This is an optimization exercise on Yosys and OpenROAD, whose aim is small area, not a production implementation.
The RTL was checked by simulation tests, not by an equivalence proof against the original design.
Not every run is shown, and edits may drop behaviour that the tests do not exercise.
The flow treats the clock pin as an ideal source, which a real chip does not have.

$ cat run.sh
#!/bin/bash
# synth_recipe.tcl (not shown) runs the flow's synth.tcl, then flattens the netlist and writes it again
# the make line also repeats each setting of config.mk as NAME=value (left out here)
make -C /OpenROAD-flow-scripts/flow DESIGN_CONFIG=/design/flow/config.mk WORK_HOME=/design/flow/orfs CLKGATE_MAP_FILE= SYNTH_SCRIPT=/design/flow/synth_recipe.tcl finish
$ cat config.mk
export PLATFORM = sky130hd
export DESIGN_NAME = drac
export DESIGN_NICKNAME = drac
export VERILOG_FILES = /design/flow/design.v
export SDC_FILE = /design/flow/constraint.sdc
export NUM_CORES = 4
export LEC_CHECK = 0
export CAP_MARGIN = 20
export CORE_MARGIN = 2
export CORE_UTILIZATION = 40
export SLEW_MARGIN = 20
$ cat constraint.sdc
create_clock -name core_clock -period 4.0 [get_ports {clk}]
set_input_delay 0.8000 -clock core_clock [delete_from_list [all_inputs] [get_ports {clk}]]
set_output_delay 0.8000 -clock core_clock [all_outputs]
set_load 0.01 [all_outputs]
$ cat design.v
module spi
	(
	input SCK,
	input CS,
	input MOSI,
	output MISO,
	input clk,
	input rst,
	input ready,
	input [7:0]datar,
	output [7:0]dataw,
	output reg valid
		);
	genvar i;
	reg [1:0]CS_sync;
	always @(posedge clk)begin
		CS_sync[0]<=CS;
		CS_sync[1]<=CS_sync[0];
	end
	reg [1:0]SCK_sync;
	always @(posedge clk)begin
		if(rst)
			SCK_sync<=0;  
		else
			SCK_sync[0]<=SCK;
			SCK_sync[1]<=SCK_sync[0];
	end
	reg late_SCK;
	always @(posedge clk)begin
		if(rst)
			late_SCK<=0;  
		else
			late_SCK<=SCK_sync[1];
	end
	wire SCK_RE;
	wire SCK_FE;
	assign SCK_RE=~late_SCK & SCK_sync[1] & ~CS_sync[1];
	assign SCK_FE= late_SCK &~SCK_sync[1] & ~CS_sync[1];
	reg [2:0]counter;
	always @(posedge clk)begin
		if(rst)
			counter<=0;
		else if(SCK_FE)
			counter<=counter+1;
	end
	always @(posedge clk)begin
		if(rst)
			valid <=0;
		else
		 	valid <= counter==7 & SCK_RE;
	end
	reg [1:0]MOSI_sync;
	always @(posedge clk)begin
		if(rst)
			MOSI_sync<=2'b11;  
		else
			MOSI_sync[0]<=MOSI;
			MOSI_sync[1]<=MOSI_sync[0];
	end
	reg [7:0] MOSI_SR;
	always @(posedge clk)begin
		if(rst)
			MOSI_SR<=8'hFF;  
		else if(SCK_RE) begin
			MOSI_SR[0]	<=MOSI_sync[1];
			MOSI_SR[7:1]<=MOSI_SR[6:0];
		end
	end
	assign dataw=MOSI_SR;
	reg [7:0] MISO_SR;
	reg sending;
	always @(posedge clk)begin
		if( CS_sync[1] | rst)begin
			MISO_SR<=8'hFF;  
			sending<=0;
		end
		else if( SCK_FE & ready & ~sending)begin
			MISO_SR<=datar;
			sending<=1;
		end
		else if( SCK_FE & ready & sending)
			MISO_SR[7:1]<=MISO_SR[6:0];		
	end
	assign MISO = MISO_SR[7];
endmodule
module access_controler #(parameter nregwr = 41,parameter nregr = 6)
	(
	input clk,
	input rst,
	output we,
	output reg [7:0]data_out,
	output reg [$clog2(nregwr+nregr)-1:0]addr,
	input [7:0]data_in,
	output reg ready,
	output reg [7:0]datar,
	input [7:0]dataw,
	input valid
		);
	localparam adrr_s=0;
	localparam write=1;
	localparam read=2;
	localparam burst=3;
	reg [$clog2(nregwr)-1:0]burst_cnt;
	reg [1:0] state;
	always @(posedge clk) begin
		if(rst)begin
			state<=adrr_s;
		end
		else if( state==adrr_s & dataw==8'hFF & valid)begin
			state<=burst;
		end
		else if( state==adrr_s & dataw[7] & valid)begin
			state<=write;
		end
		else if( state==adrr_s & ~dataw[7] & valid)begin
			state<=read;
		end
		else if( state==write & valid )begin
			state<=adrr_s;			
		end
		else if( state==read & valid )
			state<=adrr_s;
		else if( state==burst & burst_cnt==(nregwr+1) )
			state<=adrr_s;
	end
	reg single_we;
	reg burst_we;
	assign we = single_we | burst_we;
	always @(posedge clk) begin
		if(rst)
			addr<=0;
		else if( state==adrr_s & valid)
			addr<=dataw[$clog2(nregwr+nregr)-1:0];
		else if(state==burst)
			addr<=burst_cnt;
		if(rst)begin
			data_out<=0;
			single_we<=0;
		end
		else if(state==write & valid )begin
			single_we<=1;
			data_out<=dataw;
		end
		else 
			single_we<=0;
		if(rst)begin
			datar<=0;
			ready<=0;
		end 
		else if(state==read)begin
			datar<=data_in;
			ready<=1;
		end
		else
			ready<=0;
		if(rst | state==burst & burst_cnt==(nregwr+1) )begin
			burst_cnt<=0;
			data_out<=0;
			burst_we<=0;
		end
		else if(state==burst & valid )begin
			burst_cnt <= burst_cnt+1;
			burst_we  <= 1 ;
			data_out  <=dataw;
		end
		else 
			burst_we  <=0;
	end
endmodule
module registers(
  input        clk,
  input        rst,
  input        we,
  input  [7:0] dataw,
  input  [5:0] addr,
  output [7:0] datar,
  input  [3:0] regr_0,
  input  [6:0] regr_1,
  input  [7:0] regr_2,
  input  [7:0] regr_3,
  input  [7:0] regr_4,
  input  [7:0] regr_5,
  output [7:0] regwr_0,
  output [7:0] regwr_1,
  output [7:0] regwr_2,
  output [7:0] regwr_3,
  output [2:0] regwr_4,
  output [7:0] regwr_5,
  output [3:0] regwr_6,
  output [1:0] regwr_7,
  output [4:0] regwr_8,
  output [4:0] regwr_9,
  output [4:0] regwr_10,
  output [4:0] regwr_11,
  output       regwr_12,
  output       regwr_13,
  output       regwr_14,
  output [2:0] regwr_15,
  output [2:0] regwr_16,
  output [1:0] regwr_17,
  output [1:0] regwr_18,
  output       regwr_19,
  output       regwr_20,
  output [1:0] regwr_21,
  output       regwr_22,
  output [6:0] regwr_23,
  output       regwr_24,
  output       regwr_25,
  output       regwr_26,
  output [3:0] regwr_27,
  output [3:0] regwr_28,
  output       regwr_29,
  output       regwr_30,
  output       regwr_31,
  output [2:0] regwr_32,
  output [2:0] regwr_33,
  output [2:0] regwr_34,
  output       regwr_35,
  output       regwr_36,
  output       regwr_37,
  output       regwr_38,
  output       regwr_39,
  output [7:0] regwr_40,
  output [7:0] regwr_41
);
  reg [7:0] _T;  
  wire  _T_1 = addr == 6'h0;  
  wire  _T_2 = we & _T_1;  
  reg [7:0] _T_3;  
  wire  _T_4 = addr == 6'h1;  
  wire  _T_5 = we & _T_4;  
  reg [7:0] _T_6;  
  wire  _T_7 = addr == 6'h2;  
  wire  _T_8 = we & _T_7;  
  reg [7:0] _T_9;  
  wire  _T_10 = addr == 6'h3;  
  wire  _T_11 = we & _T_10;  
  reg [2:0] _T_12;  
  wire  _T_13 = addr == 6'h4;  
  wire  _T_14 = we & _T_13;  
  wire [7:0] _GEN_4 = _T_14 ? dataw : {{5'd0}, _T_12};  
  reg [7:0] _T_15;  
  wire  _T_16 = addr == 6'h5;  
  wire  _T_17 = we & _T_16;  
  reg [3:0] _T_18;  
  wire  _T_19 = addr == 6'h6;  
  wire  _T_20 = we & _T_19;  
  wire [7:0] _GEN_6 = _T_20 ? dataw : {{4'd0}, _T_18};  
  reg [1:0] _T_21;  
  wire  _T_22 = addr == 6'h7;  
  wire  _T_23 = we & _T_22;  
  wire [7:0] _GEN_7 = _T_23 ? dataw : {{6'd0}, _T_21};  
  reg [4:0] _T_24;  
  wire  _T_25 = addr == 6'h8;  
  wire  _T_26 = we & _T_25;  
  wire [7:0] _GEN_8 = _T_26 ? dataw : {{3'd0}, _T_24};  
  reg [4:0] _T_27;  
  wire  _T_28 = addr == 6'h9;  
  wire  _T_29 = we & _T_28;  
  wire [7:0] _GEN_9 = _T_29 ? dataw : {{3'd0}, _T_27};  
  reg [4:0] _T_30;  
  wire  _T_31 = addr == 6'ha;  
  wire  _T_32 = we & _T_31;  
  wire [7:0] _GEN_10 = _T_32 ? dataw : {{3'd0}, _T_30};  
  reg [4:0] _T_33;  
  wire  _T_34 = addr == 6'hb;  
  wire  _T_35 = we & _T_34;  
  wire [7:0] _GEN_11 = _T_35 ? dataw : {{3'd0}, _T_33};  
  reg  _T_36;  
  wire  _T_37 = addr == 6'hc;  
  wire  _T_38 = we & _T_37;  
  wire [7:0] _GEN_12 = _T_38 ? dataw : {{7'd0}, _T_36};  
  reg  _T_39;  
  wire  _T_40 = addr == 6'hd;  
  wire  _T_41 = we & _T_40;  
  wire [7:0] _GEN_13 = _T_41 ? dataw : {{7'd0}, _T_39};  
  reg  _T_42;  
  wire  _T_43 = addr == 6'he;  
  wire  _T_44 = we & _T_43;  
  wire [7:0] _GEN_14 = _T_44 ? dataw : {{7'd0}, _T_42};  
  reg [2:0] _T_45;  
  wire  _T_46 = addr == 6'hf;  
  wire  _T_47 = we & _T_46;  
  wire [7:0] _GEN_15 = _T_47 ? dataw : {{5'd0}, _T_45};  
  reg [2:0] _T_48;  
  wire  _T_49 = addr == 6'h10;  
  wire  _T_50 = we & _T_49;  
  wire [7:0] _GEN_16 = _T_50 ? dataw : {{5'd0}, _T_48};  
  reg [1:0] _T_51;  
  wire  _T_52 = addr == 6'h11;  
  wire  _T_53 = we & _T_52;  
  wire [7:0] _GEN_17 = _T_53 ? dataw : {{6'd0}, _T_51};  
  reg [1:0] _T_54;  
  wire  _T_55 = addr == 6'h12;  
  wire  _T_56 = we & _T_55;  
  wire [7:0] _GEN_18 = _T_56 ? dataw : {{6'd0}, _T_54};  
  reg  _T_57;  
  wire  _T_58 = addr == 6'h13;  
  wire  _T_59 = we & _T_58;  
  wire [7:0] _GEN_19 = _T_59 ? dataw : {{7'd0}, _T_57};  
  reg  _T_60;  
  wire  _T_61 = addr == 6'h14;  
  wire  _T_62 = we & _T_61;  
  wire [7:0] _GEN_20 = _T_62 ? dataw : {{7'd0}, _T_60};  
  reg [1:0] _T_63;  
  wire  _T_64 = addr == 6'h15;  
  wire  _T_65 = we & _T_64;  
  wire [7:0] _GEN_21 = _T_65 ? dataw : {{6'd0}, _T_63};  
  reg  _T_66;  
  wire  _T_67 = addr == 6'h16;  
  wire  _T_68 = we & _T_67;  
  wire [7:0] _GEN_22 = _T_68 ? dataw : {{7'd0}, _T_66};  
  reg [6:0] _T_69;  
  wire  _T_70 = addr == 6'h17;  
  wire  _T_71 = we & _T_70;  
  wire [7:0] _GEN_23 = _T_71 ? dataw : {{1'd0}, _T_69};  
  reg  _T_72;  
  wire  _T_73 = addr == 6'h18;  
  wire  _T_74 = we & _T_73;  
  wire [7:0] _GEN_24 = _T_74 ? dataw : {{7'd0}, _T_72};  
  reg  _T_75;  
  wire  _T_76 = addr == 6'h19;  
  wire  _T_77 = we & _T_76;  
  wire [7:0] _GEN_25 = _T_77 ? dataw : {{7'd0}, _T_75};  
  reg  _T_78;  
  wire  _T_79 = addr == 6'h1a;  
  wire  _T_80 = we & _T_79;  
  wire [7:0] _GEN_26 = _T_80 ? dataw : {{7'd0}, _T_78};  
  reg [3:0] _T_81;  
  wire  _T_82 = addr == 6'h1b;  
  wire  _T_83 = we & _T_82;  
  wire [7:0] _GEN_27 = _T_83 ? dataw : {{4'd0}, _T_81};  
  reg [3:0] _T_84;  
  wire  _T_85 = addr == 6'h1c;  
  wire  _T_86 = we & _T_85;  
  wire [7:0] _GEN_28 = _T_86 ? dataw : {{4'd0}, _T_84};  
  reg  _T_87;  
  wire  _T_88 = addr == 6'h1d;  
  wire  _T_89 = we & _T_88;  
  wire [7:0] _GEN_29 = _T_89 ? dataw : {{7'd0}, _T_87};  
  reg  _T_90;  
  wire  _T_91 = addr == 6'h1e;  
  wire  _T_92 = we & _T_91;  
  wire [7:0] _GEN_30 = _T_92 ? dataw : {{7'd0}, _T_90};  
  reg  _T_93;  
  wire  _T_94 = addr == 6'h1f;  
  wire  _T_95 = we & _T_94;  
  wire [7:0] _GEN_31 = _T_95 ? dataw : {{7'd0}, _T_93};  
  reg [2:0] _T_96;  
  wire  _T_97 = addr == 6'h20;  
  wire  _T_98 = we & _T_97;  
  wire [7:0] _GEN_32 = _T_98 ? dataw : {{5'd0}, _T_96};  
  reg [2:0] _T_99;  
  wire  _T_100 = addr == 6'h21;  
  wire  _T_101 = we & _T_100;  
  wire [7:0] _GEN_33 = _T_101 ? dataw : {{5'd0}, _T_99};  
  reg [2:0] _T_102;  
  wire  _T_103 = addr == 6'h22;  
  wire  _T_104 = we & _T_103;  
  wire [7:0] _GEN_34 = _T_104 ? dataw : {{5'd0}, _T_102};  
  reg  _T_105;  
  wire  _T_106 = addr == 6'h23;  
  wire  _T_107 = we & _T_106;  
  wire [7:0] _GEN_35 = _T_107 ? dataw : {{7'd0}, _T_105};  
  reg  _T_108;  
  wire  _T_109 = addr == 6'h24;  
  wire  _T_110 = we & _T_109;  
  wire [7:0] _GEN_36 = _T_110 ? dataw : {{7'd0}, _T_108};  
  reg  _T_111;  
  wire  _T_112 = addr == 6'h25;  
  wire  _T_113 = we & _T_112;  
  wire [7:0] _GEN_37 = _T_113 ? dataw : {{7'd0}, _T_111};  
  reg  _T_114;  
  wire  _T_115 = addr == 6'h26;  
  wire  _T_116 = we & _T_115;  
  wire [7:0] _GEN_38 = _T_116 ? dataw : {{7'd0}, _T_114};  
  reg  _T_117;  
  wire  _T_118 = addr == 6'h27;  
  wire  _T_119 = we & _T_118;  
  wire [7:0] _GEN_39 = _T_119 ? dataw : {{7'd0}, _T_117};  
  reg [7:0] _T_120;  
  wire  _T_121 = addr == 6'h28;  
  wire  _T_122 = we & _T_121;  
  reg [7:0] _T_123;  
  wire  _T_124 = addr == 6'h29;  
  wire  _T_125 = we & _T_124;  
  reg [7:0] _T_128_0;  
  reg [7:0] _T_128_1;  
  reg [7:0] _T_128_2;  
  reg [7:0] _T_128_3;  
  reg [7:0] _T_128_4;  
  reg [7:0] _T_128_5;  
  wire [7:0] _T_126_4 = {{5'd0}, _T_12};  
  wire [7:0] _T_126_6 = {{4'd0}, _T_18};  
  wire [7:0] _T_126_9 = {{3'd0}, _T_27};  
  wire [7:0] _T_126_8 = {{3'd0}, _T_24};  
  wire [7:0] _T_126_7 = {{6'd0}, _T_21};  
  wire [79:0] _T_143 = {_T_126_9,_T_126_8,_T_126_7,_T_126_6,_T_15,_T_126_4,_T_9,_T_6,_T_3,_T};  
  wire [7:0] _T_126_11 = {{3'd0}, _T_33};  
  wire [7:0] _T_126_10 = {{3'd0}, _T_30};  
  wire [7:0] _T_126_14 = {{7'd0}, _T_42};  
  wire [7:0] _T_126_13 = {{7'd0}, _T_39};  
  wire [7:0] _T_126_12 = {{7'd0}, _T_36};  
  wire [39:0] _T_147 = {_T_126_14,_T_126_13,_T_126_12,_T_126_11,_T_126_10};  
  wire [7:0] _T_126_17 = {{6'd0}, _T_51};  
  wire [7:0] _T_126_16 = {{5'd0}, _T_48};  
  wire [7:0] _T_126_15 = {{5'd0}, _T_45};  
  wire [7:0] _T_126_20 = {{7'd0}, _T_60};  
  wire [7:0] _T_126_19 = {{7'd0}, _T_57};  
  wire [7:0] _T_126_18 = {{6'd0}, _T_54};  
  wire [167:0] _T_154 = {_T_126_20,_T_126_19,_T_126_18,_T_126_17,_T_126_16,_T_126_15,_T_147,_T_143};  
  wire [7:0] _T_126_22 = {{7'd0}, _T_66};  
  wire [7:0] _T_126_21 = {{6'd0}, _T_63};  
  wire [7:0] _T_126_25 = {{7'd0}, _T_75};  
  wire [7:0] _T_126_24 = {{7'd0}, _T_72};  
  wire [7:0] _T_126_23 = {{1'd0}, _T_69};  
  wire [7:0] _T_126_27 = {{4'd0}, _T_81};  
  wire [7:0] _T_126_26 = {{7'd0}, _T_78};  
  wire [7:0] _T_126_30 = {{7'd0}, _T_90};  
  wire [7:0] _T_126_29 = {{7'd0}, _T_87};  
  wire [7:0] _T_126_28 = {{4'd0}, _T_84};  
  wire [79:0] _T_163 = {_T_126_30,_T_126_29,_T_126_28,_T_126_27,_T_126_26,_T_126_25,_T_126_24,_T_126_23,_T_126_22,_T_126_21};  
  wire [7:0] _T_126_32 = {{5'd0}, _T_96};  
  wire [7:0] _T_126_31 = {{7'd0}, _T_93};  
  wire [7:0] _T_126_35 = {{7'd0}, _T_105};  
  wire [7:0] _T_126_34 = {{5'd0}, _T_102};  
  wire [7:0] _T_126_33 = {{5'd0}, _T_99};  
  wire [39:0] _T_167 = {_T_126_35,_T_126_34,_T_126_33,_T_126_32,_T_126_31};  
  wire [7:0] _T_126_38 = {{7'd0}, _T_114};  
  wire [7:0] _T_126_37 = {{7'd0}, _T_111};  
  wire [7:0] _T_126_36 = {{7'd0}, _T_108};  
  wire [7:0] _T_126_39 = {{7'd0}, _T_117};  
  wire [335:0] _T_175 = {_T_123,_T_120,_T_126_39,_T_126_38,_T_126_37,_T_126_36,_T_167,_T_163,_T_154};  
  wire [383:0] _T_176 = {_T_128_5,_T_128_4,_T_128_3,_T_128_2,_T_128_1,_T_128_0,_T_175};  
  reg [7:0] _T_227;  
  assign datar = _T_227;  
  assign regwr_0 = _T;  
  assign regwr_1 = _T_3;  
  assign regwr_2 = _T_6;  
  assign regwr_3 = _T_9;  
  assign regwr_4 = _T_12;  
  assign regwr_5 = _T_15;  
  assign regwr_6 = _T_18;  
  assign regwr_7 = _T_21;  
  assign regwr_8 = _T_24;  
  assign regwr_9 = _T_27;  
  assign regwr_10 = _T_30;  
  assign regwr_11 = _T_33;  
  assign regwr_12 = _T_36;  
  assign regwr_13 = _T_39;  
  assign regwr_14 = _T_42;  
  assign regwr_15 = _T_45;  
  assign regwr_16 = _T_48;  
  assign regwr_17 = _T_51;  
  assign regwr_18 = _T_54;  
  assign regwr_19 = _T_57;  
  assign regwr_20 = _T_60;  
  assign regwr_21 = _T_63;  
  assign regwr_22 = _T_66;  
  assign regwr_23 = _T_69;  
  assign regwr_24 = _T_72;  
  assign regwr_25 = _T_75;  
  assign regwr_26 = _T_78;  
  assign regwr_27 = _T_81;  
  assign regwr_28 = _T_84;  
  assign regwr_29 = _T_87;  
  assign regwr_30 = _T_90;  
  assign regwr_31 = _T_93;  
  assign regwr_32 = _T_96;  
  assign regwr_33 = _T_99;  
  assign regwr_34 = _T_102;  
  assign regwr_35 = _T_105;  
  assign regwr_36 = _T_108;  
  assign regwr_37 = _T_111;  
  assign regwr_38 = _T_114;  
  assign regwr_39 = _T_117;  
  assign regwr_40 = _T_120;  
  assign regwr_41 = _T_123;  
  always @(posedge clk) begin
    if (6'h2f == addr) begin
      _T_227 <= _T_176[383:376];
    end else if (6'h2e == addr) begin
      _T_227 <= _T_176[375:368];
    end else if (6'h2d == addr) begin
      _T_227 <= _T_176[367:360];
    end else if (6'h2c == addr) begin
      _T_227 <= _T_176[359:352];
    end else if (6'h2b == addr) begin
      _T_227 <= _T_176[351:344];
    end else if (6'h2a == addr) begin
      _T_227 <= _T_176[343:336];
    end else if (6'h29 == addr) begin
      _T_227 <= _T_176[335:328];
    end else if (6'h28 == addr) begin
      _T_227 <= _T_176[327:320];
    end else if (6'h27 == addr) begin
      _T_227 <= _T_176[319:312];
    end else if (6'h26 == addr) begin
      _T_227 <= _T_176[311:304];
    end else if (6'h25 == addr) begin
      _T_227 <= _T_176[303:296];
    end else if (6'h24 == addr) begin
      _T_227 <= _T_176[295:288];
    end else if (6'h23 == addr) begin
      _T_227 <= _T_176[287:280];
    end else if (6'h22 == addr) begin
      _T_227 <= _T_176[279:272];
    end else if (6'h21 == addr) begin
      _T_227 <= _T_176[271:264];
    end else if (6'h20 == addr) begin
      _T_227 <= _T_176[263:256];
    end else if (6'h1f == addr) begin
      _T_227 <= _T_176[255:248];
    end else if (6'h1e == addr) begin
      _T_227 <= _T_176[247:240];
    end else if (6'h1d == addr) begin
      _T_227 <= _T_176[239:232];
    end else if (6'h1c == addr) begin
      _T_227 <= _T_176[231:224];
    end else if (6'h1b == addr) begin
      _T_227 <= _T_176[223:216];
    end else if (6'h1a == addr) begin
      _T_227 <= _T_176[215:208];
    end else if (6'h19 == addr) begin
      _T_227 <= _T_176[207:200];
    end else if (6'h18 == addr) begin
      _T_227 <= _T_176[199:192];
    end else if (6'h17 == addr) begin
      _T_227 <= _T_176[191:184];
    end else if (6'h16 == addr) begin
      _T_227 <= _T_176[183:176];
    end else if (6'h15 == addr) begin
      _T_227 <= _T_176[175:168];
    end else if (6'h14 == addr) begin
      _T_227 <= _T_176[167:160];
    end else if (6'h13 == addr) begin
      _T_227 <= _T_176[159:152];
    end else if (6'h12 == addr) begin
      _T_227 <= _T_176[151:144];
    end else if (6'h11 == addr) begin
      _T_227 <= _T_176[143:136];
    end else if (6'h10 == addr) begin
      _T_227 <= _T_176[135:128];
    end else if (6'hf == addr) begin
      _T_227 <= _T_176[127:120];
    end else if (6'he == addr) begin
      _T_227 <= _T_176[119:112];
    end else if (6'hd == addr) begin
      _T_227 <= _T_176[111:104];
    end else if (6'hc == addr) begin
      _T_227 <= _T_176[103:96];
    end else if (6'hb == addr) begin
      _T_227 <= _T_176[95:88];
    end else if (6'ha == addr) begin
      _T_227 <= _T_176[87:80];
    end else if (6'h9 == addr) begin
      _T_227 <= _T_176[79:72];
    end else if (6'h8 == addr) begin
      _T_227 <= _T_176[71:64];
    end else if (6'h7 == addr) begin
      _T_227 <= _T_176[63:56];
    end else if (6'h6 == addr) begin
      _T_227 <= _T_176[55:48];
    end else if (6'h5 == addr) begin
      _T_227 <= _T_176[47:40];
    end else if (6'h4 == addr) begin
      _T_227 <= _T_176[39:32];
    end else if (6'h3 == addr) begin
      _T_227 <= _T_176[31:24];
    end else if (6'h2 == addr) begin
      _T_227 <= _T_176[23:16];
    end else if (6'h1 == addr) begin
      _T_227 <= _T_176[15:8];
    end else begin
      _T_227 <= _T_176[7:0];
    end
  end
  always @(posedge clk or posedge rst) begin
    if (rst) begin
      _T <= 8'h81;
    end else if (_T_2) begin
      _T <= dataw;
    end
  end
  always @(posedge clk or posedge rst) begin
    if (rst) begin
      _T_3 <= 8'hff;
    end else if (_T_5) begin
      _T_3 <= dataw;
    end
  end
  always @(posedge clk or posedge rst) begin
    if (rst) begin
      _T_6 <= 8'h0;
    end else if (_T_8) begin
      _T_6 <= dataw;
    end
  end
  always @(posedge clk or posedge rst) begin
    if (rst) begin
      _T_9 <= 8'h0;
    end else if (_T_11) begin
      _T_9 <= dataw;
    end
  end
  always @(posedge clk or posedge rst) begin
    if (rst) begin
      _T_12 <= 3'h4;
    end else begin
      _T_12 <= _GEN_4[2:0];
    end
  end
  always @(posedge clk or posedge rst) begin
    if (rst) begin
      _T_15 <= 8'hff;
    end else if (_T_17) begin
      _T_15 <= dataw;
    end
  end
  always @(posedge clk or posedge rst) begin
    if (rst) begin
      _T_18 <= 4'h0;
    end else begin
      _T_18 <= _GEN_6[3:0];
    end
  end
  always @(posedge clk or posedge rst) begin
    if (rst) begin
      _T_21 <= 2'h0;
    end else begin
      _T_21 <= _GEN_7[1:0];
    end
  end
  always @(posedge clk or posedge rst) begin
    if (rst) begin
      _T_24 <= 5'hb;
    end else begin
      _T_24 <= _GEN_8[4:0];
    end
  end
  always @(posedge clk or posedge rst) begin
    if (rst) begin
      _T_27 <= 5'h2;
    end else begin
      _T_27 <= _GEN_9[4:0];
    end
  end
  always @(posedge clk or posedge rst) begin
    if (rst) begin
      _T_30 <= 5'h0;
    end else begin
      _T_30 <= _GEN_10[4:0];
    end
  end
  always @(posedge clk or posedge rst) begin
    if (rst) begin
      _T_33 <= 5'h0;
    end else begin
      _T_33 <= _GEN_11[4:0];
    end
  end
  always @(posedge clk or posedge rst) begin
    if (rst) begin
      _T_36 <= 1'h0;
    end else begin
      _T_36 <= _GEN_12[0];
    end
  end
  always @(posedge clk or posedge rst) begin
    if (rst) begin
      _T_39 <= 1'h0;
    end else begin
      _T_39 <= _GEN_13[0];
    end
  end
  always @(posedge clk or posedge rst) begin
    if (rst) begin
      _T_42 <= 1'h1;
    end else begin
      _T_42 <= _GEN_14[0];
    end
  end
  always @(posedge clk or posedge rst) begin
    if (rst) begin
      _T_45 <= 3'h3;
    end else begin
      _T_45 <= _GEN_15[2:0];
    end
  end
  always @(posedge clk or posedge rst) begin
    if (rst) begin
      _T_48 <= 3'h1;
    end else begin
      _T_48 <= _GEN_16[2:0];
    end
  end
  always @(posedge clk or posedge rst) begin
    if (rst) begin
      _T_51 <= 2'h1;
    end else begin
      _T_51 <= _GEN_17[1:0];
    end
  end
  always @(posedge clk or posedge rst) begin
    if (rst) begin
      _T_54 <= 2'h1;
    end else begin
      _T_54 <= _GEN_18[1:0];
    end
  end
  always @(posedge clk or posedge rst) begin
    if (rst) begin
      _T_57 <= 1'h0;
    end else begin
      _T_57 <= _GEN_19[0];
    end
  end
  always @(posedge clk or posedge rst) begin
    if (rst) begin
      _T_60 <= 1'h0;
    end else begin
      _T_60 <= _GEN_20[0];
    end
  end
  always @(posedge clk or posedge rst) begin
    if (rst) begin
      _T_63 <= 2'h0;
    end else begin
      _T_63 <= _GEN_21[1:0];
    end
  end
  always @(posedge clk or posedge rst) begin
    if (rst) begin
      _T_66 <= 1'h1;
    end else begin
      _T_66 <= _GEN_22[0];
    end
  end
  always @(posedge clk or posedge rst) begin
    if (rst) begin
      _T_69 <= 7'h0;
    end else begin
      _T_69 <= _GEN_23[6:0];
    end
  end
  always @(posedge clk or posedge rst) begin
    if (rst) begin
      _T_72 <= 1'h0;
    end else begin
      _T_72 <= _GEN_24[0];
    end
  end
  always @(posedge clk or posedge rst) begin
    if (rst) begin
      _T_75 <= 1'h0;
    end else begin
      _T_75 <= _GEN_25[0];
    end
  end
  always @(posedge clk or posedge rst) begin
    if (rst) begin
      _T_78 <= 1'h0;
    end else begin
      _T_78 <= _GEN_26[0];
    end
  end
  always @(posedge clk or posedge rst) begin
    if (rst) begin
      _T_81 <= 4'h0;
    end else begin
      _T_81 <= _GEN_27[3:0];
    end
  end
  always @(posedge clk or posedge rst) begin
    if (rst) begin
      _T_84 <= 4'h8;
    end else begin
      _T_84 <= _GEN_28[3:0];
    end
  end
  always @(posedge clk or posedge rst) begin
    if (rst) begin
      _T_87 <= 1'h0;
    end else begin
      _T_87 <= _GEN_29[0];
    end
  end
  always @(posedge clk or posedge rst) begin
    if (rst) begin
      _T_90 <= 1'h0;
    end else begin
      _T_90 <= _GEN_30[0];
    end
  end
  always @(posedge clk or posedge rst) begin
    if (rst) begin
      _T_93 <= 1'h0;
    end else begin
      _T_93 <= _GEN_31[0];
    end
  end
  always @(posedge clk or posedge rst) begin
    if (rst) begin
      _T_96 <= 3'h0;
    end else begin
      _T_96 <= _GEN_32[2:0];
    end
  end
  always @(posedge clk or posedge rst) begin
    if (rst) begin
      _T_99 <= 3'h0;
    end else begin
      _T_99 <= _GEN_33[2:0];
    end
  end
  always @(posedge clk or posedge rst) begin
    if (rst) begin
      _T_102 <= 3'h0;
    end else begin
      _T_102 <= _GEN_34[2:0];
    end
  end
  always @(posedge clk or posedge rst) begin
    if (rst) begin
      _T_105 <= 1'h1;
    end else begin
      _T_105 <= _GEN_35[0];
    end
  end
  always @(posedge clk or posedge rst) begin
    if (rst) begin
      _T_108 <= 1'h1;
    end else begin
      _T_108 <= _GEN_36[0];
    end
  end
  always @(posedge clk or posedge rst) begin
    if (rst) begin
      _T_111 <= 1'h1;
    end else begin
      _T_111 <= _GEN_37[0];
    end
  end
  always @(posedge clk or posedge rst) begin
    if (rst) begin
      _T_114 <= 1'h0;
    end else begin
      _T_114 <= _GEN_38[0];
    end
  end
  always @(posedge clk or posedge rst) begin
    if (rst) begin
      _T_117 <= 1'h0;
    end else begin
      _T_117 <= _GEN_39[0];
    end
  end
  always @(posedge clk or posedge rst) begin
    if (rst) begin
      _T_120 <= 8'h0;
    end else if (_T_122) begin
      _T_120 <= dataw;
    end
  end
  always @(posedge clk or posedge rst) begin
    if (rst) begin
      _T_123 <= 8'h0;
    end else if (_T_125) begin
      _T_123 <= dataw;
    end
  end
  always @(posedge clk or posedge rst) begin
    if (rst) begin
      _T_128_0 <= 8'h0;
    end else begin
      _T_128_0 <= {{4'd0}, regr_0};
    end
  end
  always @(posedge clk or posedge rst) begin
    if (rst) begin
      _T_128_1 <= 8'h0;
    end else begin
      _T_128_1 <= {{1'd0}, regr_1};
    end
  end
  always @(posedge clk or posedge rst) begin
    if (rst) begin
      _T_128_2 <= 8'h0;
    end else begin
      _T_128_2 <= regr_2;
    end
  end
  always @(posedge clk or posedge rst) begin
    if (rst) begin
      _T_128_3 <= 8'h0;
    end else begin
      _T_128_3 <= regr_3;
    end
  end
  always @(posedge clk or posedge rst) begin
    if (rst) begin
      _T_128_4 <= 8'h0;
    end else begin
      _T_128_4 <= regr_4;
    end
  end
  always @(posedge clk or posedge rst) begin
    if (rst) begin
      _T_128_5 <= 8'h0;
    end else begin
      _T_128_5 <= regr_5;
    end
  end
endmodule
module drac
	(
	input SCK,
	input CS,
	input MOSI,
	output MISO,
	input clk,
	input rst,
  input  [3:0] regr_0,
  input  [6:0] regr_1,
  input  [7:0] regr_2,
  input  [7:0] regr_3,
  input  [7:0] regr_4,
  input  [7:0] regr_5,
  output [7:0] regwr_0,
  output [7:0] regwr_1,
  output [7:0] regwr_2,
  output [7:0] regwr_3,
  output [2:0] regwr_4,
  output [7:0] regwr_5,
  output [3:0] regwr_6,
  output [1:0] regwr_7,
  output [4:0] regwr_8,
  output [4:0] regwr_9,
  output [4:0] regwr_10,
  output [4:0] regwr_11,
  output       regwr_12,
  output       regwr_13,
  output       regwr_14,
  output [2:0] regwr_15,
  output [2:0] regwr_16,
  output [1:0] regwr_17,
  output [1:0] regwr_18,
  output       regwr_19,
  output       regwr_20,
  output [1:0] regwr_21,
  output       regwr_22,
  output [6:0] regwr_23,
  output       regwr_24,
  output       regwr_25,
  output       regwr_26,
  output [3:0] regwr_27,
  output [3:0] regwr_28,
  output       regwr_29,
  output       regwr_30,
  output       regwr_31,
  output [2:0] regwr_32,
  output [2:0] regwr_33,
  output [2:0] regwr_34,
  output       regwr_35,
  output       regwr_36,
  output       regwr_37,
  output       regwr_38,
  output       regwr_39,
  output [7:0] regwr_40,
  output [7:0] regwr_41
		);
	wire ready;
	wire [7:0]datar;
	wire [7:0]dataw;
	wire valid;
	spi SPI(
	.SCK(SCK),
	.MOSI(MOSI),
	.MISO(MISO),
	.CS(CS),
	.ready(ready),
	.datar(datar),
	.dataw(dataw),
	.valid(valid),
	.rst(rst),
	.clk(clk)
	);
localparam nregwr =41; 
localparam nregr =6; 
wire we;
wire [7:0] data_out;
wire [7:0] data_in;
wire [$clog2(nregwr+nregr)-1:0] addr;
access_controler#(nregwr,nregr) CONTROL(
	.we(we),
	.data_out(data_out),
	.addr(addr),
	.data_in(data_in),
	.ready(ready),
	.datar(datar),
	.dataw(dataw),
	.valid(valid),
	.rst(rst),
	.clk(clk)
		);
registers REGS	(
	.we(we),
	.dataw(data_out),
	.addr(addr),
	.datar(data_in),
	.rst(rst),
	.clk(clk),
	.regr_0(regr_0),
	.regr_1(regr_1),
	.regr_2(regr_2),
	.regr_3(regr_3),
	.regr_4(regr_4),
	.regr_5(regr_5),
	.regwr_0(regwr_0),
	.regwr_1(regwr_1),
	.regwr_2(regwr_2),
	.regwr_3(regwr_3),
	.regwr_4(regwr_4),
	.regwr_5(regwr_5),
	.regwr_6(regwr_6),
	.regwr_7(regwr_7),
	.regwr_8(regwr_8),
	.regwr_9(regwr_9),
	.regwr_10(regwr_10),
	.regwr_11(regwr_11),
	.regwr_12(regwr_12),
	.regwr_13(regwr_13),
	.regwr_14(regwr_14),
	.regwr_15(regwr_15),
	.regwr_16(regwr_16),
	.regwr_17(regwr_17),
	.regwr_18(regwr_18),
	.regwr_19(regwr_19),
	.regwr_20(regwr_20),
	.regwr_21(regwr_21),
	.regwr_22(regwr_22),
	.regwr_23(regwr_23),
	.regwr_24(regwr_24),
	.regwr_25(regwr_25),
	.regwr_26(regwr_26),
	.regwr_27(regwr_27),
	.regwr_28(regwr_28),
	.regwr_29(regwr_29),
	.regwr_30(regwr_30),
	.regwr_31(regwr_31),
	.regwr_32(regwr_32),
	.regwr_33(regwr_33),
	.regwr_34(regwr_34),
	.regwr_35(regwr_35),
	.regwr_36(regwr_36),
	.regwr_37(regwr_37),
	.regwr_38(regwr_38),
	.regwr_39(regwr_39),
	.regwr_40(regwr_40),
	.regwr_41(regwr_41)		
		);
endmodule
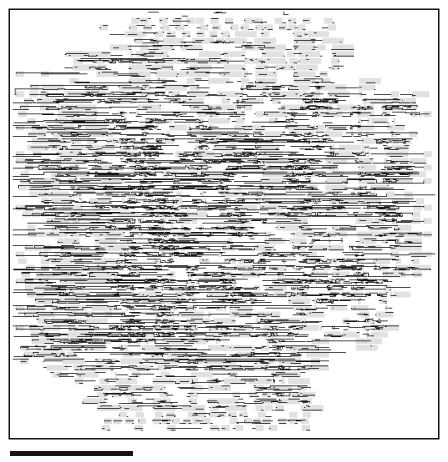
run_1/met1.png
Bar = 50 um. Cells faint in the background.
wire length on this layer	16100 um
share of all routed wire	44%
routing usage on met1: 32.98%
Vias: 9281

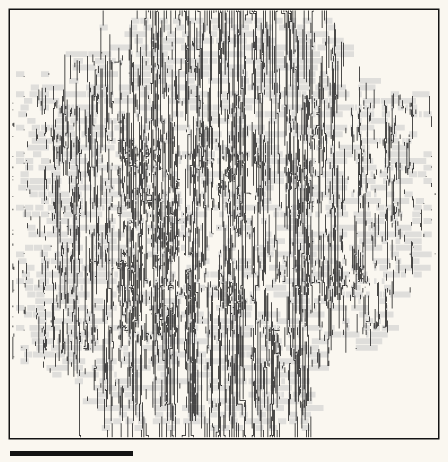
run_1/met2.png
Bar = 50 um. Cells faint in the background.
nets with wire on the layer	1112
share of all routed wire	46%
wire length on this layer	17000 um
wirelength, routed: 36550 um
GR Util met2: 37.93%

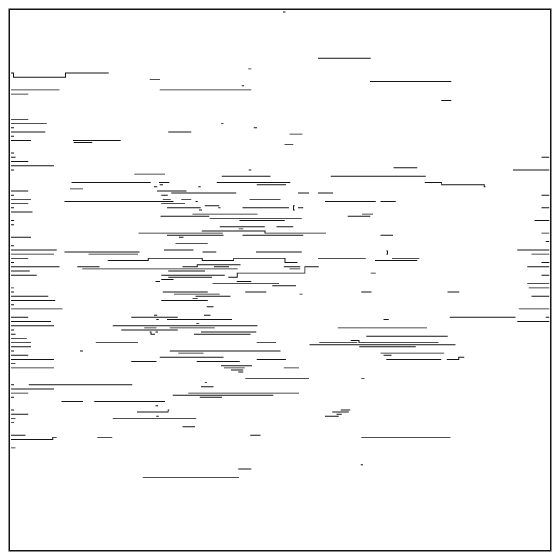
run_1/met3.png
wire length on this layer	2380 um
longest straight run	49.9 um
met3 Usage GRT: 4.112%

==> summary.txt, run 1 <==
Placed design
  • Placed wire-length estimate: 25420 um
  • Place WS: 1.021 ns
  • Placed insts: 1581
  • Gpl congestion: 0.9273
  • DP Area: 0.01372 mm^2

GRT
  • All-Layer GR Usage: 23.64%
  • First-pass GRT wire length: 55930 um
  • Most Used Layer, Global Route: met2
  • Largest net degree at the start of global routing: 80
  • Antenna violations before repair: 0
  • Vias in the first global route: 9163

Job
  • Max-cap violations: 0

Floorplanning
  • N_taps: 384
  • Die W: 174.4 um
  • Die height: 174.4 um
  • Die area: 0.03041 mm^2
  • Initial core utilization: 40.57%

Yosys
  • Top cells by area, synth: dfrtp_1 32%, mux2_2 13%, dfxtp_1 12%
  • Post-synthesis mux area share: 17.15%
  • Yosys warns: 3
  • Post-Synthesis Cells: 1072
  • Synth top area share: 31.68%
  • Adder-cell share of the synthesized area: 0.4310%
  • Post-synth ARST share: 72.40%
  • Seq/Total Area, Yosys: 51.27%
  • Post-Synth Simple-Gate Area: 12.83%
  • Synth Area in Compound Gates: 14.24%
  • Post-synthesis cell area: 0.01161 mm^2
  • FF+latch count, synth: 250
  • Most frequent cells after synthesis: 147 x dfrtp_1, 136 x mux2_2, 92 x nand2_1, 91 x nor2_1, 69 x dfxtp_1
  • Largest family of logic cells by synthesized area: multiplexers
  • Main flop type after synthesis: dfrtp_1
  • Post-synth EDFFs: 0
  • Cell taking the most area after synthesis: dfrtp_1

Final layout
  • Sequential share of cell area: 40.76%
  • Final core occ: 51.11%
  • Fin area: 0.01463 mm^2
  • Multi-input logic area: 0.005243 mm^2
  • Fraction of area in multi-input gates: 35.83%
  • FF+latch count: 250
  • Fillers: 2607
  • Non-Clock Buffer Count: 203
  • Most common cell after layout, fill and taps aside: clkdlybuf4s50_1
  • Area grow syn2layout: 26.00%
  • Register area: 0.005963 mm^2
  • Nets: 1278
  • Inverters: 10
  • Layout cells sized above 1: 21.91%
  • Most frequent cells in the layout: 186 x clkdlybuf4s50_1, 147 x dfrtp_1, 136 x mux2_2

Min path
  • Hold Path Class: register to register
  • Min-delay src: SPI.MOSI_sync[0]

Setup path
  • Worst Setup Path Type: register to register
  • Buf+Inv Stages, Crit Path: 0
  • CP Data Required Time: 4.39 ns
  • Maximum fanout along the worst path: 23
  • Worst path max stage delay: 0.87 ns
  • Worst Path Arrival: 3.44 ns
  • CP startpoint kind: register
  • CP Depth: 5
  • FF-to-FF End: REGS._T_227[0]
  • CP top delay family: compound AO/OA/AOI/OAI gates
  • End point of the critical path: REGS._T_227[0]
  • Cells on worst reg2reg path: 5
  • Critical path's slowest cell: dfxtp_1
  • Crit-path cells: nor2b_1, nand3_1, o311ai_0, a21oi_1, a21boi_2
  • Crit path from: CONTROL.addr[5]
  • Worst setup EP type: register

Timing
  • Hold_ws: 0.3254 ns
  • Skew final: 0.01258 ns
  • Fmax: 0.3277 GHz
  • Setup-failing EPs final: 0
  • Slew HR: 23.39%
  • Final setup margin: 0.9487 ns
  • Aggregate negative setup slack: 0 ns
  • Worst-margin pin slew: 1.148 ns
  • RSZ-0062 raised after global routing: false
  • Final Max Slew Viols: 0
  • Endpoints failing hold: 0

Clock tree
  • Max Buffers Root-to-Sink: 3
  • Clock Latency Late Sink: 0.53 ns
  • Post-cts hold buffer count: 0
  • Postcts setup bufs: 0
  • Clock root buffer: clkbuf_16
  • CTS tree: built
  • Clk slew on worst S/H paths: 0.07 ns
  • Post-cts gate resize count: 0

Detailed routing
  • Wire per inst: 22.42 um
  • Vias/cell: 5.694
  • Met1 WL: 16130 um
  • DR top layer: met4
  • Routed wl met3: 2384 um
  • DRT Pass-1 Iters: 5
  • Iter 0 DRT Violations: 878
  • Drc violations: 0

Run status
  • Run status: timing/DRC/antenna clean
==> run 1: worst min path at each step <==
stage                  endpoint  slack [ns]  depth (start not counted)
3_3_place_gp   SPI.MOSI_sync[1]        0.31                          0
6_report       SPI.MOSI_sync[1]        0.33                          0
5_1_grt         SPI.SCK_sync[1]        0.34                          0
2_1_floorplan    SPI.CS_sync[1]        0.31                          0
3_5_place_dp     SPI.CS_sync[1]        0.31                          0
4_1_cts        SPI.MOSI_sync[1]        0.33                          0
==> run 1: state kept, by name, summed over array words and instances (netlist names), 6 cells and up <==
| register | cells |
|---|---|
| CONTROL.data_out | 8 |
| CONTROL.datar | 8 |
| REGS._T | 8 |
| REGS._T_120 | 8 |
| REGS._T_123 | 8 |
| REGS._T_128_2 | 8 |
| REGS._T_128_3 | 8 |
| REGS._T_128_4 | 8 |
| REGS._T_128_5 | 8 |
| REGS._T_15 | 8 |
| REGS._T_227 | 8 |
| REGS._T_3 | 8 |
| REGS._T_6 | 8 |
| REGS._T_9 | 8 |
| SPI.MISO_SR | 8 |
| SPI.MOSI_SR | 8 |
| REGS._T_128_1 | 7 |
| REGS._T_69 | 7 |
| CONTROL.addr | 6 |
| CONTROL.burst_cnt | 6 |
==> run 2: a larger rewrite; changed files in full <==
removed: run.sh
==> design.v <==
module drac (
  input SCK,
  input CS,
  input MOSI,
  output MISO,
  input clk,
  input rst,
  input [3:0] regr_0,
  input [6:0] regr_1,
  input [7:0] regr_2,
  input [7:0] regr_3,
  input [7:0] regr_4,
  input [7:0] regr_5,
  output [7:0] regwr_0,
  output [7:0] regwr_1,
  output [7:0] regwr_2,
  output [7:0] regwr_3,
  output [2:0] regwr_4,
  output [7:0] regwr_5,
  output [3:0] regwr_6,
  output [1:0] regwr_7,
  output [4:0] regwr_8,
  output [4:0] regwr_9,
  output [4:0] regwr_10,
  output [4:0] regwr_11,
  output regwr_12,
  output regwr_13,
  output regwr_14,
  output [2:0] regwr_15,
  output [2:0] regwr_16,
  output [1:0] regwr_17,
  output [1:0] regwr_18,
  output regwr_19,
  output regwr_20,
  output [1:0] regwr_21,
  output regwr_22,
  output [6:0] regwr_23,
  output regwr_24,
  output regwr_25,
  output regwr_26,
  output [3:0] regwr_27,
  output [3:0] regwr_28,
  output regwr_29,
  output regwr_30,
  output regwr_31,
  output [2:0] regwr_32,
  output [2:0] regwr_33,
  output [2:0] regwr_34,
  output regwr_35,
  output regwr_36,
  output regwr_37,
  output regwr_38,
  output regwr_39,
  output [7:0] regwr_40,
  output [7:0] regwr_41
);
  reg cs0, cs1, sck0, sck1, sck2, mo0, mo1;
  always @(posedge clk) begin
    cs0 <= CS;   cs1 <= cs0;
    sck0 <= SCK; sck1 <= sck0; sck2 <= sck1;
    mo0 <= MOSI; mo1 <= mo0;
  end
  wire re = sck1 & ~sck2 & ~cs1;    
  localparam CMD = 2'd0, WR = 2'd1, RD = 2'd2, BURST = 2'd3;
  reg [1:0] st;
  reg [7:0] sr;
  reg [5:0] addr;
  wire done = re & sr[7];
  wire [7:0] byte_in = {sr[6:0], mo1};
  wire is_ff = &byte_in;
  always @(posedge clk) begin
    if (cs1)
      sr <= 8'd1;
    else if (re)
      sr <= sr[7] ? 8'd1 : {sr[6:0], mo1 & (st != RD)};
  end
  always @(posedge clk) begin
    if (cs1)
      st <= CMD;
    else if (done)
      case (st)
        CMD:   st <= is_ff ? BURST : (byte_in[7] ? WR : RD);
        BURST: if (addr == 6'd41) st <= CMD;
        default: st <= CMD;
      endcase
  end
  always @(posedge clk) begin
    if (done) begin
      if (st == CMD)
        addr <= byte_in[5:0] & {6{~is_ff}};
      else if (st == BURST)
        addr <= addr + 6'd1;
    end
  end
  wire wr = done & st[0];             
  wire [7:0] bus0 = byte_in & {8{~rst}};   
  wire [7:0] bus1 = byte_in | {8{rst}};    
  wire [7:0] wlo; wire [5:0] whi;
  assign wlo[0] = rst | (addr[2:0] == 3'd0);
  assign wlo[1] = rst | (addr[2:0] == 3'd1);
  assign wlo[2] = rst | (addr[2:0] == 3'd2);
  assign wlo[3] = rst | (addr[2:0] == 3'd3);
  assign wlo[4] = rst | (addr[2:0] == 3'd4);
  assign wlo[5] = rst | (addr[2:0] == 3'd5);
  assign wlo[6] = rst | (addr[2:0] == 3'd6);
  assign wlo[7] = rst | (addr[2:0] == 3'd7);
  assign whi[0] = rst | (wr & (addr[5:3] == 3'd0));
  assign whi[1] = rst | (wr & (addr[5:3] == 3'd1));
  assign whi[2] = rst | (wr & (addr[5:3] == 3'd2));
  assign whi[3] = rst | (wr & (addr[5:3] == 3'd3));
  assign whi[4] = rst | (wr & (addr[5:3] == 3'd4));
  assign whi[5] = rst | (wr & (addr[5:3] == 3'd5));
  reg [7:0] r0;
  always @(posedge clk) if (whi[0] & wlo[0]) r0 <= {bus1[7], bus0[6], bus0[5], bus0[4], bus0[3], bus0[2], bus0[1], bus1[0]};
  assign regwr_0 = r0;
  reg [7:0] r1;
  always @(posedge clk) if (whi[0] & wlo[1]) r1 <= {bus1[7], bus1[6], bus1[5], bus1[4], bus1[3], bus1[2], bus1[1], bus1[0]};
  assign regwr_1 = r1;
  reg [7:0] r2;
  always @(posedge clk) if (whi[0] & wlo[2]) r2 <= {bus0[7], bus0[6], bus0[5], bus0[4], bus0[3], bus0[2], bus0[1], bus0[0]};
  assign regwr_2 = r2;
  reg [7:0] r3;
  always @(posedge clk) if (whi[0] & wlo[3]) r3 <= {bus0[7], bus0[6], bus0[5], bus0[4], bus0[3], bus0[2], bus0[1], bus0[0]};
  assign regwr_3 = r3;
  reg [2:0] r4;
  always @(posedge clk) if (whi[0] & wlo[4]) r4 <= {bus1[2], bus0[1], bus0[0]};
  assign regwr_4 = r4;
  reg [7:0] r5;
  always @(posedge clk) if (whi[0] & wlo[5]) r5 <= {bus1[7], bus1[6], bus1[5], bus1[4], bus1[3], bus1[2], bus1[1], bus1[0]};
  assign regwr_5 = r5;
  reg [3:0] r6;
  always @(posedge clk) if (whi[0] & wlo[6]) r6 <= {bus0[3], bus0[2], bus0[1], bus0[0]};
  assign regwr_6 = r6;
  reg [1:0] r7;
  always @(posedge clk) if (whi[0] & wlo[7]) r7 <= {bus0[1], bus0[0]};
  assign regwr_7 = r7;
  reg [4:0] r8;
  always @(posedge clk) if (whi[1] & wlo[0]) r8 <= {bus0[4], bus1[3], bus0[2], bus1[1], bus1[0]};
  assign regwr_8 = r8;
  reg [4:0] r9;
  always @(posedge clk) if (whi[1] & wlo[1]) r9 <= {bus0[4], bus0[3], bus0[2], bus1[1], bus0[0]};
  assign regwr_9 = r9;
  reg [4:0] r10;
  always @(posedge clk) if (whi[1] & wlo[2]) r10 <= {bus0[4], bus0[3], bus0[2], bus0[1], bus0[0]};
  assign regwr_10 = r10;
  reg [4:0] r11;
  always @(posedge clk) if (whi[1] & wlo[3]) r11 <= {bus0[4], bus0[3], bus0[2], bus0[1], bus0[0]};
  assign regwr_11 = r11;
  reg r12;
  always @(posedge clk) if (whi[1] & wlo[4]) r12 <= {bus0[0]};
  assign regwr_12 = r12;
  reg r13;
  always @(posedge clk) if (whi[1] & wlo[5]) r13 <= {bus0[0]};
  assign regwr_13 = r13;
  reg r14;
  always @(posedge clk) if (whi[1] & wlo[6]) r14 <= {bus1[0]};
  assign regwr_14 = r14;
  reg [2:0] r15;
  always @(posedge clk) if (whi[1] & wlo[7]) r15 <= {bus0[2], bus1[1], bus1[0]};
  assign regwr_15 = r15;
  reg [2:0] r16;
  always @(posedge clk) if (whi[2] & wlo[0]) r16 <= {bus0[2], bus0[1], bus1[0]};
  assign regwr_16 = r16;
  reg [1:0] r17;
  always @(posedge clk) if (whi[2] & wlo[1]) r17 <= {bus0[1], bus1[0]};
  assign regwr_17 = r17;
  reg [1:0] r18;
  always @(posedge clk) if (whi[2] & wlo[2]) r18 <= {bus0[1], bus1[0]};
  assign regwr_18 = r18;
  reg r19;
  always @(posedge clk) if (whi[2] & wlo[3]) r19 <= {bus0[0]};
  assign regwr_19 = r19;
  reg r20;
  always @(posedge clk) if (whi[2] & wlo[4]) r20 <= {bus0[0]};
  assign regwr_20 = r20;
  reg [1:0] r21;
  always @(posedge clk) if (whi[2] & wlo[5]) r21 <= {bus0[1], bus0[0]};
  assign regwr_21 = r21;
  reg r22;
  always @(posedge clk) if (whi[2] & wlo[6]) r22 <= {bus1[0]};
  assign regwr_22 = r22;
  reg [6:0] r23;
  always @(posedge clk) if (whi[2] & wlo[7]) r23 <= {bus0[6], bus0[5], bus0[4], bus0[3], bus0[2], bus0[1], bus0[0]};
  assign regwr_23 = r23;
  reg r24;
  always @(posedge clk) if (whi[3] & wlo[0]) r24 <= {bus0[0]};
  assign regwr_24 = r24;
  reg r25;
  always @(posedge clk) if (whi[3] & wlo[1]) r25 <= {bus0[0]};
  assign regwr_25 = r25;
  reg r26;
  always @(posedge clk) if (whi[3] & wlo[2]) r26 <= {bus0[0]};
  assign regwr_26 = r26;
  reg [3:0] r27;
  always @(posedge clk) if (whi[3] & wlo[3]) r27 <= {bus0[3], bus0[2], bus0[1], bus0[0]};
  assign regwr_27 = r27;
  reg [3:0] r28;
  always @(posedge clk) if (whi[3] & wlo[4]) r28 <= {bus1[3], bus0[2], bus0[1], bus0[0]};
  assign regwr_28 = r28;
  reg r29;
  always @(posedge clk) if (whi[3] & wlo[5]) r29 <= {bus0[0]};
  assign regwr_29 = r29;
  reg r30;
  always @(posedge clk) if (whi[3] & wlo[6]) r30 <= {bus0[0]};
  assign regwr_30 = r30;
  reg r31;
  always @(posedge clk) if (whi[3] & wlo[7]) r31 <= {bus0[0]};
  assign regwr_31 = r31;
  reg [2:0] r32;
  always @(posedge clk) if (whi[4] & wlo[0]) r32 <= {bus0[2], bus0[1], bus0[0]};
  assign regwr_32 = r32;
  reg [2:0] r33;
  always @(posedge clk) if (whi[4] & wlo[1]) r33 <= {bus0[2], bus0[1], bus0[0]};
  assign regwr_33 = r33;
  reg [2:0] r34;
  always @(posedge clk) if (whi[4] & wlo[2]) r34 <= {bus0[2], bus0[1], bus0[0]};
  assign regwr_34 = r34;
  reg r35;
  always @(posedge clk) if (whi[4] & wlo[3]) r35 <= {bus1[0]};
  assign regwr_35 = r35;
  reg r36;
  always @(posedge clk) if (whi[4] & wlo[4]) r36 <= {bus1[0]};
  assign regwr_36 = r36;
  reg r37;
  always @(posedge clk) if (whi[4] & wlo[5]) r37 <= {bus1[0]};
  assign regwr_37 = r37;
  reg r38;
  always @(posedge clk) if (whi[4] & wlo[6]) r38 <= {bus0[0]};
  assign regwr_38 = r38;
  reg r39;
  always @(posedge clk) if (whi[4] & wlo[7]) r39 <= {bus0[0]};
  assign regwr_39 = r39;
  reg [7:0] r40;
  always @(posedge clk) if (whi[5] & wlo[0]) r40 <= {bus0[7], bus0[6], bus0[5], bus0[4], bus0[3], bus0[2], bus0[1], bus0[0]};
  assign regwr_40 = r40;
  reg [7:0] r41;
  always @(posedge clk) if (whi[5] & wlo[1]) r41 <= {bus0[7], bus0[6], bus0[5], bus0[4], bus0[3], bus0[2], bus0[1], bus0[0]};
  assign regwr_41 = r41;
  wire [7:0] rlo; wire [5:0] rhi;
  assign rlo[0] = addr[2:0] == 3'd0;
  assign rlo[1] = addr[2:0] == 3'd1;
  assign rlo[2] = addr[2:0] == 3'd2;
  assign rlo[3] = addr[2:0] == 3'd3;
  assign rlo[4] = addr[2:0] == 3'd4;
  assign rlo[5] = addr[2:0] == 3'd5;
  assign rlo[6] = addr[2:0] == 3'd6;
  assign rlo[7] = addr[2:0] == 3'd7;
  assign rhi[0] = addr[5:3] == 3'd0;
  assign rhi[1] = addr[5:3] == 3'd1;
  assign rhi[2] = addr[5:3] == 3'd2;
  assign rhi[3] = addr[5:3] == 3'd3;
  assign rhi[4] = addr[5:3] == 3'd4;
  assign rhi[5] = addr[5:3] == 3'd5;
  wire [7:0] bsel = {sr[0], sr[1], sr[2], sr[3], sr[4], sr[5], sr[6], sr[7]};
  wire [47:0] bits;
  assign bits[0] = |(bsel[7:0] & r0);
  assign bits[1] = |(bsel[7:0] & r1);
  assign bits[2] = |(bsel[7:0] & r2);
  assign bits[3] = |(bsel[7:0] & r3);
  assign bits[4] = |(bsel[2:0] & r4);
  assign bits[5] = |(bsel[7:0] & r5);
  assign bits[6] = |(bsel[3:0] & r6);
  assign bits[7] = |(bsel[1:0] & r7);
  assign bits[8] = |(bsel[4:0] & r8);
  assign bits[9] = |(bsel[4:0] & r9);
  assign bits[10] = |(bsel[4:0] & r10);
  assign bits[11] = |(bsel[4:0] & r11);
  assign bits[12] = |(bsel[0:0] & r12);
  assign bits[13] = |(bsel[0:0] & r13);
  assign bits[14] = |(bsel[0:0] & r14);
  assign bits[15] = |(bsel[2:0] & r15);
  assign bits[16] = |(bsel[2:0] & r16);
  assign bits[17] = |(bsel[1:0] & r17);
  assign bits[18] = |(bsel[1:0] & r18);
  assign bits[19] = |(bsel[0:0] & r19);
  assign bits[20] = |(bsel[0:0] & r20);
  assign bits[21] = |(bsel[1:0] & r21);
  assign bits[22] = |(bsel[0:0] & r22);
  assign bits[23] = |(bsel[6:0] & r23);
  assign bits[24] = |(bsel[0:0] & r24);
  assign bits[25] = |(bsel[0:0] & r25);
  assign bits[26] = |(bsel[0:0] & r26);
  assign bits[27] = |(bsel[3:0] & r27);
  assign bits[28] = |(bsel[3:0] & r28);
  assign bits[29] = |(bsel[0:0] & r29);
  assign bits[30] = |(bsel[0:0] & r30);
  assign bits[31] = |(bsel[0:0] & r31);
  assign bits[32] = |(bsel[2:0] & r32);
  assign bits[33] = |(bsel[2:0] & r33);
  assign bits[34] = |(bsel[2:0] & r34);
  assign bits[35] = |(bsel[0:0] & r35);
  assign bits[36] = |(bsel[0:0] & r36);
  assign bits[37] = |(bsel[0:0] & r37);
  assign bits[38] = |(bsel[0:0] & r38);
  assign bits[39] = |(bsel[0:0] & r39);
  assign bits[40] = |(bsel[7:0] & r40);
  assign bits[41] = |(bsel[7:0] & r41);
  assign bits[42] = |(bsel[3:0] & regr_0);
  assign bits[43] = |(bsel[6:0] & regr_1);
  assign bits[44] = |(bsel[7:0] & regr_2);
  assign bits[45] = |(bsel[7:0] & regr_3);
  assign bits[46] = |(bsel[7:0] & regr_4);
  assign bits[47] = |(bsel[7:0] & regr_5);
  wire g0 = |(rlo & bits[7:0]);
  wire g1 = |(rlo & bits[15:8]);
  wire g2 = |(rlo & bits[23:16]);
  wire g3 = |(rlo & bits[31:24]);
  wire g4 = |(rlo & bits[39:32]);
  wire g5 = |(rlo & bits[47:40]);
  assign MISO = (rhi[0] & g0) | (rhi[1] & g1) | (rhi[2] & g2) | (rhi[3] & g3) | (rhi[4] & g4) | (rhi[5] & g5);
endmodule
==> flow/run.sh <==
#!/bin/bash
# Standard ORFS layout (standard.sh), except: ports are buffered with buf_1
# cells, and CTS uses small clock buffers without dummy loads.
set -euo pipefail
bash standard.sh synth > synth.log 2>&1
bash standard.sh \
  "BUFFER_PORTS_ARGS=-buffer_cell sky130_fd_sc_hd__buf_1" \
  "CTS_ARGS=-sink_clustering_enable -repair_clock_nets -dont_use_dummy_load -buf_list {sky130_fd_sc_hd__clkbuf_4 sky130_fd_sc_hd__clkbuf_8}" \
  REMOVE_ABC_BUFFERS=1 RECOVER_POWER=100 \
  finish > layout.log 2>&1
==> standard.sh <==
#!/bin/bash
# synth_recipe.tcl (not shown) runs the flow's synth.tcl, then flattens the netlist and writes it again
# the make line also repeats each setting of config.mk as NAME=value (left out here)
make -C /OpenROAD-flow-scripts/flow DESIGN_CONFIG=/design/flow/config.mk WORK_HOME=/design/flow/orfs CLKGATE_MAP_FILE= SYNTH_SCRIPT=/design/flow/synth_recipe.tcl "${@:-finish}"
==> config.mk <==
export PLATFORM = sky130hd
export DESIGN_NAME = drac
export DESIGN_NICKNAME = drac
export VERILOG_FILES = /design/flow/design.v
export SDC_FILE = /design/flow/constraint.sdc
export NUM_CORES = 4
export LEC_CHECK = 0
export CAP_MARGIN = 20
export CORE_MARGIN = 2
export CORE_UTILIZATION = 40
export GPL_TIMING_DRIVEN = 0
export SLEW_MARGIN = 20
==> run 2 against run 1 <==
Net effect: now fails the layout checks on capacitance limit, slew limit; non-clock buffer count fell by 10; final cell count fell by 45%; cell area fell by 46%; global-route usage rose by 0.54 points; register-to-register slack improved by 0.14 ns; count of clock-buffer cells in the layout fell by 18; maximum frequency fell by 19%; die area fell by 41%; setup slack got worse by 0.71 ns; sequential share of layout area rose by 19 points; largest cell class unchanged.
==> summary.txt, run 2 <==
Run status
  • Violated checks: capacitance limit, slew limit
  • Run status: failed layout checks

Setup path
  • Buf+Inv Stages, Crit Path: 2 (+2)
  • CP Data Required Time: 3.20 ns (-1.19 ns)
  • Cells on worst reg2reg path: 5 (unchanged)
  • CP top delay family: compound AO/OA/AOI/OAI gates
  • Worst setup EP type: primary output
  • FF-to-FF End: r1[2]
  • Crit path from: addr[1]
  • Worst path max stage delay: 0.51 ns (-0.36 ns)
  • CP Depth: 9 (+4)
  • Critical path's slowest cell: ha_1
  • Worst Setup Path Type: register to primary output
  • Maximum fanout along the worst path: 12 (-48%)
  • Worst Path Arrival: 2.96 ns (-0.48 ns)
  • CP startpoint kind: register

Clock tree
  • CTS tree: built
  • Clock Latency Late Sink: 0.46 ns (-0.07 ns)
  • Clock root buffer: clkbuf_8
  • Clk slew on worst S/H paths: 0.07 ns (about the same)

Detailed routing
  • Drc violations: 0 (unchanged)
  • Wire per inst: 24.79 um (+11%)

Placed design
  • DP Area: 0.007674 mm^2 (-44%)
  • Placed wire-length estimate: 15070 um (-41%)
  • Place WS: 0.4929 ns (-0.5276 ns)
  • Placed insts: 879 (-44%)

Yosys
  • Post-synth ARST share: 0% (-72 points)
  • Top cells by area, synth: edfxtp_1 64%, a22oi_1 6.8%, dfxtp_1 5.0%
  • Post-synth EDFFs: 144 (+144)
  • Seq/Total Area, Yosys: 68.97% (+18 points)
  • Main flop type after synthesis: edfxtp_1
  • Post-Synthesis Cells: 502 (-53%)
  • Yosys warns: 1 (-2)
  • Most frequent cells after synthesis: 144 x edfxtp_1, 61 x a22oi_1, 52 x nor2_1, 30 x a21oi_1, 26 x nand2_1
  • FF+latch count, synth: 161 (-36%)
  • Post-synthesis cell area: 0.006763 mm^2 (-42%)
  • Synth top area share: 63.94% (+32 points)

Final layout
  • Fin area: 0.007875 mm^2 (-46%)
  • Layout cells sized above 1: 5.022% (-17 points)
  • Area grow syn2layout: 16.45%
  • Final core occ: 47.49% (-3.6 points)
  • Most common cell after layout, fill and taps aside: buf_1
  • Most frequent cells in the layout: 185 x buf_1, 144 x edfxtp_1, 61 x a22oi_1
  • Nets: 736 (-42%)

GRT
  • Vias in the first global route: 5064 (-45%)
  • First-pass GRT wire length: 31630 um (-43%)
  • All-Layer GR Usage: 24.18% (+0.54 points)
  • Antenna violations before repair: 0 (unchanged)

Timing
  • Skew final: 0.03246 ns (+0.01987 ns)
  • Final setup margin: 0.2384 ns (-0.7103 ns)
  • Final Max Slew Viols: 30 (+30)
  • Setup-failing EPs final: 0 (unchanged)
  • Slew HR: -57.15% (-81 points)
  • RSZ-0062 raised after global routing: false
  • Worst-margin pin slew: 2.352 ns (+1.205 ns)

Min path
  • Worst hold endpoint: sck1
  • Hold Path Class: register to register

Job
  • Max-cap violations: 1 (+1)

Floorplanning
  • Die W: 134.0 um (-23%)
run 2: layout make-up:
type	instances	area, um^2
flip-flops and latches	161	4671
multi-input cells	296	1869
clock buffers	17	234.0
repair buffers	193	788.3
well taps	220	275.3
fillers	1572	8708
inverters	10	37.54
run 2: layer usage:
metal / global-route usage (%) / up-vias / share of wire (%)
met3: 6.765 / 35 / 10
met2: 38.46 / 333 / 47
met4: 6.491 / 0 / 2.0
met5: 0 / - / 0
li1: - / 2293 / -
met1: 32.88 / 2643 / 41
run 2: what timing repair did:
action	CTS	global route
buffers inserted	1	0
hold buffers	0	0
endpoints found under the setup margin	1	0
run 2: logic make-up (layout without fill, tap and decap cells):
| family | count (synthesis) | in the layout | synth area share [%] |
|---|---|---|---|
| compound gates | 142 | 142 | 15.30 |
| flops | 161 | 161 | 68.97 |
| simple gates | 138 | 138 | 9.861 |
| mux | 4 | 4 | 0.5921 |
| fa+ha+maj | 9 | 9 | 1.665 |
| buf+inv | 45 | 220 | 3.219 |
| xor+xnor | 3 | 3 | 0.3886 |
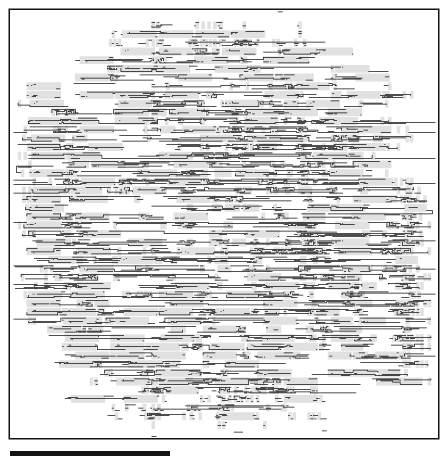
run_2/met1.png
Bar = 50 um. Cells faint in the background.
main direction	horizontal
nets with wire on the layer	629
longest straight run	54.7 um
share of all routed wire	41%
wirelength, routed: 22240 um
routing usage on met1: 32.88%

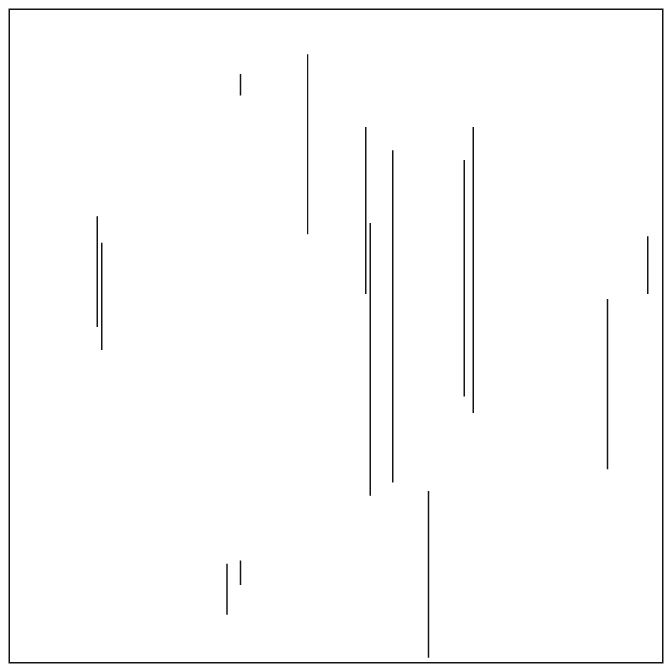
run_2/met4.png
share of all routed wire	2.0%
nets with wire on the layer	14
wire length on this layer	445 um
Vias: 5304

==> run 3: changes to the inputs <==
--- a/design.v
+++ b/design.v
@@ -307,5 +307,7 @@
   wire g3 = |(rlo & bits[31:24]);
   wire g4 = |(rlo & bits[39:32]);
   wire g5 = |(rlo & bits[47:40]);
-  assign MISO = (rhi[0] & g0) | (rhi[1] & g1) | (rhi[2] & g2) | (rhi[3] & g3) | (rhi[4] & g4) | (rhi[5] & g5);
+  reg miso_q;
+  always @(posedge clk) miso_q <= (rhi[0] & g0) | (rhi[1] & g1) | (rhi[2] & g2) | (rhi[3] & g3) | (rhi[4] & g4) | (rhi[5] & g5);
+  assign MISO = miso_q;
 endmodule
--- a/flow/run.sh
+++ b/flow/run.sh
@@ -6,5 +6,5 @@
 bash standard.sh \
   "BUFFER_PORTS_ARGS=-buffer_cell sky130_fd_sc_hd__buf_1" \
   "CTS_ARGS=-sink_clustering_enable -repair_clock_nets -dont_use_dummy_load -buf_list {sky130_fd_sc_hd__clkbuf_4 sky130_fd_sc_hd__clkbuf_8}" \
-  REMOVE_ABC_BUFFERS=1 RECOVER_POWER=100 \
+  REMOVE_ABC_BUFFERS=1 \
   finish > layout.log 2>&1
==> run 3 against run 2 <==
Net effect: now clean on timing, DRC and antenna; sequential share of layout area is 0.25 points lower; hold slack worse by 0.012 ns; synthesized cell count is 0.20% higher; die area is 0.29% higher; count of clock-buffer cells in the layout stayed put; register-to-register slack better by 0.08 ns; critical endpoint is now r5[1].
==> summary.txt, run 3 <==
Timing
  • RSZ-0062 raised after global routing: false
  • Slew HR: 30.94% (+88 points)
  • Worst-margin pin slew: 1.034 ns (-1.319 ns)
  • Setup-failing EPs final: 0 (unchanged)
  • Final Max Slew Viols: 0 (-100%)

Yosys
  • Post-synthesis cell area: 0.006783 mm^2 (+0.30%)
  • Yosys warns: 1 (unchanged)
  • Post-Synth Simple-Gate Area: 9.832% (-0.029 points)
  • Post-synth EDFFs: 144 (unchanged)
  • Largest family of logic cells by synthesized area: compound AO/OA/AOI/OAI gates
  • Post-synthesis xor/xnor area fraction: 0.3874% (-0.0011 points)
  • Post-synthesis mux area share: 0.5903% (-0.0017 points)
  • Synth Area in Compound Gates: 15.26% (-0.045 points)
  • FF+latch count, synth: 162 (+0.62%)
  • Seq/Total Area, Yosys: 69.06% (+0.092 points)
  • Adder-cell share of the synthesized area: 1.660% (-0.0049 points)
  • Top cells by area, synth: edfxtp_1 64%, a22oi_1 6.8%, dfxtp_1 5.3%

GRT
  • Vias in the first global route: 5197 (+2.6%)
  • Most Used Layer, Global Route: met2
  • GR Util met2: 39.85% (+1.4 points)
  • Met3 Usage GRT: 6.463% (-0.30 points)
  • Antenna violations before repair: 0 (unchanged)
  • First-pass GRT wire length: 32150 um (+1.7%)
  • All-Layer GR Usage: 24.50% (+0.32 points)

Detailed routing
  • Drc violations: 0 (unchanged)
  • DR top layer: met4
  • Met1 WL: 9184 um (+0.88%)

Final layout
  • Clk tree area frac: 2.946% (-0.025 points)
  • Leading cell kind: flip-flops and latches
  • Final core occ: 47.89% (+0.41 points)
  • Non-Clock Buffer Count: 192 (-0.52%)
  • Inverters: 10 (unchanged)
  • Fraction of area in multi-input gates: 23.83% (+0.097 points)
  • Multi-input logic area: 0.001893 mm^2 (+1.3%)
  • Most frequent cells in the layout: 185 x buf_1, 144 x edfxtp_1, 61 x a22oi_1
  • Most common cell after layout, fill and taps aside: buf_1

Setup path
  • CP startpoint kind: register
  • Maximum fanout along the worst path: 8 (-4)
  • Worst Setup Path Type: register to register
  • Critical path's slowest cell: nor2_1
  • CP Data Required Time: 4.07 ns (+0.87 ns)
  • Worst path max stage delay: 0.64 ns (+0.13 ns)
  • CP top delay family: simple AND/OR/NAND/NOR gates
  • Buf+Inv Stages, Crit Path: 0 (-2)

Clock tree
  • CTS tree: built
  • Post-cts hold buffer count: 0 (unchanged)
  • Clock root buffer: clkbuf_8

Floorplanning
  • Die W: 134.2 um (+0.15%)
  • N_taps: 220 (unchanged)

Job
  • Max-cap violations: 0 (-1)

Run status
  • Run status: timing/DRC/antenna clean

Min path
  • Hold Path Class: register to register
[run 3: cell count changes in the layout (fill, tap and decap cells not counted), moves of 2 or more]
cell	change
a21oi_1	-3
a21oi_2	+3
clkbuf_1	-3
nor2b_1	-3
or2_0	-3
or2_2	+3
buf_8	+2
nor2b_2	+2
[run 3: path summary, 6_finish.rpt]
kind / start / end / slack, ns / cells past startpoint
worst max-delay path: sck1 / r5[1] / 1.17 / 5
worst min-delay path: cs0 / cs1 / 0.33 / 0
worst max register to register: sck1 / r5[1] / 1.17 / 5
worst min register to register: cs0 / cs1 / 0.33 / 0
[run 3: through the flow]
step / instances / hold WS [ns] / area [um^2] / worst slack [ns]
2_1_floorplan: 468 / 0.3096 / 6603 / 1.625
3_3_place_gp: 874 / 0.3186 / 7576 / 0.06987
5_1_grt: 897 / 0.3364 / 7943 / 0.9635
3_5_place_dp: 880 / 0.3135 / 7707 / 1.164
6_report: 897 / 0.3280 / 7943 / 1.166
4_1_cts: 897 / 0.3301 / 7941 / 1.135
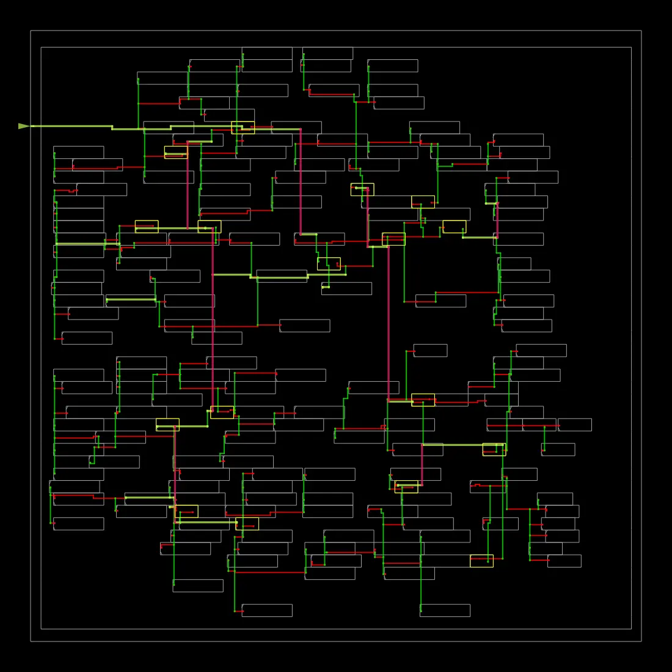
run_3/final_clocks.png
FF+latch count: 162
Clock Latency Late Sink: 0.46 ns

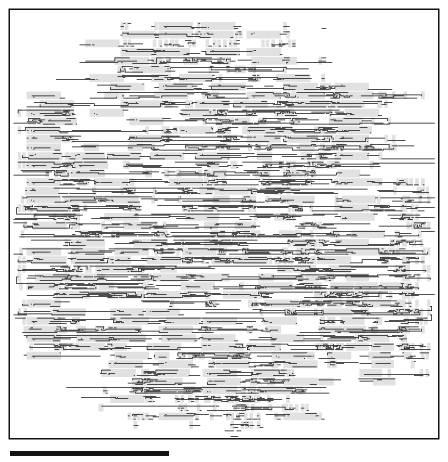
run_3/met1.png
Bar = 50 um. Cells faint in the background.
routing usage on met1: 32.49%
wirelength, routed: 22560 um
Vias: 5333

==> run 4: changes to the inputs <==
==> flow/run.sh (replaced) <==
#!/bin/bash
# Standard ORFS layout (standard.sh), except: ports are buffered with buf_1
# cells, and CTS uses small clock buffers without dummy loads.
set -euo pipefail
bash standard.sh synth > synth.log 2>&1
bash standard.sh \
  "BUFFER_PORTS_ARGS=-buffer_cell sky130_fd_sc_hd__buf_1" \
  "CTS_ARGS=-sink_clustering_enable -repair_clock_nets -dont_use_dummy_load -buf_list sky130_fd_sc_hd__clkbuf_4" \
  REMOVE_ABC_BUFFERS=1 "POST_CTS_TCL=$(pwd)/flow/post_cts.tcl" \
  finish > layout.log 2>&1
==> flow/post_cts.tcl (new file) <==
# After CTS: upsize each clkbuf_4 whose loads see a slow clock edge to clkbuf_8,
# then legalize the placement again.
estimate_parasitics -placement
set n 0
foreach inst [get_cells -filter "ref_name == sky130_fd_sc_hd__clkbuf_4"] {
  set worst 0
  set net [get_nets -of_objects [get_pins [get_full_name $inst]/X]]
  foreach pin [get_pins -of_objects $net -filter "direction == input"] {
    set s [get_property $pin slew_max]
    if {$s > $worst} { set worst $s }
  }
  if {$worst > 0.112} {
    replace_cell $inst sky130_fd_sc_hd__clkbuf_8
    incr n
  }
}
puts "post_cts: upsized $n clock buffers"
estimate_parasitics -placement
detailed_placement
check_placement -verbose
==> config.mk (replaced) <==
export PLATFORM = sky130hd
export DESIGN_NAME = drac
export DESIGN_NICKNAME = drac
export VERILOG_FILES = /design/flow/design.v
export SDC_FILE = /design/flow/constraint.sdc
export NUM_CORES = 4
export LEC_CHECK = 0
export CAP_MARGIN = 0
export CORE_MARGIN = 2
export CORE_UTILIZATION = 60
export GPL_TIMING_DRIVEN = 0
export PLACE_DENSITY = 0.75
export SLEW_MARGIN = 0
==> run 4 against run 3 <==
Net effect: still clean on timing, DRC and antenna; sequential cell count unchanged; global-route usage up 9.6 points; utilization up 23 points; critical path depth up 3; register-to-register slack worse by 0.29 ns; synthesized cell count unchanged.
==> summary.txt, run 4 <==
Yosys
  • Post-synth EDFFs: 144 (unchanged)
  • Synth Area in Compound Gates: 15.26% (unchanged)
  • Post-synthesis mux area share: 0.5903% (unchanged)
  • Largest family of logic cells by synthesized area: compound AO/OA/AOI/OAI gates
  • Post-synthesis cell area: 0.006783 mm^2 (unchanged)
  • FF+latch count, synth: 162 (unchanged)
  • Post-Synth Simple-Gate Area: 9.832% (unchanged)
  • Yosys warns: 1 (unchanged)
  • Top cells by area, synth: edfxtp_1 64%, a22oi_1 6.8%, dfxtp_1 5.3%
  • Seq/Total Area, Yosys: 69.06% (unchanged)
  • Post-synthesis xor/xnor area fraction: 0.3874% (unchanged)
  • Adder-cell share of the synthesized area: 1.660% (unchanged)

Timing
  • Worst-margin pin slew: 1.417 ns (+0.3833 ns)
  • RSZ-0062 raised after global routing: false
  • Hold_ws: 0.3383 ns (+0.01025 ns)
  • Aggregate negative setup slack: 0 ns
  • Setup-failing EPs final: 0 (unchanged)
  • Final setup margin: 0.8758 ns (-0.2901 ns)
  • Final Max Slew Viols: 0 (unchanged)

Final layout
  • FF+latch count: 162 (unchanged)
  • Fin cells: 814 (-9.3%)
  • Inverters: 10 (unchanged)
  • Sequential share of cell area: 60.90%
  • Non-Clock Buffer Count: 189 (-1.6%)
  • Fraction of area in multi-input gates: 24.52% (+0.69 points)
  • Most common cell after layout, fill and taps aside: buf_1
  • Final core occ: 70.40% (+23 points)
  • Most frequent cells in the layout: 185 x buf_1, 144 x edfxtp_1, 61 x a22oi_1
  • Leading cell kind: flip-flops and latches
  • Fin area: 0.007699 mm^2 (-3.1%)

Setup path
  • Cells on worst reg2reg path: 8 (+3)
  • Worst path max stage delay: 1.12 ns (+0.48 ns)
  • Critical path's slowest cell: edfxtp_1
  • Worst Setup Path Type: register to register
  • Maximum fanout along the worst path: 30 (+22)
  • CP startpoint kind: register

GRT
  • Antenna violations before repair: 0 (unchanged)
  • First-pass GRT wire length: 29290 um (-8.9%)
  • All-Layer GR Usage: 34.11% (+9.6 points)
  • Vias in the first global route: 5165 (-0.62%)

Placed design
  • Placed wire-length estimate: 13450 um
  • Place WS: 1.010 ns (-0.1539 ns)
  • DP Area: 0.007545 mm^2 (-2.1%)
  • Placed insts: 797 (-9.4%)

Floorplanning
  • N_taps: 140 (-36%)
  • Die W: 110.3 um (-18%)

Clock tree
  • CTS tree: built
  • Clock Latency Late Sink: 0.44 ns (-0.02 ns)

Run status
  • Run status: timing/DRC/antenna clean

Min path
  • Hold depth: 0 (unchanged)
  • Hold Path Class: register to register

Job
  • Max-cap violations: 0 (unchanged)
run 4: changes by cell type in the layout (fill, tap and decap cells not counted), moves of 2 or more:
cell,change
clkbuf_8,-13
dfxtp_2,-2
dfxtp_1,+2
buf_12,-2
clkbuf_4,+13
run 4: routing by layer:
| layer | global-route usage [%] | routed length, um | vias up |
|---|---|---|---|
| met1 | 45.48 | 7400 | 2604 |
| met2 | 52.89 | 9739 | 419 |
| met4 | 13.21 | 552 | 0 |
| met5 | 0 | 0 | - |
| met3 | 10.70 | 2604 | 52 |
| li1 | - | - | 2303 |
run 4: worst max-delay path, delay by kind of cell (launching register included):
kind | cells | cell delay, ns
AO/OA/AOI/OAI | 6 | 1.10
adder cells (fa/ha/maj) | 1 | 0.47
flip-flops | 1 | 1.12
buffers and inverters | 1 | 0.31
run 4: path summary, 6_finish.rpt:
kind / slack [ns] / to / from
hold reg to reg: 0.34 / sck1 / sck0
hold / removal: 0.34 / sck1 / sck0
setup reg to reg: 0.88 / miso_q / addr[2]
setup / recovery: 0.88 / miso_q / addr[2]
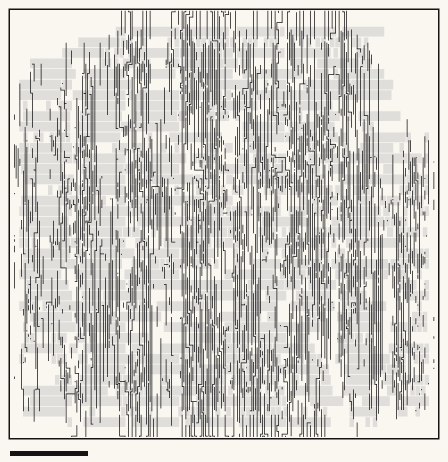
run_4/met2.png
Bar = 20 um. Cells faint in the background.
nets with wire on the layer	668
wire length on this layer	9740 um
main direction	vertical
GR Util met2: 52.89%
wirelength, routed: 20300 um
Vias: 5378

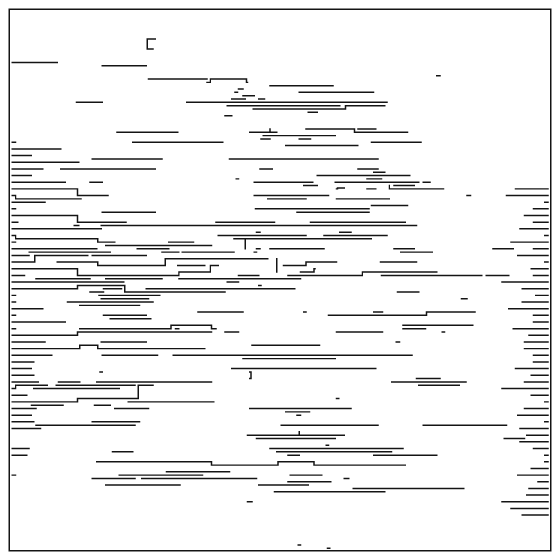
run_4/met3.png
share of all routed wire	13%
nets with wire on the layer	188
met3 Usage GRT: 10.70%

==> run 5: changes to the inputs <==
--- a/design.v
+++ b/design.v
@@ -61,7 +61,7 @@
     mo0 <= MOSI; mo1 <= mo0;
   end
   wire re = sck1 & ~sck2 & ~cs1;    
-  localparam CMD = 2'd0, WR = 2'd1, RD = 2'd2, BURST = 2'd3;
+  localparam CMD = 2'd0, WR = 2'd2, RD = 2'd1, BURST = 2'd3;
   reg [1:0] st;
   reg [7:0] sr;
   reg [5:0] addr;
@@ -84,15 +84,10 @@
         default: st <= CMD;
       endcase
   end
-  always @(posedge clk) begin
-    if (done) begin
-      if (st == CMD)
-        addr <= byte_in[5:0] & {6{~is_ff}};
-      else if (st == BURST)
-        addr <= addr + 6'd1;
-    end
-  end
-  wire wr = done & st[0];             
+  always @(posedge clk)
+    if (done)
+      addr <= (st == CMD) ? (byte_in[5:0] & {6{~is_ff}}) : addr + 6'd1;
+  wire wr = done & st[1];             
   wire [7:0] bus0 = byte_in & {8{~rst}};   
   wire [7:0] bus1 = byte_in | {8{rst}};    
   wire [7:0] wlo; wire [5:0] whi;
==> run 5 against run 4 <==
Net effect: critical path depth unchanged; highest routed layer unchanged; die area down 1.6%; clock skew is essentially flat; synthesized cell count shrank 2.2%; still clean on timing, DRC and antenna; sequential share of layout area is 0.84 points higher.
==> summary.txt, run 5 <==
Run status
  • Run status: timing/DRC/antenna clean

Yosys
  • FF+latch count, synth: 162 (unchanged)
  • Synth top area share: 64.79%
  • Post-synthesis cell area: 0.006674 mm^2 (-1.6%)
  • Yosys warns: 1 (unchanged)
  • Most frequent cells after synthesis: 144 x edfxtp_1, 53 x a22oi_1, 53 x nor2_1, 27 x nand2_1, 26 x clkbuf_1
  • Post-Synthesis Cells: 492
  • Synth unique cells: 43
  • Syn avg cell area: 13.56 um^2
  • Post-synth EDFFs: 144 (unchanged)
  • Cell taking the most area after synthesis: edfxtp_1
  • Seq/Total Area, Yosys: 70.19% (+1.1 points)
  • Top cells by area, synth: edfxtp_1 65%, a22oi_1 6.0%, dfxtp_1 5.4%

Timing
  • Aggregate negative setup slack: 0 ns (unchanged)
  • Fin crit share: 75.38%
  • RSZ-0062 raised after global routing: false
  • Min cycle time layout: 3.015 ns
  • Slew HR: 20.59%
  • Fmax: 0.3316 GHz
  • Final setup margin: 0.9846 ns (+0.1088 ns)
  • Setup-failing EPs final: 0 (unchanged)
  • Hold_ws: 0.3158 ns (-0.02247 ns)
  • Final Max Slew Viols: 0 (unchanged)
  • Worst-margin pin slew: 1.189 ns (-0.2275 ns)

Final layout
  • Multi-input logic area: 0.001777 mm^2
  • Register area: 0.004688 mm^2
  • Fin cells: 802 (-1.5%)
  • Most frequent cells in the layout: 185 x buf_1, 144 x edfxtp_1, 53 x nor2_1, 53 x a22oi_1, 27 x nand2_1
  • Nets: 718
  • Final core occ: 70.05% (-0.35 points)
  • Fin area: 0.007594 mm^2 (-1.4%)
  • Area grow syn2layout: 13.78%
  • Layout cells sized above 1: 5.589%
  • Most common cell after layout, fill and taps aside: buf_1
  • Ant diodes: 0

Placed design
  • Placed insts: 784 (-1.6%)
  • DP Area: 0.007425 mm^2 (-1.6%)
  • Place WS: 0.6138 ns (-0.3967 ns)
  • I/O Buffers: 186
  • Placed wire-length estimate: 13370 um (-0.61%)
  • Gpl congestion: 0.9342

GRT
  • First-pass GRT wire length: 28250 um (-3.6%)
  • Largest net degree at the start of global routing: 38
  • Antenna violations before repair: 0 (unchanged)
  • GR Overflow Total: 0
  • All-Layer GR Usage: 32.81% (-1.3 points)
  • Vias in the first global route: 4998 (-3.2%)

Detailed routing
  • Iter 0 DRT Violations: 820
  • Vias/cell: 6.648
  • DRT Pass-1 Iters: 8
  • Wire per inst: 24.21 um
  • Antenna viol nets, final: 0
  • Drc violations: 0

Min path
  • Hold Path Class: register to register

Setup path
  • Worst Path Arrival: 3.29 ns
  • CP startpoint kind: register
  • Worst setup EP type: register
  • Maximum fanout along the worst path: 23 (-23%)
  • Worst path max stage delay: 0.99 ns (-0.13 ns)
  • Crit-path cells: inv_1, ha_1, a31oi_1, o21ai_0, a21oi_1, o211ai_1, a32oi_1, o221ai_1
  • Critical path's slowest cell: edfxtp_1
  • Worst Setup Path Type: register to register

Floorplanning
  • Die W: 109.5 um (-0.78%)
  • Initial core utilization: 61.57%
  • Row cnt: 38

Clock tree
  • CTS tree: built
  • Clk slew on worst S/H paths: 0.11 ns

Job
  • Max-cap violations: 0 (unchanged)
==> run 5: worst paths after layout <==
path | from | slack [ns] | depth (start not counted) | endpoint
min reg2reg | mo0 | 0.32 | 0 | mo1
max | addr[2] | 0.98 | 8 | miso_q
min | mo0 | 0.32 | 0 | mo1
max reg2reg | addr[2] | 0.98 | 8 | miso_q
==> run 5: layout make-up <==
class	count	area share, %
clock buffer	17	2.093
inverter	12	0.5932
multi-input combinational	282	23.40
sequential	162	61.74
tap	140	2.307
timing repair buffer	189	9.870
==> run 5: per-layer routing <==
metal,vias to the layer above,global-route usage [%],part of all wire (%)
met5,-,0,0
met4,0,12.21,2.5
met3,47,8.892,11
met2,414,50.97,47
met1,2591,44.84,39
li1,2280,-,-
==> run 5: kinds of logic after synthesis <==
group | synth area share [%]
AO/OA/AOI/OAI | 15.62
XOR/XNOR | 0.3938
multiplexers | 0.3000
AND/OR/NAND/NOR | 9.074
flip-flops | 70.19
buffers and inverters | 3.299
adder cells (fa/ha/maj) | 1.125
==> run 5: critical path: cells and delay by family, from the launching register on <==
kind	cells	cell delay [ns]
AO/OA/AOI/OAI	6	1.01
flip-flops	1	0.99
adder cells (fa/ha/maj)	1	0.46
buffers and inverters	1	0.40
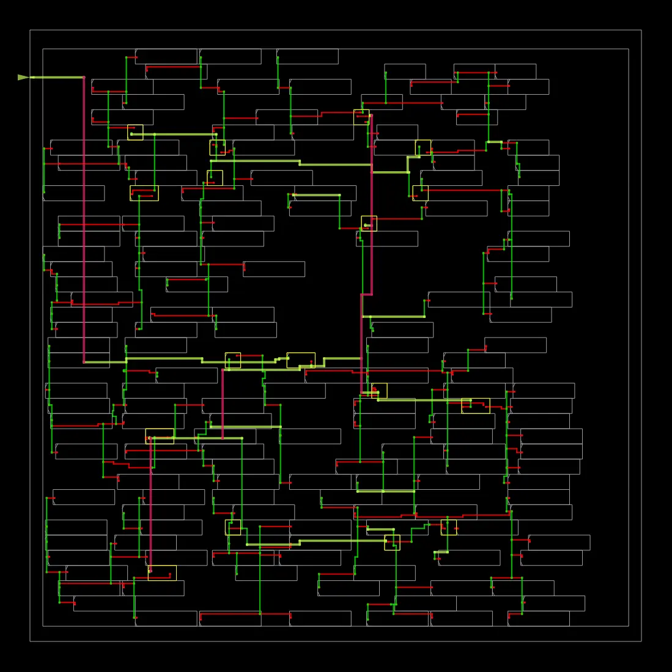
run_5/final_clocks.png
clk_buf instances: 17
skew final: 0.02936 ns
Clock Latency Late Sink: 0.44 ns
Sink Count: 162

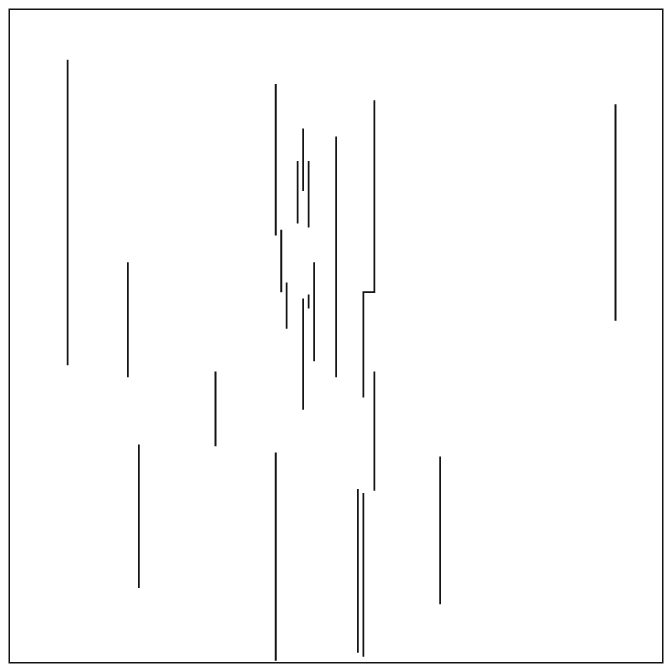
run_5/met4.png
nets with wire on the layer	18
share of all routed wire	2.5%
longest straight run	51.0 um
main direction	vertical
wire length on this layer	478 um
Vias: 5332
wirelength, routed: 19420 um

==> run 6: changes to the inputs <==
--- a/design.v
+++ b/design.v
@@ -60,7 +60,7 @@
     sck0 <= SCK; sck1 <= sck0; sck2 <= sck1;
     mo0 <= MOSI; mo1 <= mo0;
   end
-  wire re = sck1 & ~sck2 & ~cs1;    
+  wire re = sck1 & ~sck2;
   localparam CMD = 2'd0, WR = 2'd2, RD = 2'd1, BURST = 2'd3;
   reg [1:0] st;
   reg [7:0] sr;
@@ -80,7 +80,7 @@
     else if (done)
       case (st)
         CMD:   st <= is_ff ? BURST : (byte_in[7] ? WR : RD);
-        BURST: if (addr == 6'd41) st <= CMD;
+        BURST: if (addr[5] & addr[3] & addr[0]) st <= CMD;
         default: st <= CMD;
       endcase
   end
==> run 6 against run 5 <==
Net effect: setup slack lost 0.077 ns; hold slack gained 0.020 ns; first-iteration DRC count shrank 22%; non-clock buffer count decreased by 1; count of clock-buffer cells in the layout is the same; via count grew 0.92%; sequential share of layout area shrank 0.13 points; critical endpoint is now r5[2].
==> summary.txt, run 6 <==
Yosys
  • Cell taking the most area after synthesis: edfxtp_1
  • Post-synthesis mux area share: 0.6728% (+0.37 points)
  • Post-synth EDFFs: 144 (unchanged)
  • Adder-cell share of the synthesized area: 1.121% (-0.0036 points)
  • Largest family of logic cells by synthesized area: compound AO/OA/AOI/OAI gates
  • Post-synthesis cell area: 0.006695 mm^2 (+0.32%)
  • FF+latch count, synth: 162 (unchanged)
  • Post-Synth Simple-Gate Area: 9.998% (+0.92 points)
  • Synth Area in Compound Gates: 15.10% (-0.52 points)
  • Post-synthesis xor/xnor area fraction: 0.3925% (-0.0013 points)
  • Yosys warns: 1 (unchanged)
  • Post-Synthesis Cells: 500 (+1.6%)
  • Most frequent cells after synthesis: 144 x edfxtp_1, 68 x a22oi_1, 58 x nor2_1, 33 x clkbuf_1, 28 x nand2_1
  • Synth unique cells: 42 (-2.3%)
  • Seq/Total Area, Yosys: 69.97% (-0.22 points)
  • Synth top area share: 64.59% (-0.21 points)
  • Syn avg cell area: 13.39 um^2 (-1.3%)
  • Top cells by area, synth: edfxtp_1 65%, a22oi_1 7.6%, dfxtp_1 5.4%

Setup path
  • R2r setup slk: 0.91 ns (-0.08 ns)
  • Reg-to-reg startpoint: sr[7]
  • Worst Path Arrival: 3.16 ns (-0.13 ns)
  • CP startpoint kind: register
  • Worst Setup Path Type: register to register
  • Worst setup EP type: register
  • End point of the critical path: r5[2]
  • Crit path from: sr[7]
  • CP Data Required Time: 4.07 ns
  • Maximum fanout along the worst path: 41 (+78%)
  • Cells on worst reg2reg path: 5 (-3)
  • FF-to-FF End: r5[2]

Placed design
  • Placed wire-length estimate: 13000 um (-2.8%)
  • DP Area: 0.007455 mm^2 (+0.40%)
  • Placed insts: 790 (+0.77%)
  • I/O Buffers: 186 (unchanged)
  • Gpl congestion: 0.9068 (-2.9%)
  • Place WS: 0.5847 ns (-0.02903 ns)

GRT
  • All-Layer GR Usage: 33.35% (+0.54 points)
  • GR Overflow Total: 0 (unchanged)
  • First-pass GRT wire length: 28430 um (+0.64%)
  • Vias in the first global route: 5060 (+1.2%)
  • Largest net degree at the start of global routing: 42 (+11%)
  • Antenna violations before repair: 0 (unchanged)

Timing
  • Aggregate negative setup slack: 0 ns (unchanged)
  • Final setup margin: 0.9078 ns (-0.07686 ns)
  • Hold_ws: 0.3360 ns (+0.02020 ns)
  • Fin crit share: 77.31% (+1.9 points)
  • Min cycle time layout: 3.092 ns (+0.07686 ns)
  • Worst-margin pin slew: 1.244 ns (+0.05408 ns)
  • Fmax: 0.3234 GHz (-2.5%)
  • Slew HR: 16.98% (-3.6 points)
  • RSZ-0062 raised after global routing: false
  • Setup-failing EPs final: 0 (unchanged)
  • Final Max Slew Viols: 0 (unchanged)

Clock tree
  • Clk slew on worst S/H paths: 0.10 ns (about the same)
  • Sink Count: 162 (unchanged)
  • CTS tree: built

Final layout
  • Most common cell after layout, fill and taps aside: buf_1
  • Area grow syn2layout: 13.66%
  • Most frequent cells in the layout: 185 x buf_1, 144 x edfxtp_1, 68 x a22oi_1
  • Fin area: 0.007610 mm^2 (+0.21%)
  • Fin cells: 807 (+0.62%)
  • Layout cells sized above 1: 5.697% (+0.11 points)
  • Ant diodes: 0 (unchanged)
  • Final core occ: 70.20% (+0.15 points)
  • Nets: 723 (+0.70%)

Detailed routing
  • DRT Pass-1 Iters: 6 (-2)
  • Wire per inst: 24.35 um (+0.56%)
  • Iter 0 DRT Violations: 643 (-22%)
  • Drc violations: 0 (unchanged)
  • Antenna viol nets, final: 0 (unchanged)
  • Vias/cell: 6.668 (+0.29%)

Floorplanning
  • I/O pin total: 187
  • Initial core utilization: 61.76% (+0.20 points)
  • Row cnt: 38 (unchanged)
  • Die height: 109.6 um
  • Die W: 109.6 um (+0.16%)

Min path
  • Hold Path Class: register to register
  • Hold depth: 0 (unchanged)
  • Worst hold endpoint: mo1
  • Min-delay src: mo0

Run status
  • Run status: timing/DRC/antenna clean

Job
  • Max-cap violations: 0 (unchanged)
## run 6: changes by cell type after synthesis, sizes merged, moves of 5 or more
cell,change
a221oi,-7
clkbuf,+7
buf,-5
a31oi,-5
nand3b,+8
a22oi,+15
nand4,+6
nand3,-7
## run 6: area by class of cell
type	instances	area (um^2)	share of cell area [%]
Sequential cell	162	4688	61.61
Tap cell	140	175.2	2.302
Multi-Input combinational cell	292	1834	24.10
Clock buffer	17	152.6	2.006
Inverter	8	30.03	0.3946
Timing Repair Buffer	188	729.5	9.586
## run 6: routing by layer
layer	part of all wire (%)	global-route usage, %	vias up
li1	-	-	2280
met1	37	44.90	2556
met2	47	50.93	470
met3	13	8.536	75
met4	3.9	16.46	0
met5	0	0	-
## run 6: worst max-delay path, stage by stage (launching register included)
cell     delay (ns)
dfxtp_2        0.91
and2_1         0.56
nand2_1        0.10
nor2_1         0.18
a21oi_1        0.29
nor2_1         0.67
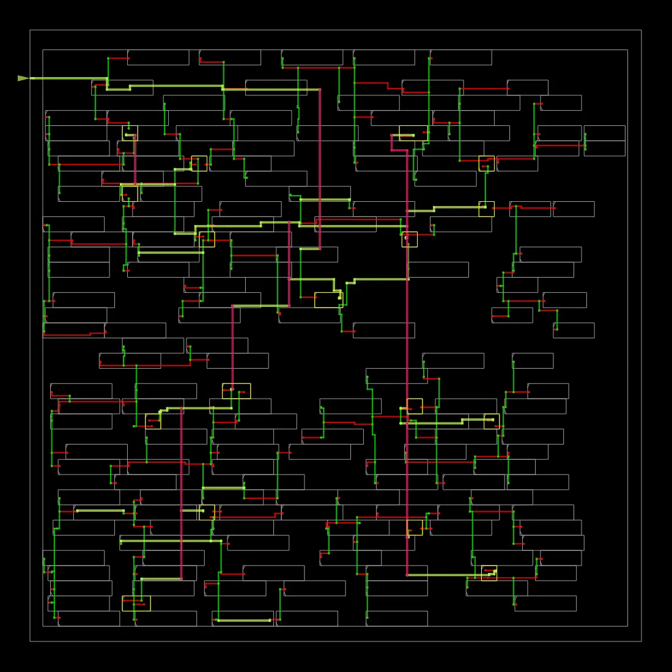
run_6/final_clocks.png
Clock Latency Late Sink: 0.45 ns
skew final: 0.03033 ns

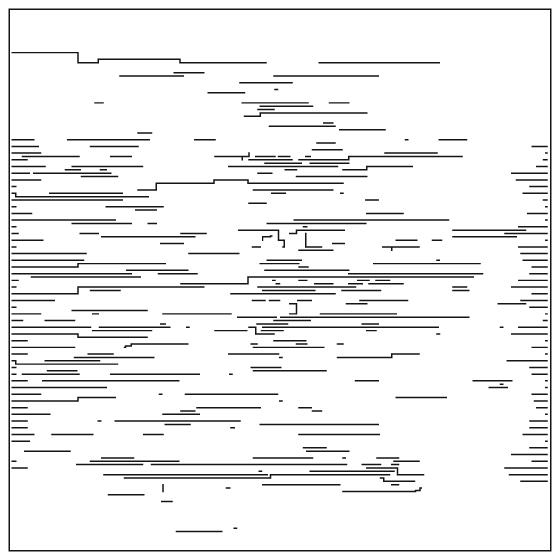
run_6/met3.png
wire length on this layer	2530 um
main direction	horizontal
longest straight run	45.8 um
nets with wire on the layer	197
share of all routed wire	13%
wirelength, routed: 19650 um
Vias: 5381
met3 Usage GRT: 8.536%


==> layout pictures side by side <==
Clock wiring as the flow saved it.
picture 1
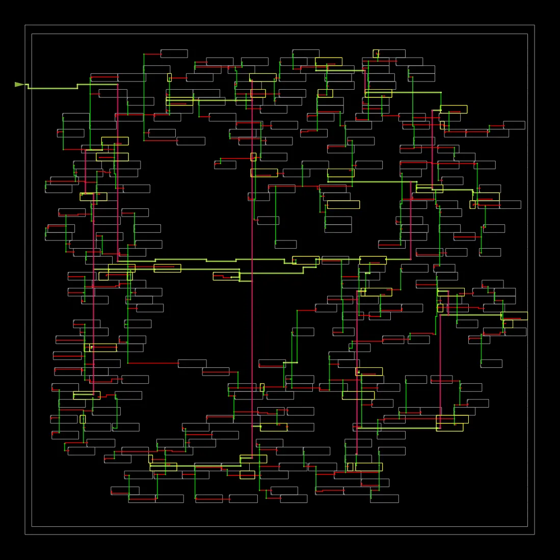
picture 2
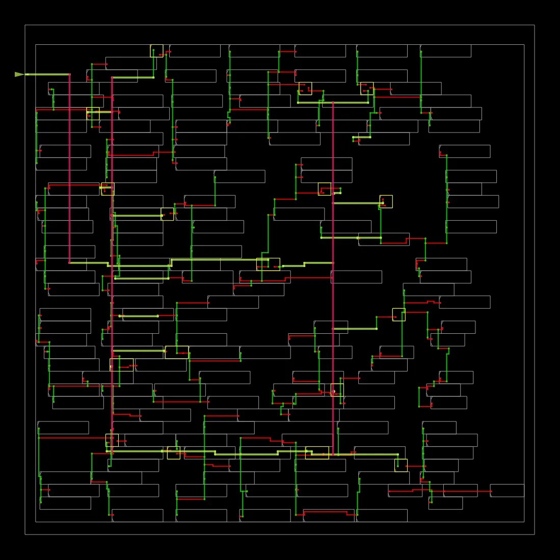
picture 3
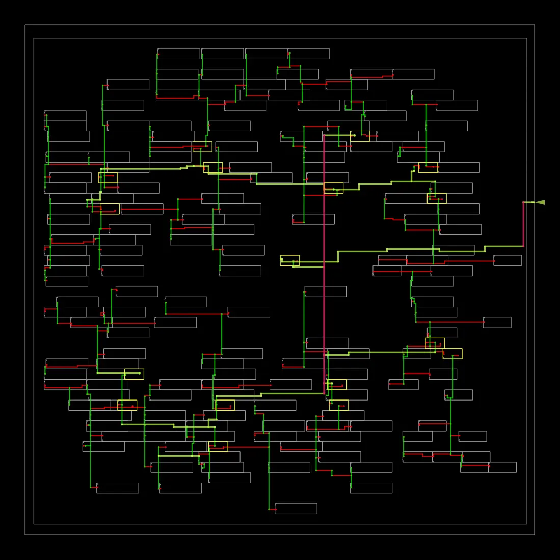
run 4: picture 2
run 2: picture 3
run 1: picture 1
Of these, most clock buffers: picture 1
Of these, most sequential cells: picture 1

## what the ideal ports hide
The flow's constraints put no driver on any port. The routed layouts listed below were extracted and timed again, unchanged, in two steps.
Step 1, drivers: a clkbuf_16 drives clk and a buf_2 each remaining input, both assumed.
Step 2 times the ports against the registers' clock, not the clock port: input delays grow and output delays shrink by t, the midpoint of the rising clock arrivals with the driver on.
Three values: ideal ports, drivers, drivers and shift; two values: the first two.
run | t, ns | setup slack, ns | worst setup path at the end | latest minus earliest clock arrival (ns) | worst slew at a driven data input, ns
run 1 | 0.581 | 0.949 / 0.949 / 0.949 | register to register | 0.013 / 0.013 | 0.06
run 2 | 0.476 | 0.238 / 0.205 / 0.081 | input to register | 0.038 / 0.038 | 0.04
run 3 | 0.480 | 1.166 / 1.166 / 1.166 | register to register | 0.022 / 0.021 | 0.05
run 4 | 0.465 | 0.876 / 0.876 / 0.876 | register to register | 0.040 / 0.040 | 0.04
run 5 | 0.458 | 0.985 / 0.985 / 0.985 | register to register | 0.031 / 0.031 | 0.04
run 6 | 0.469 | 0.908 / 0.908 / 0.908 | register to register | 0.034 / 0.035 | 0.03
The setup slack of run 2, which loses most, moves by -0.033 ns with the drivers and by -0.157 ns with both steps.
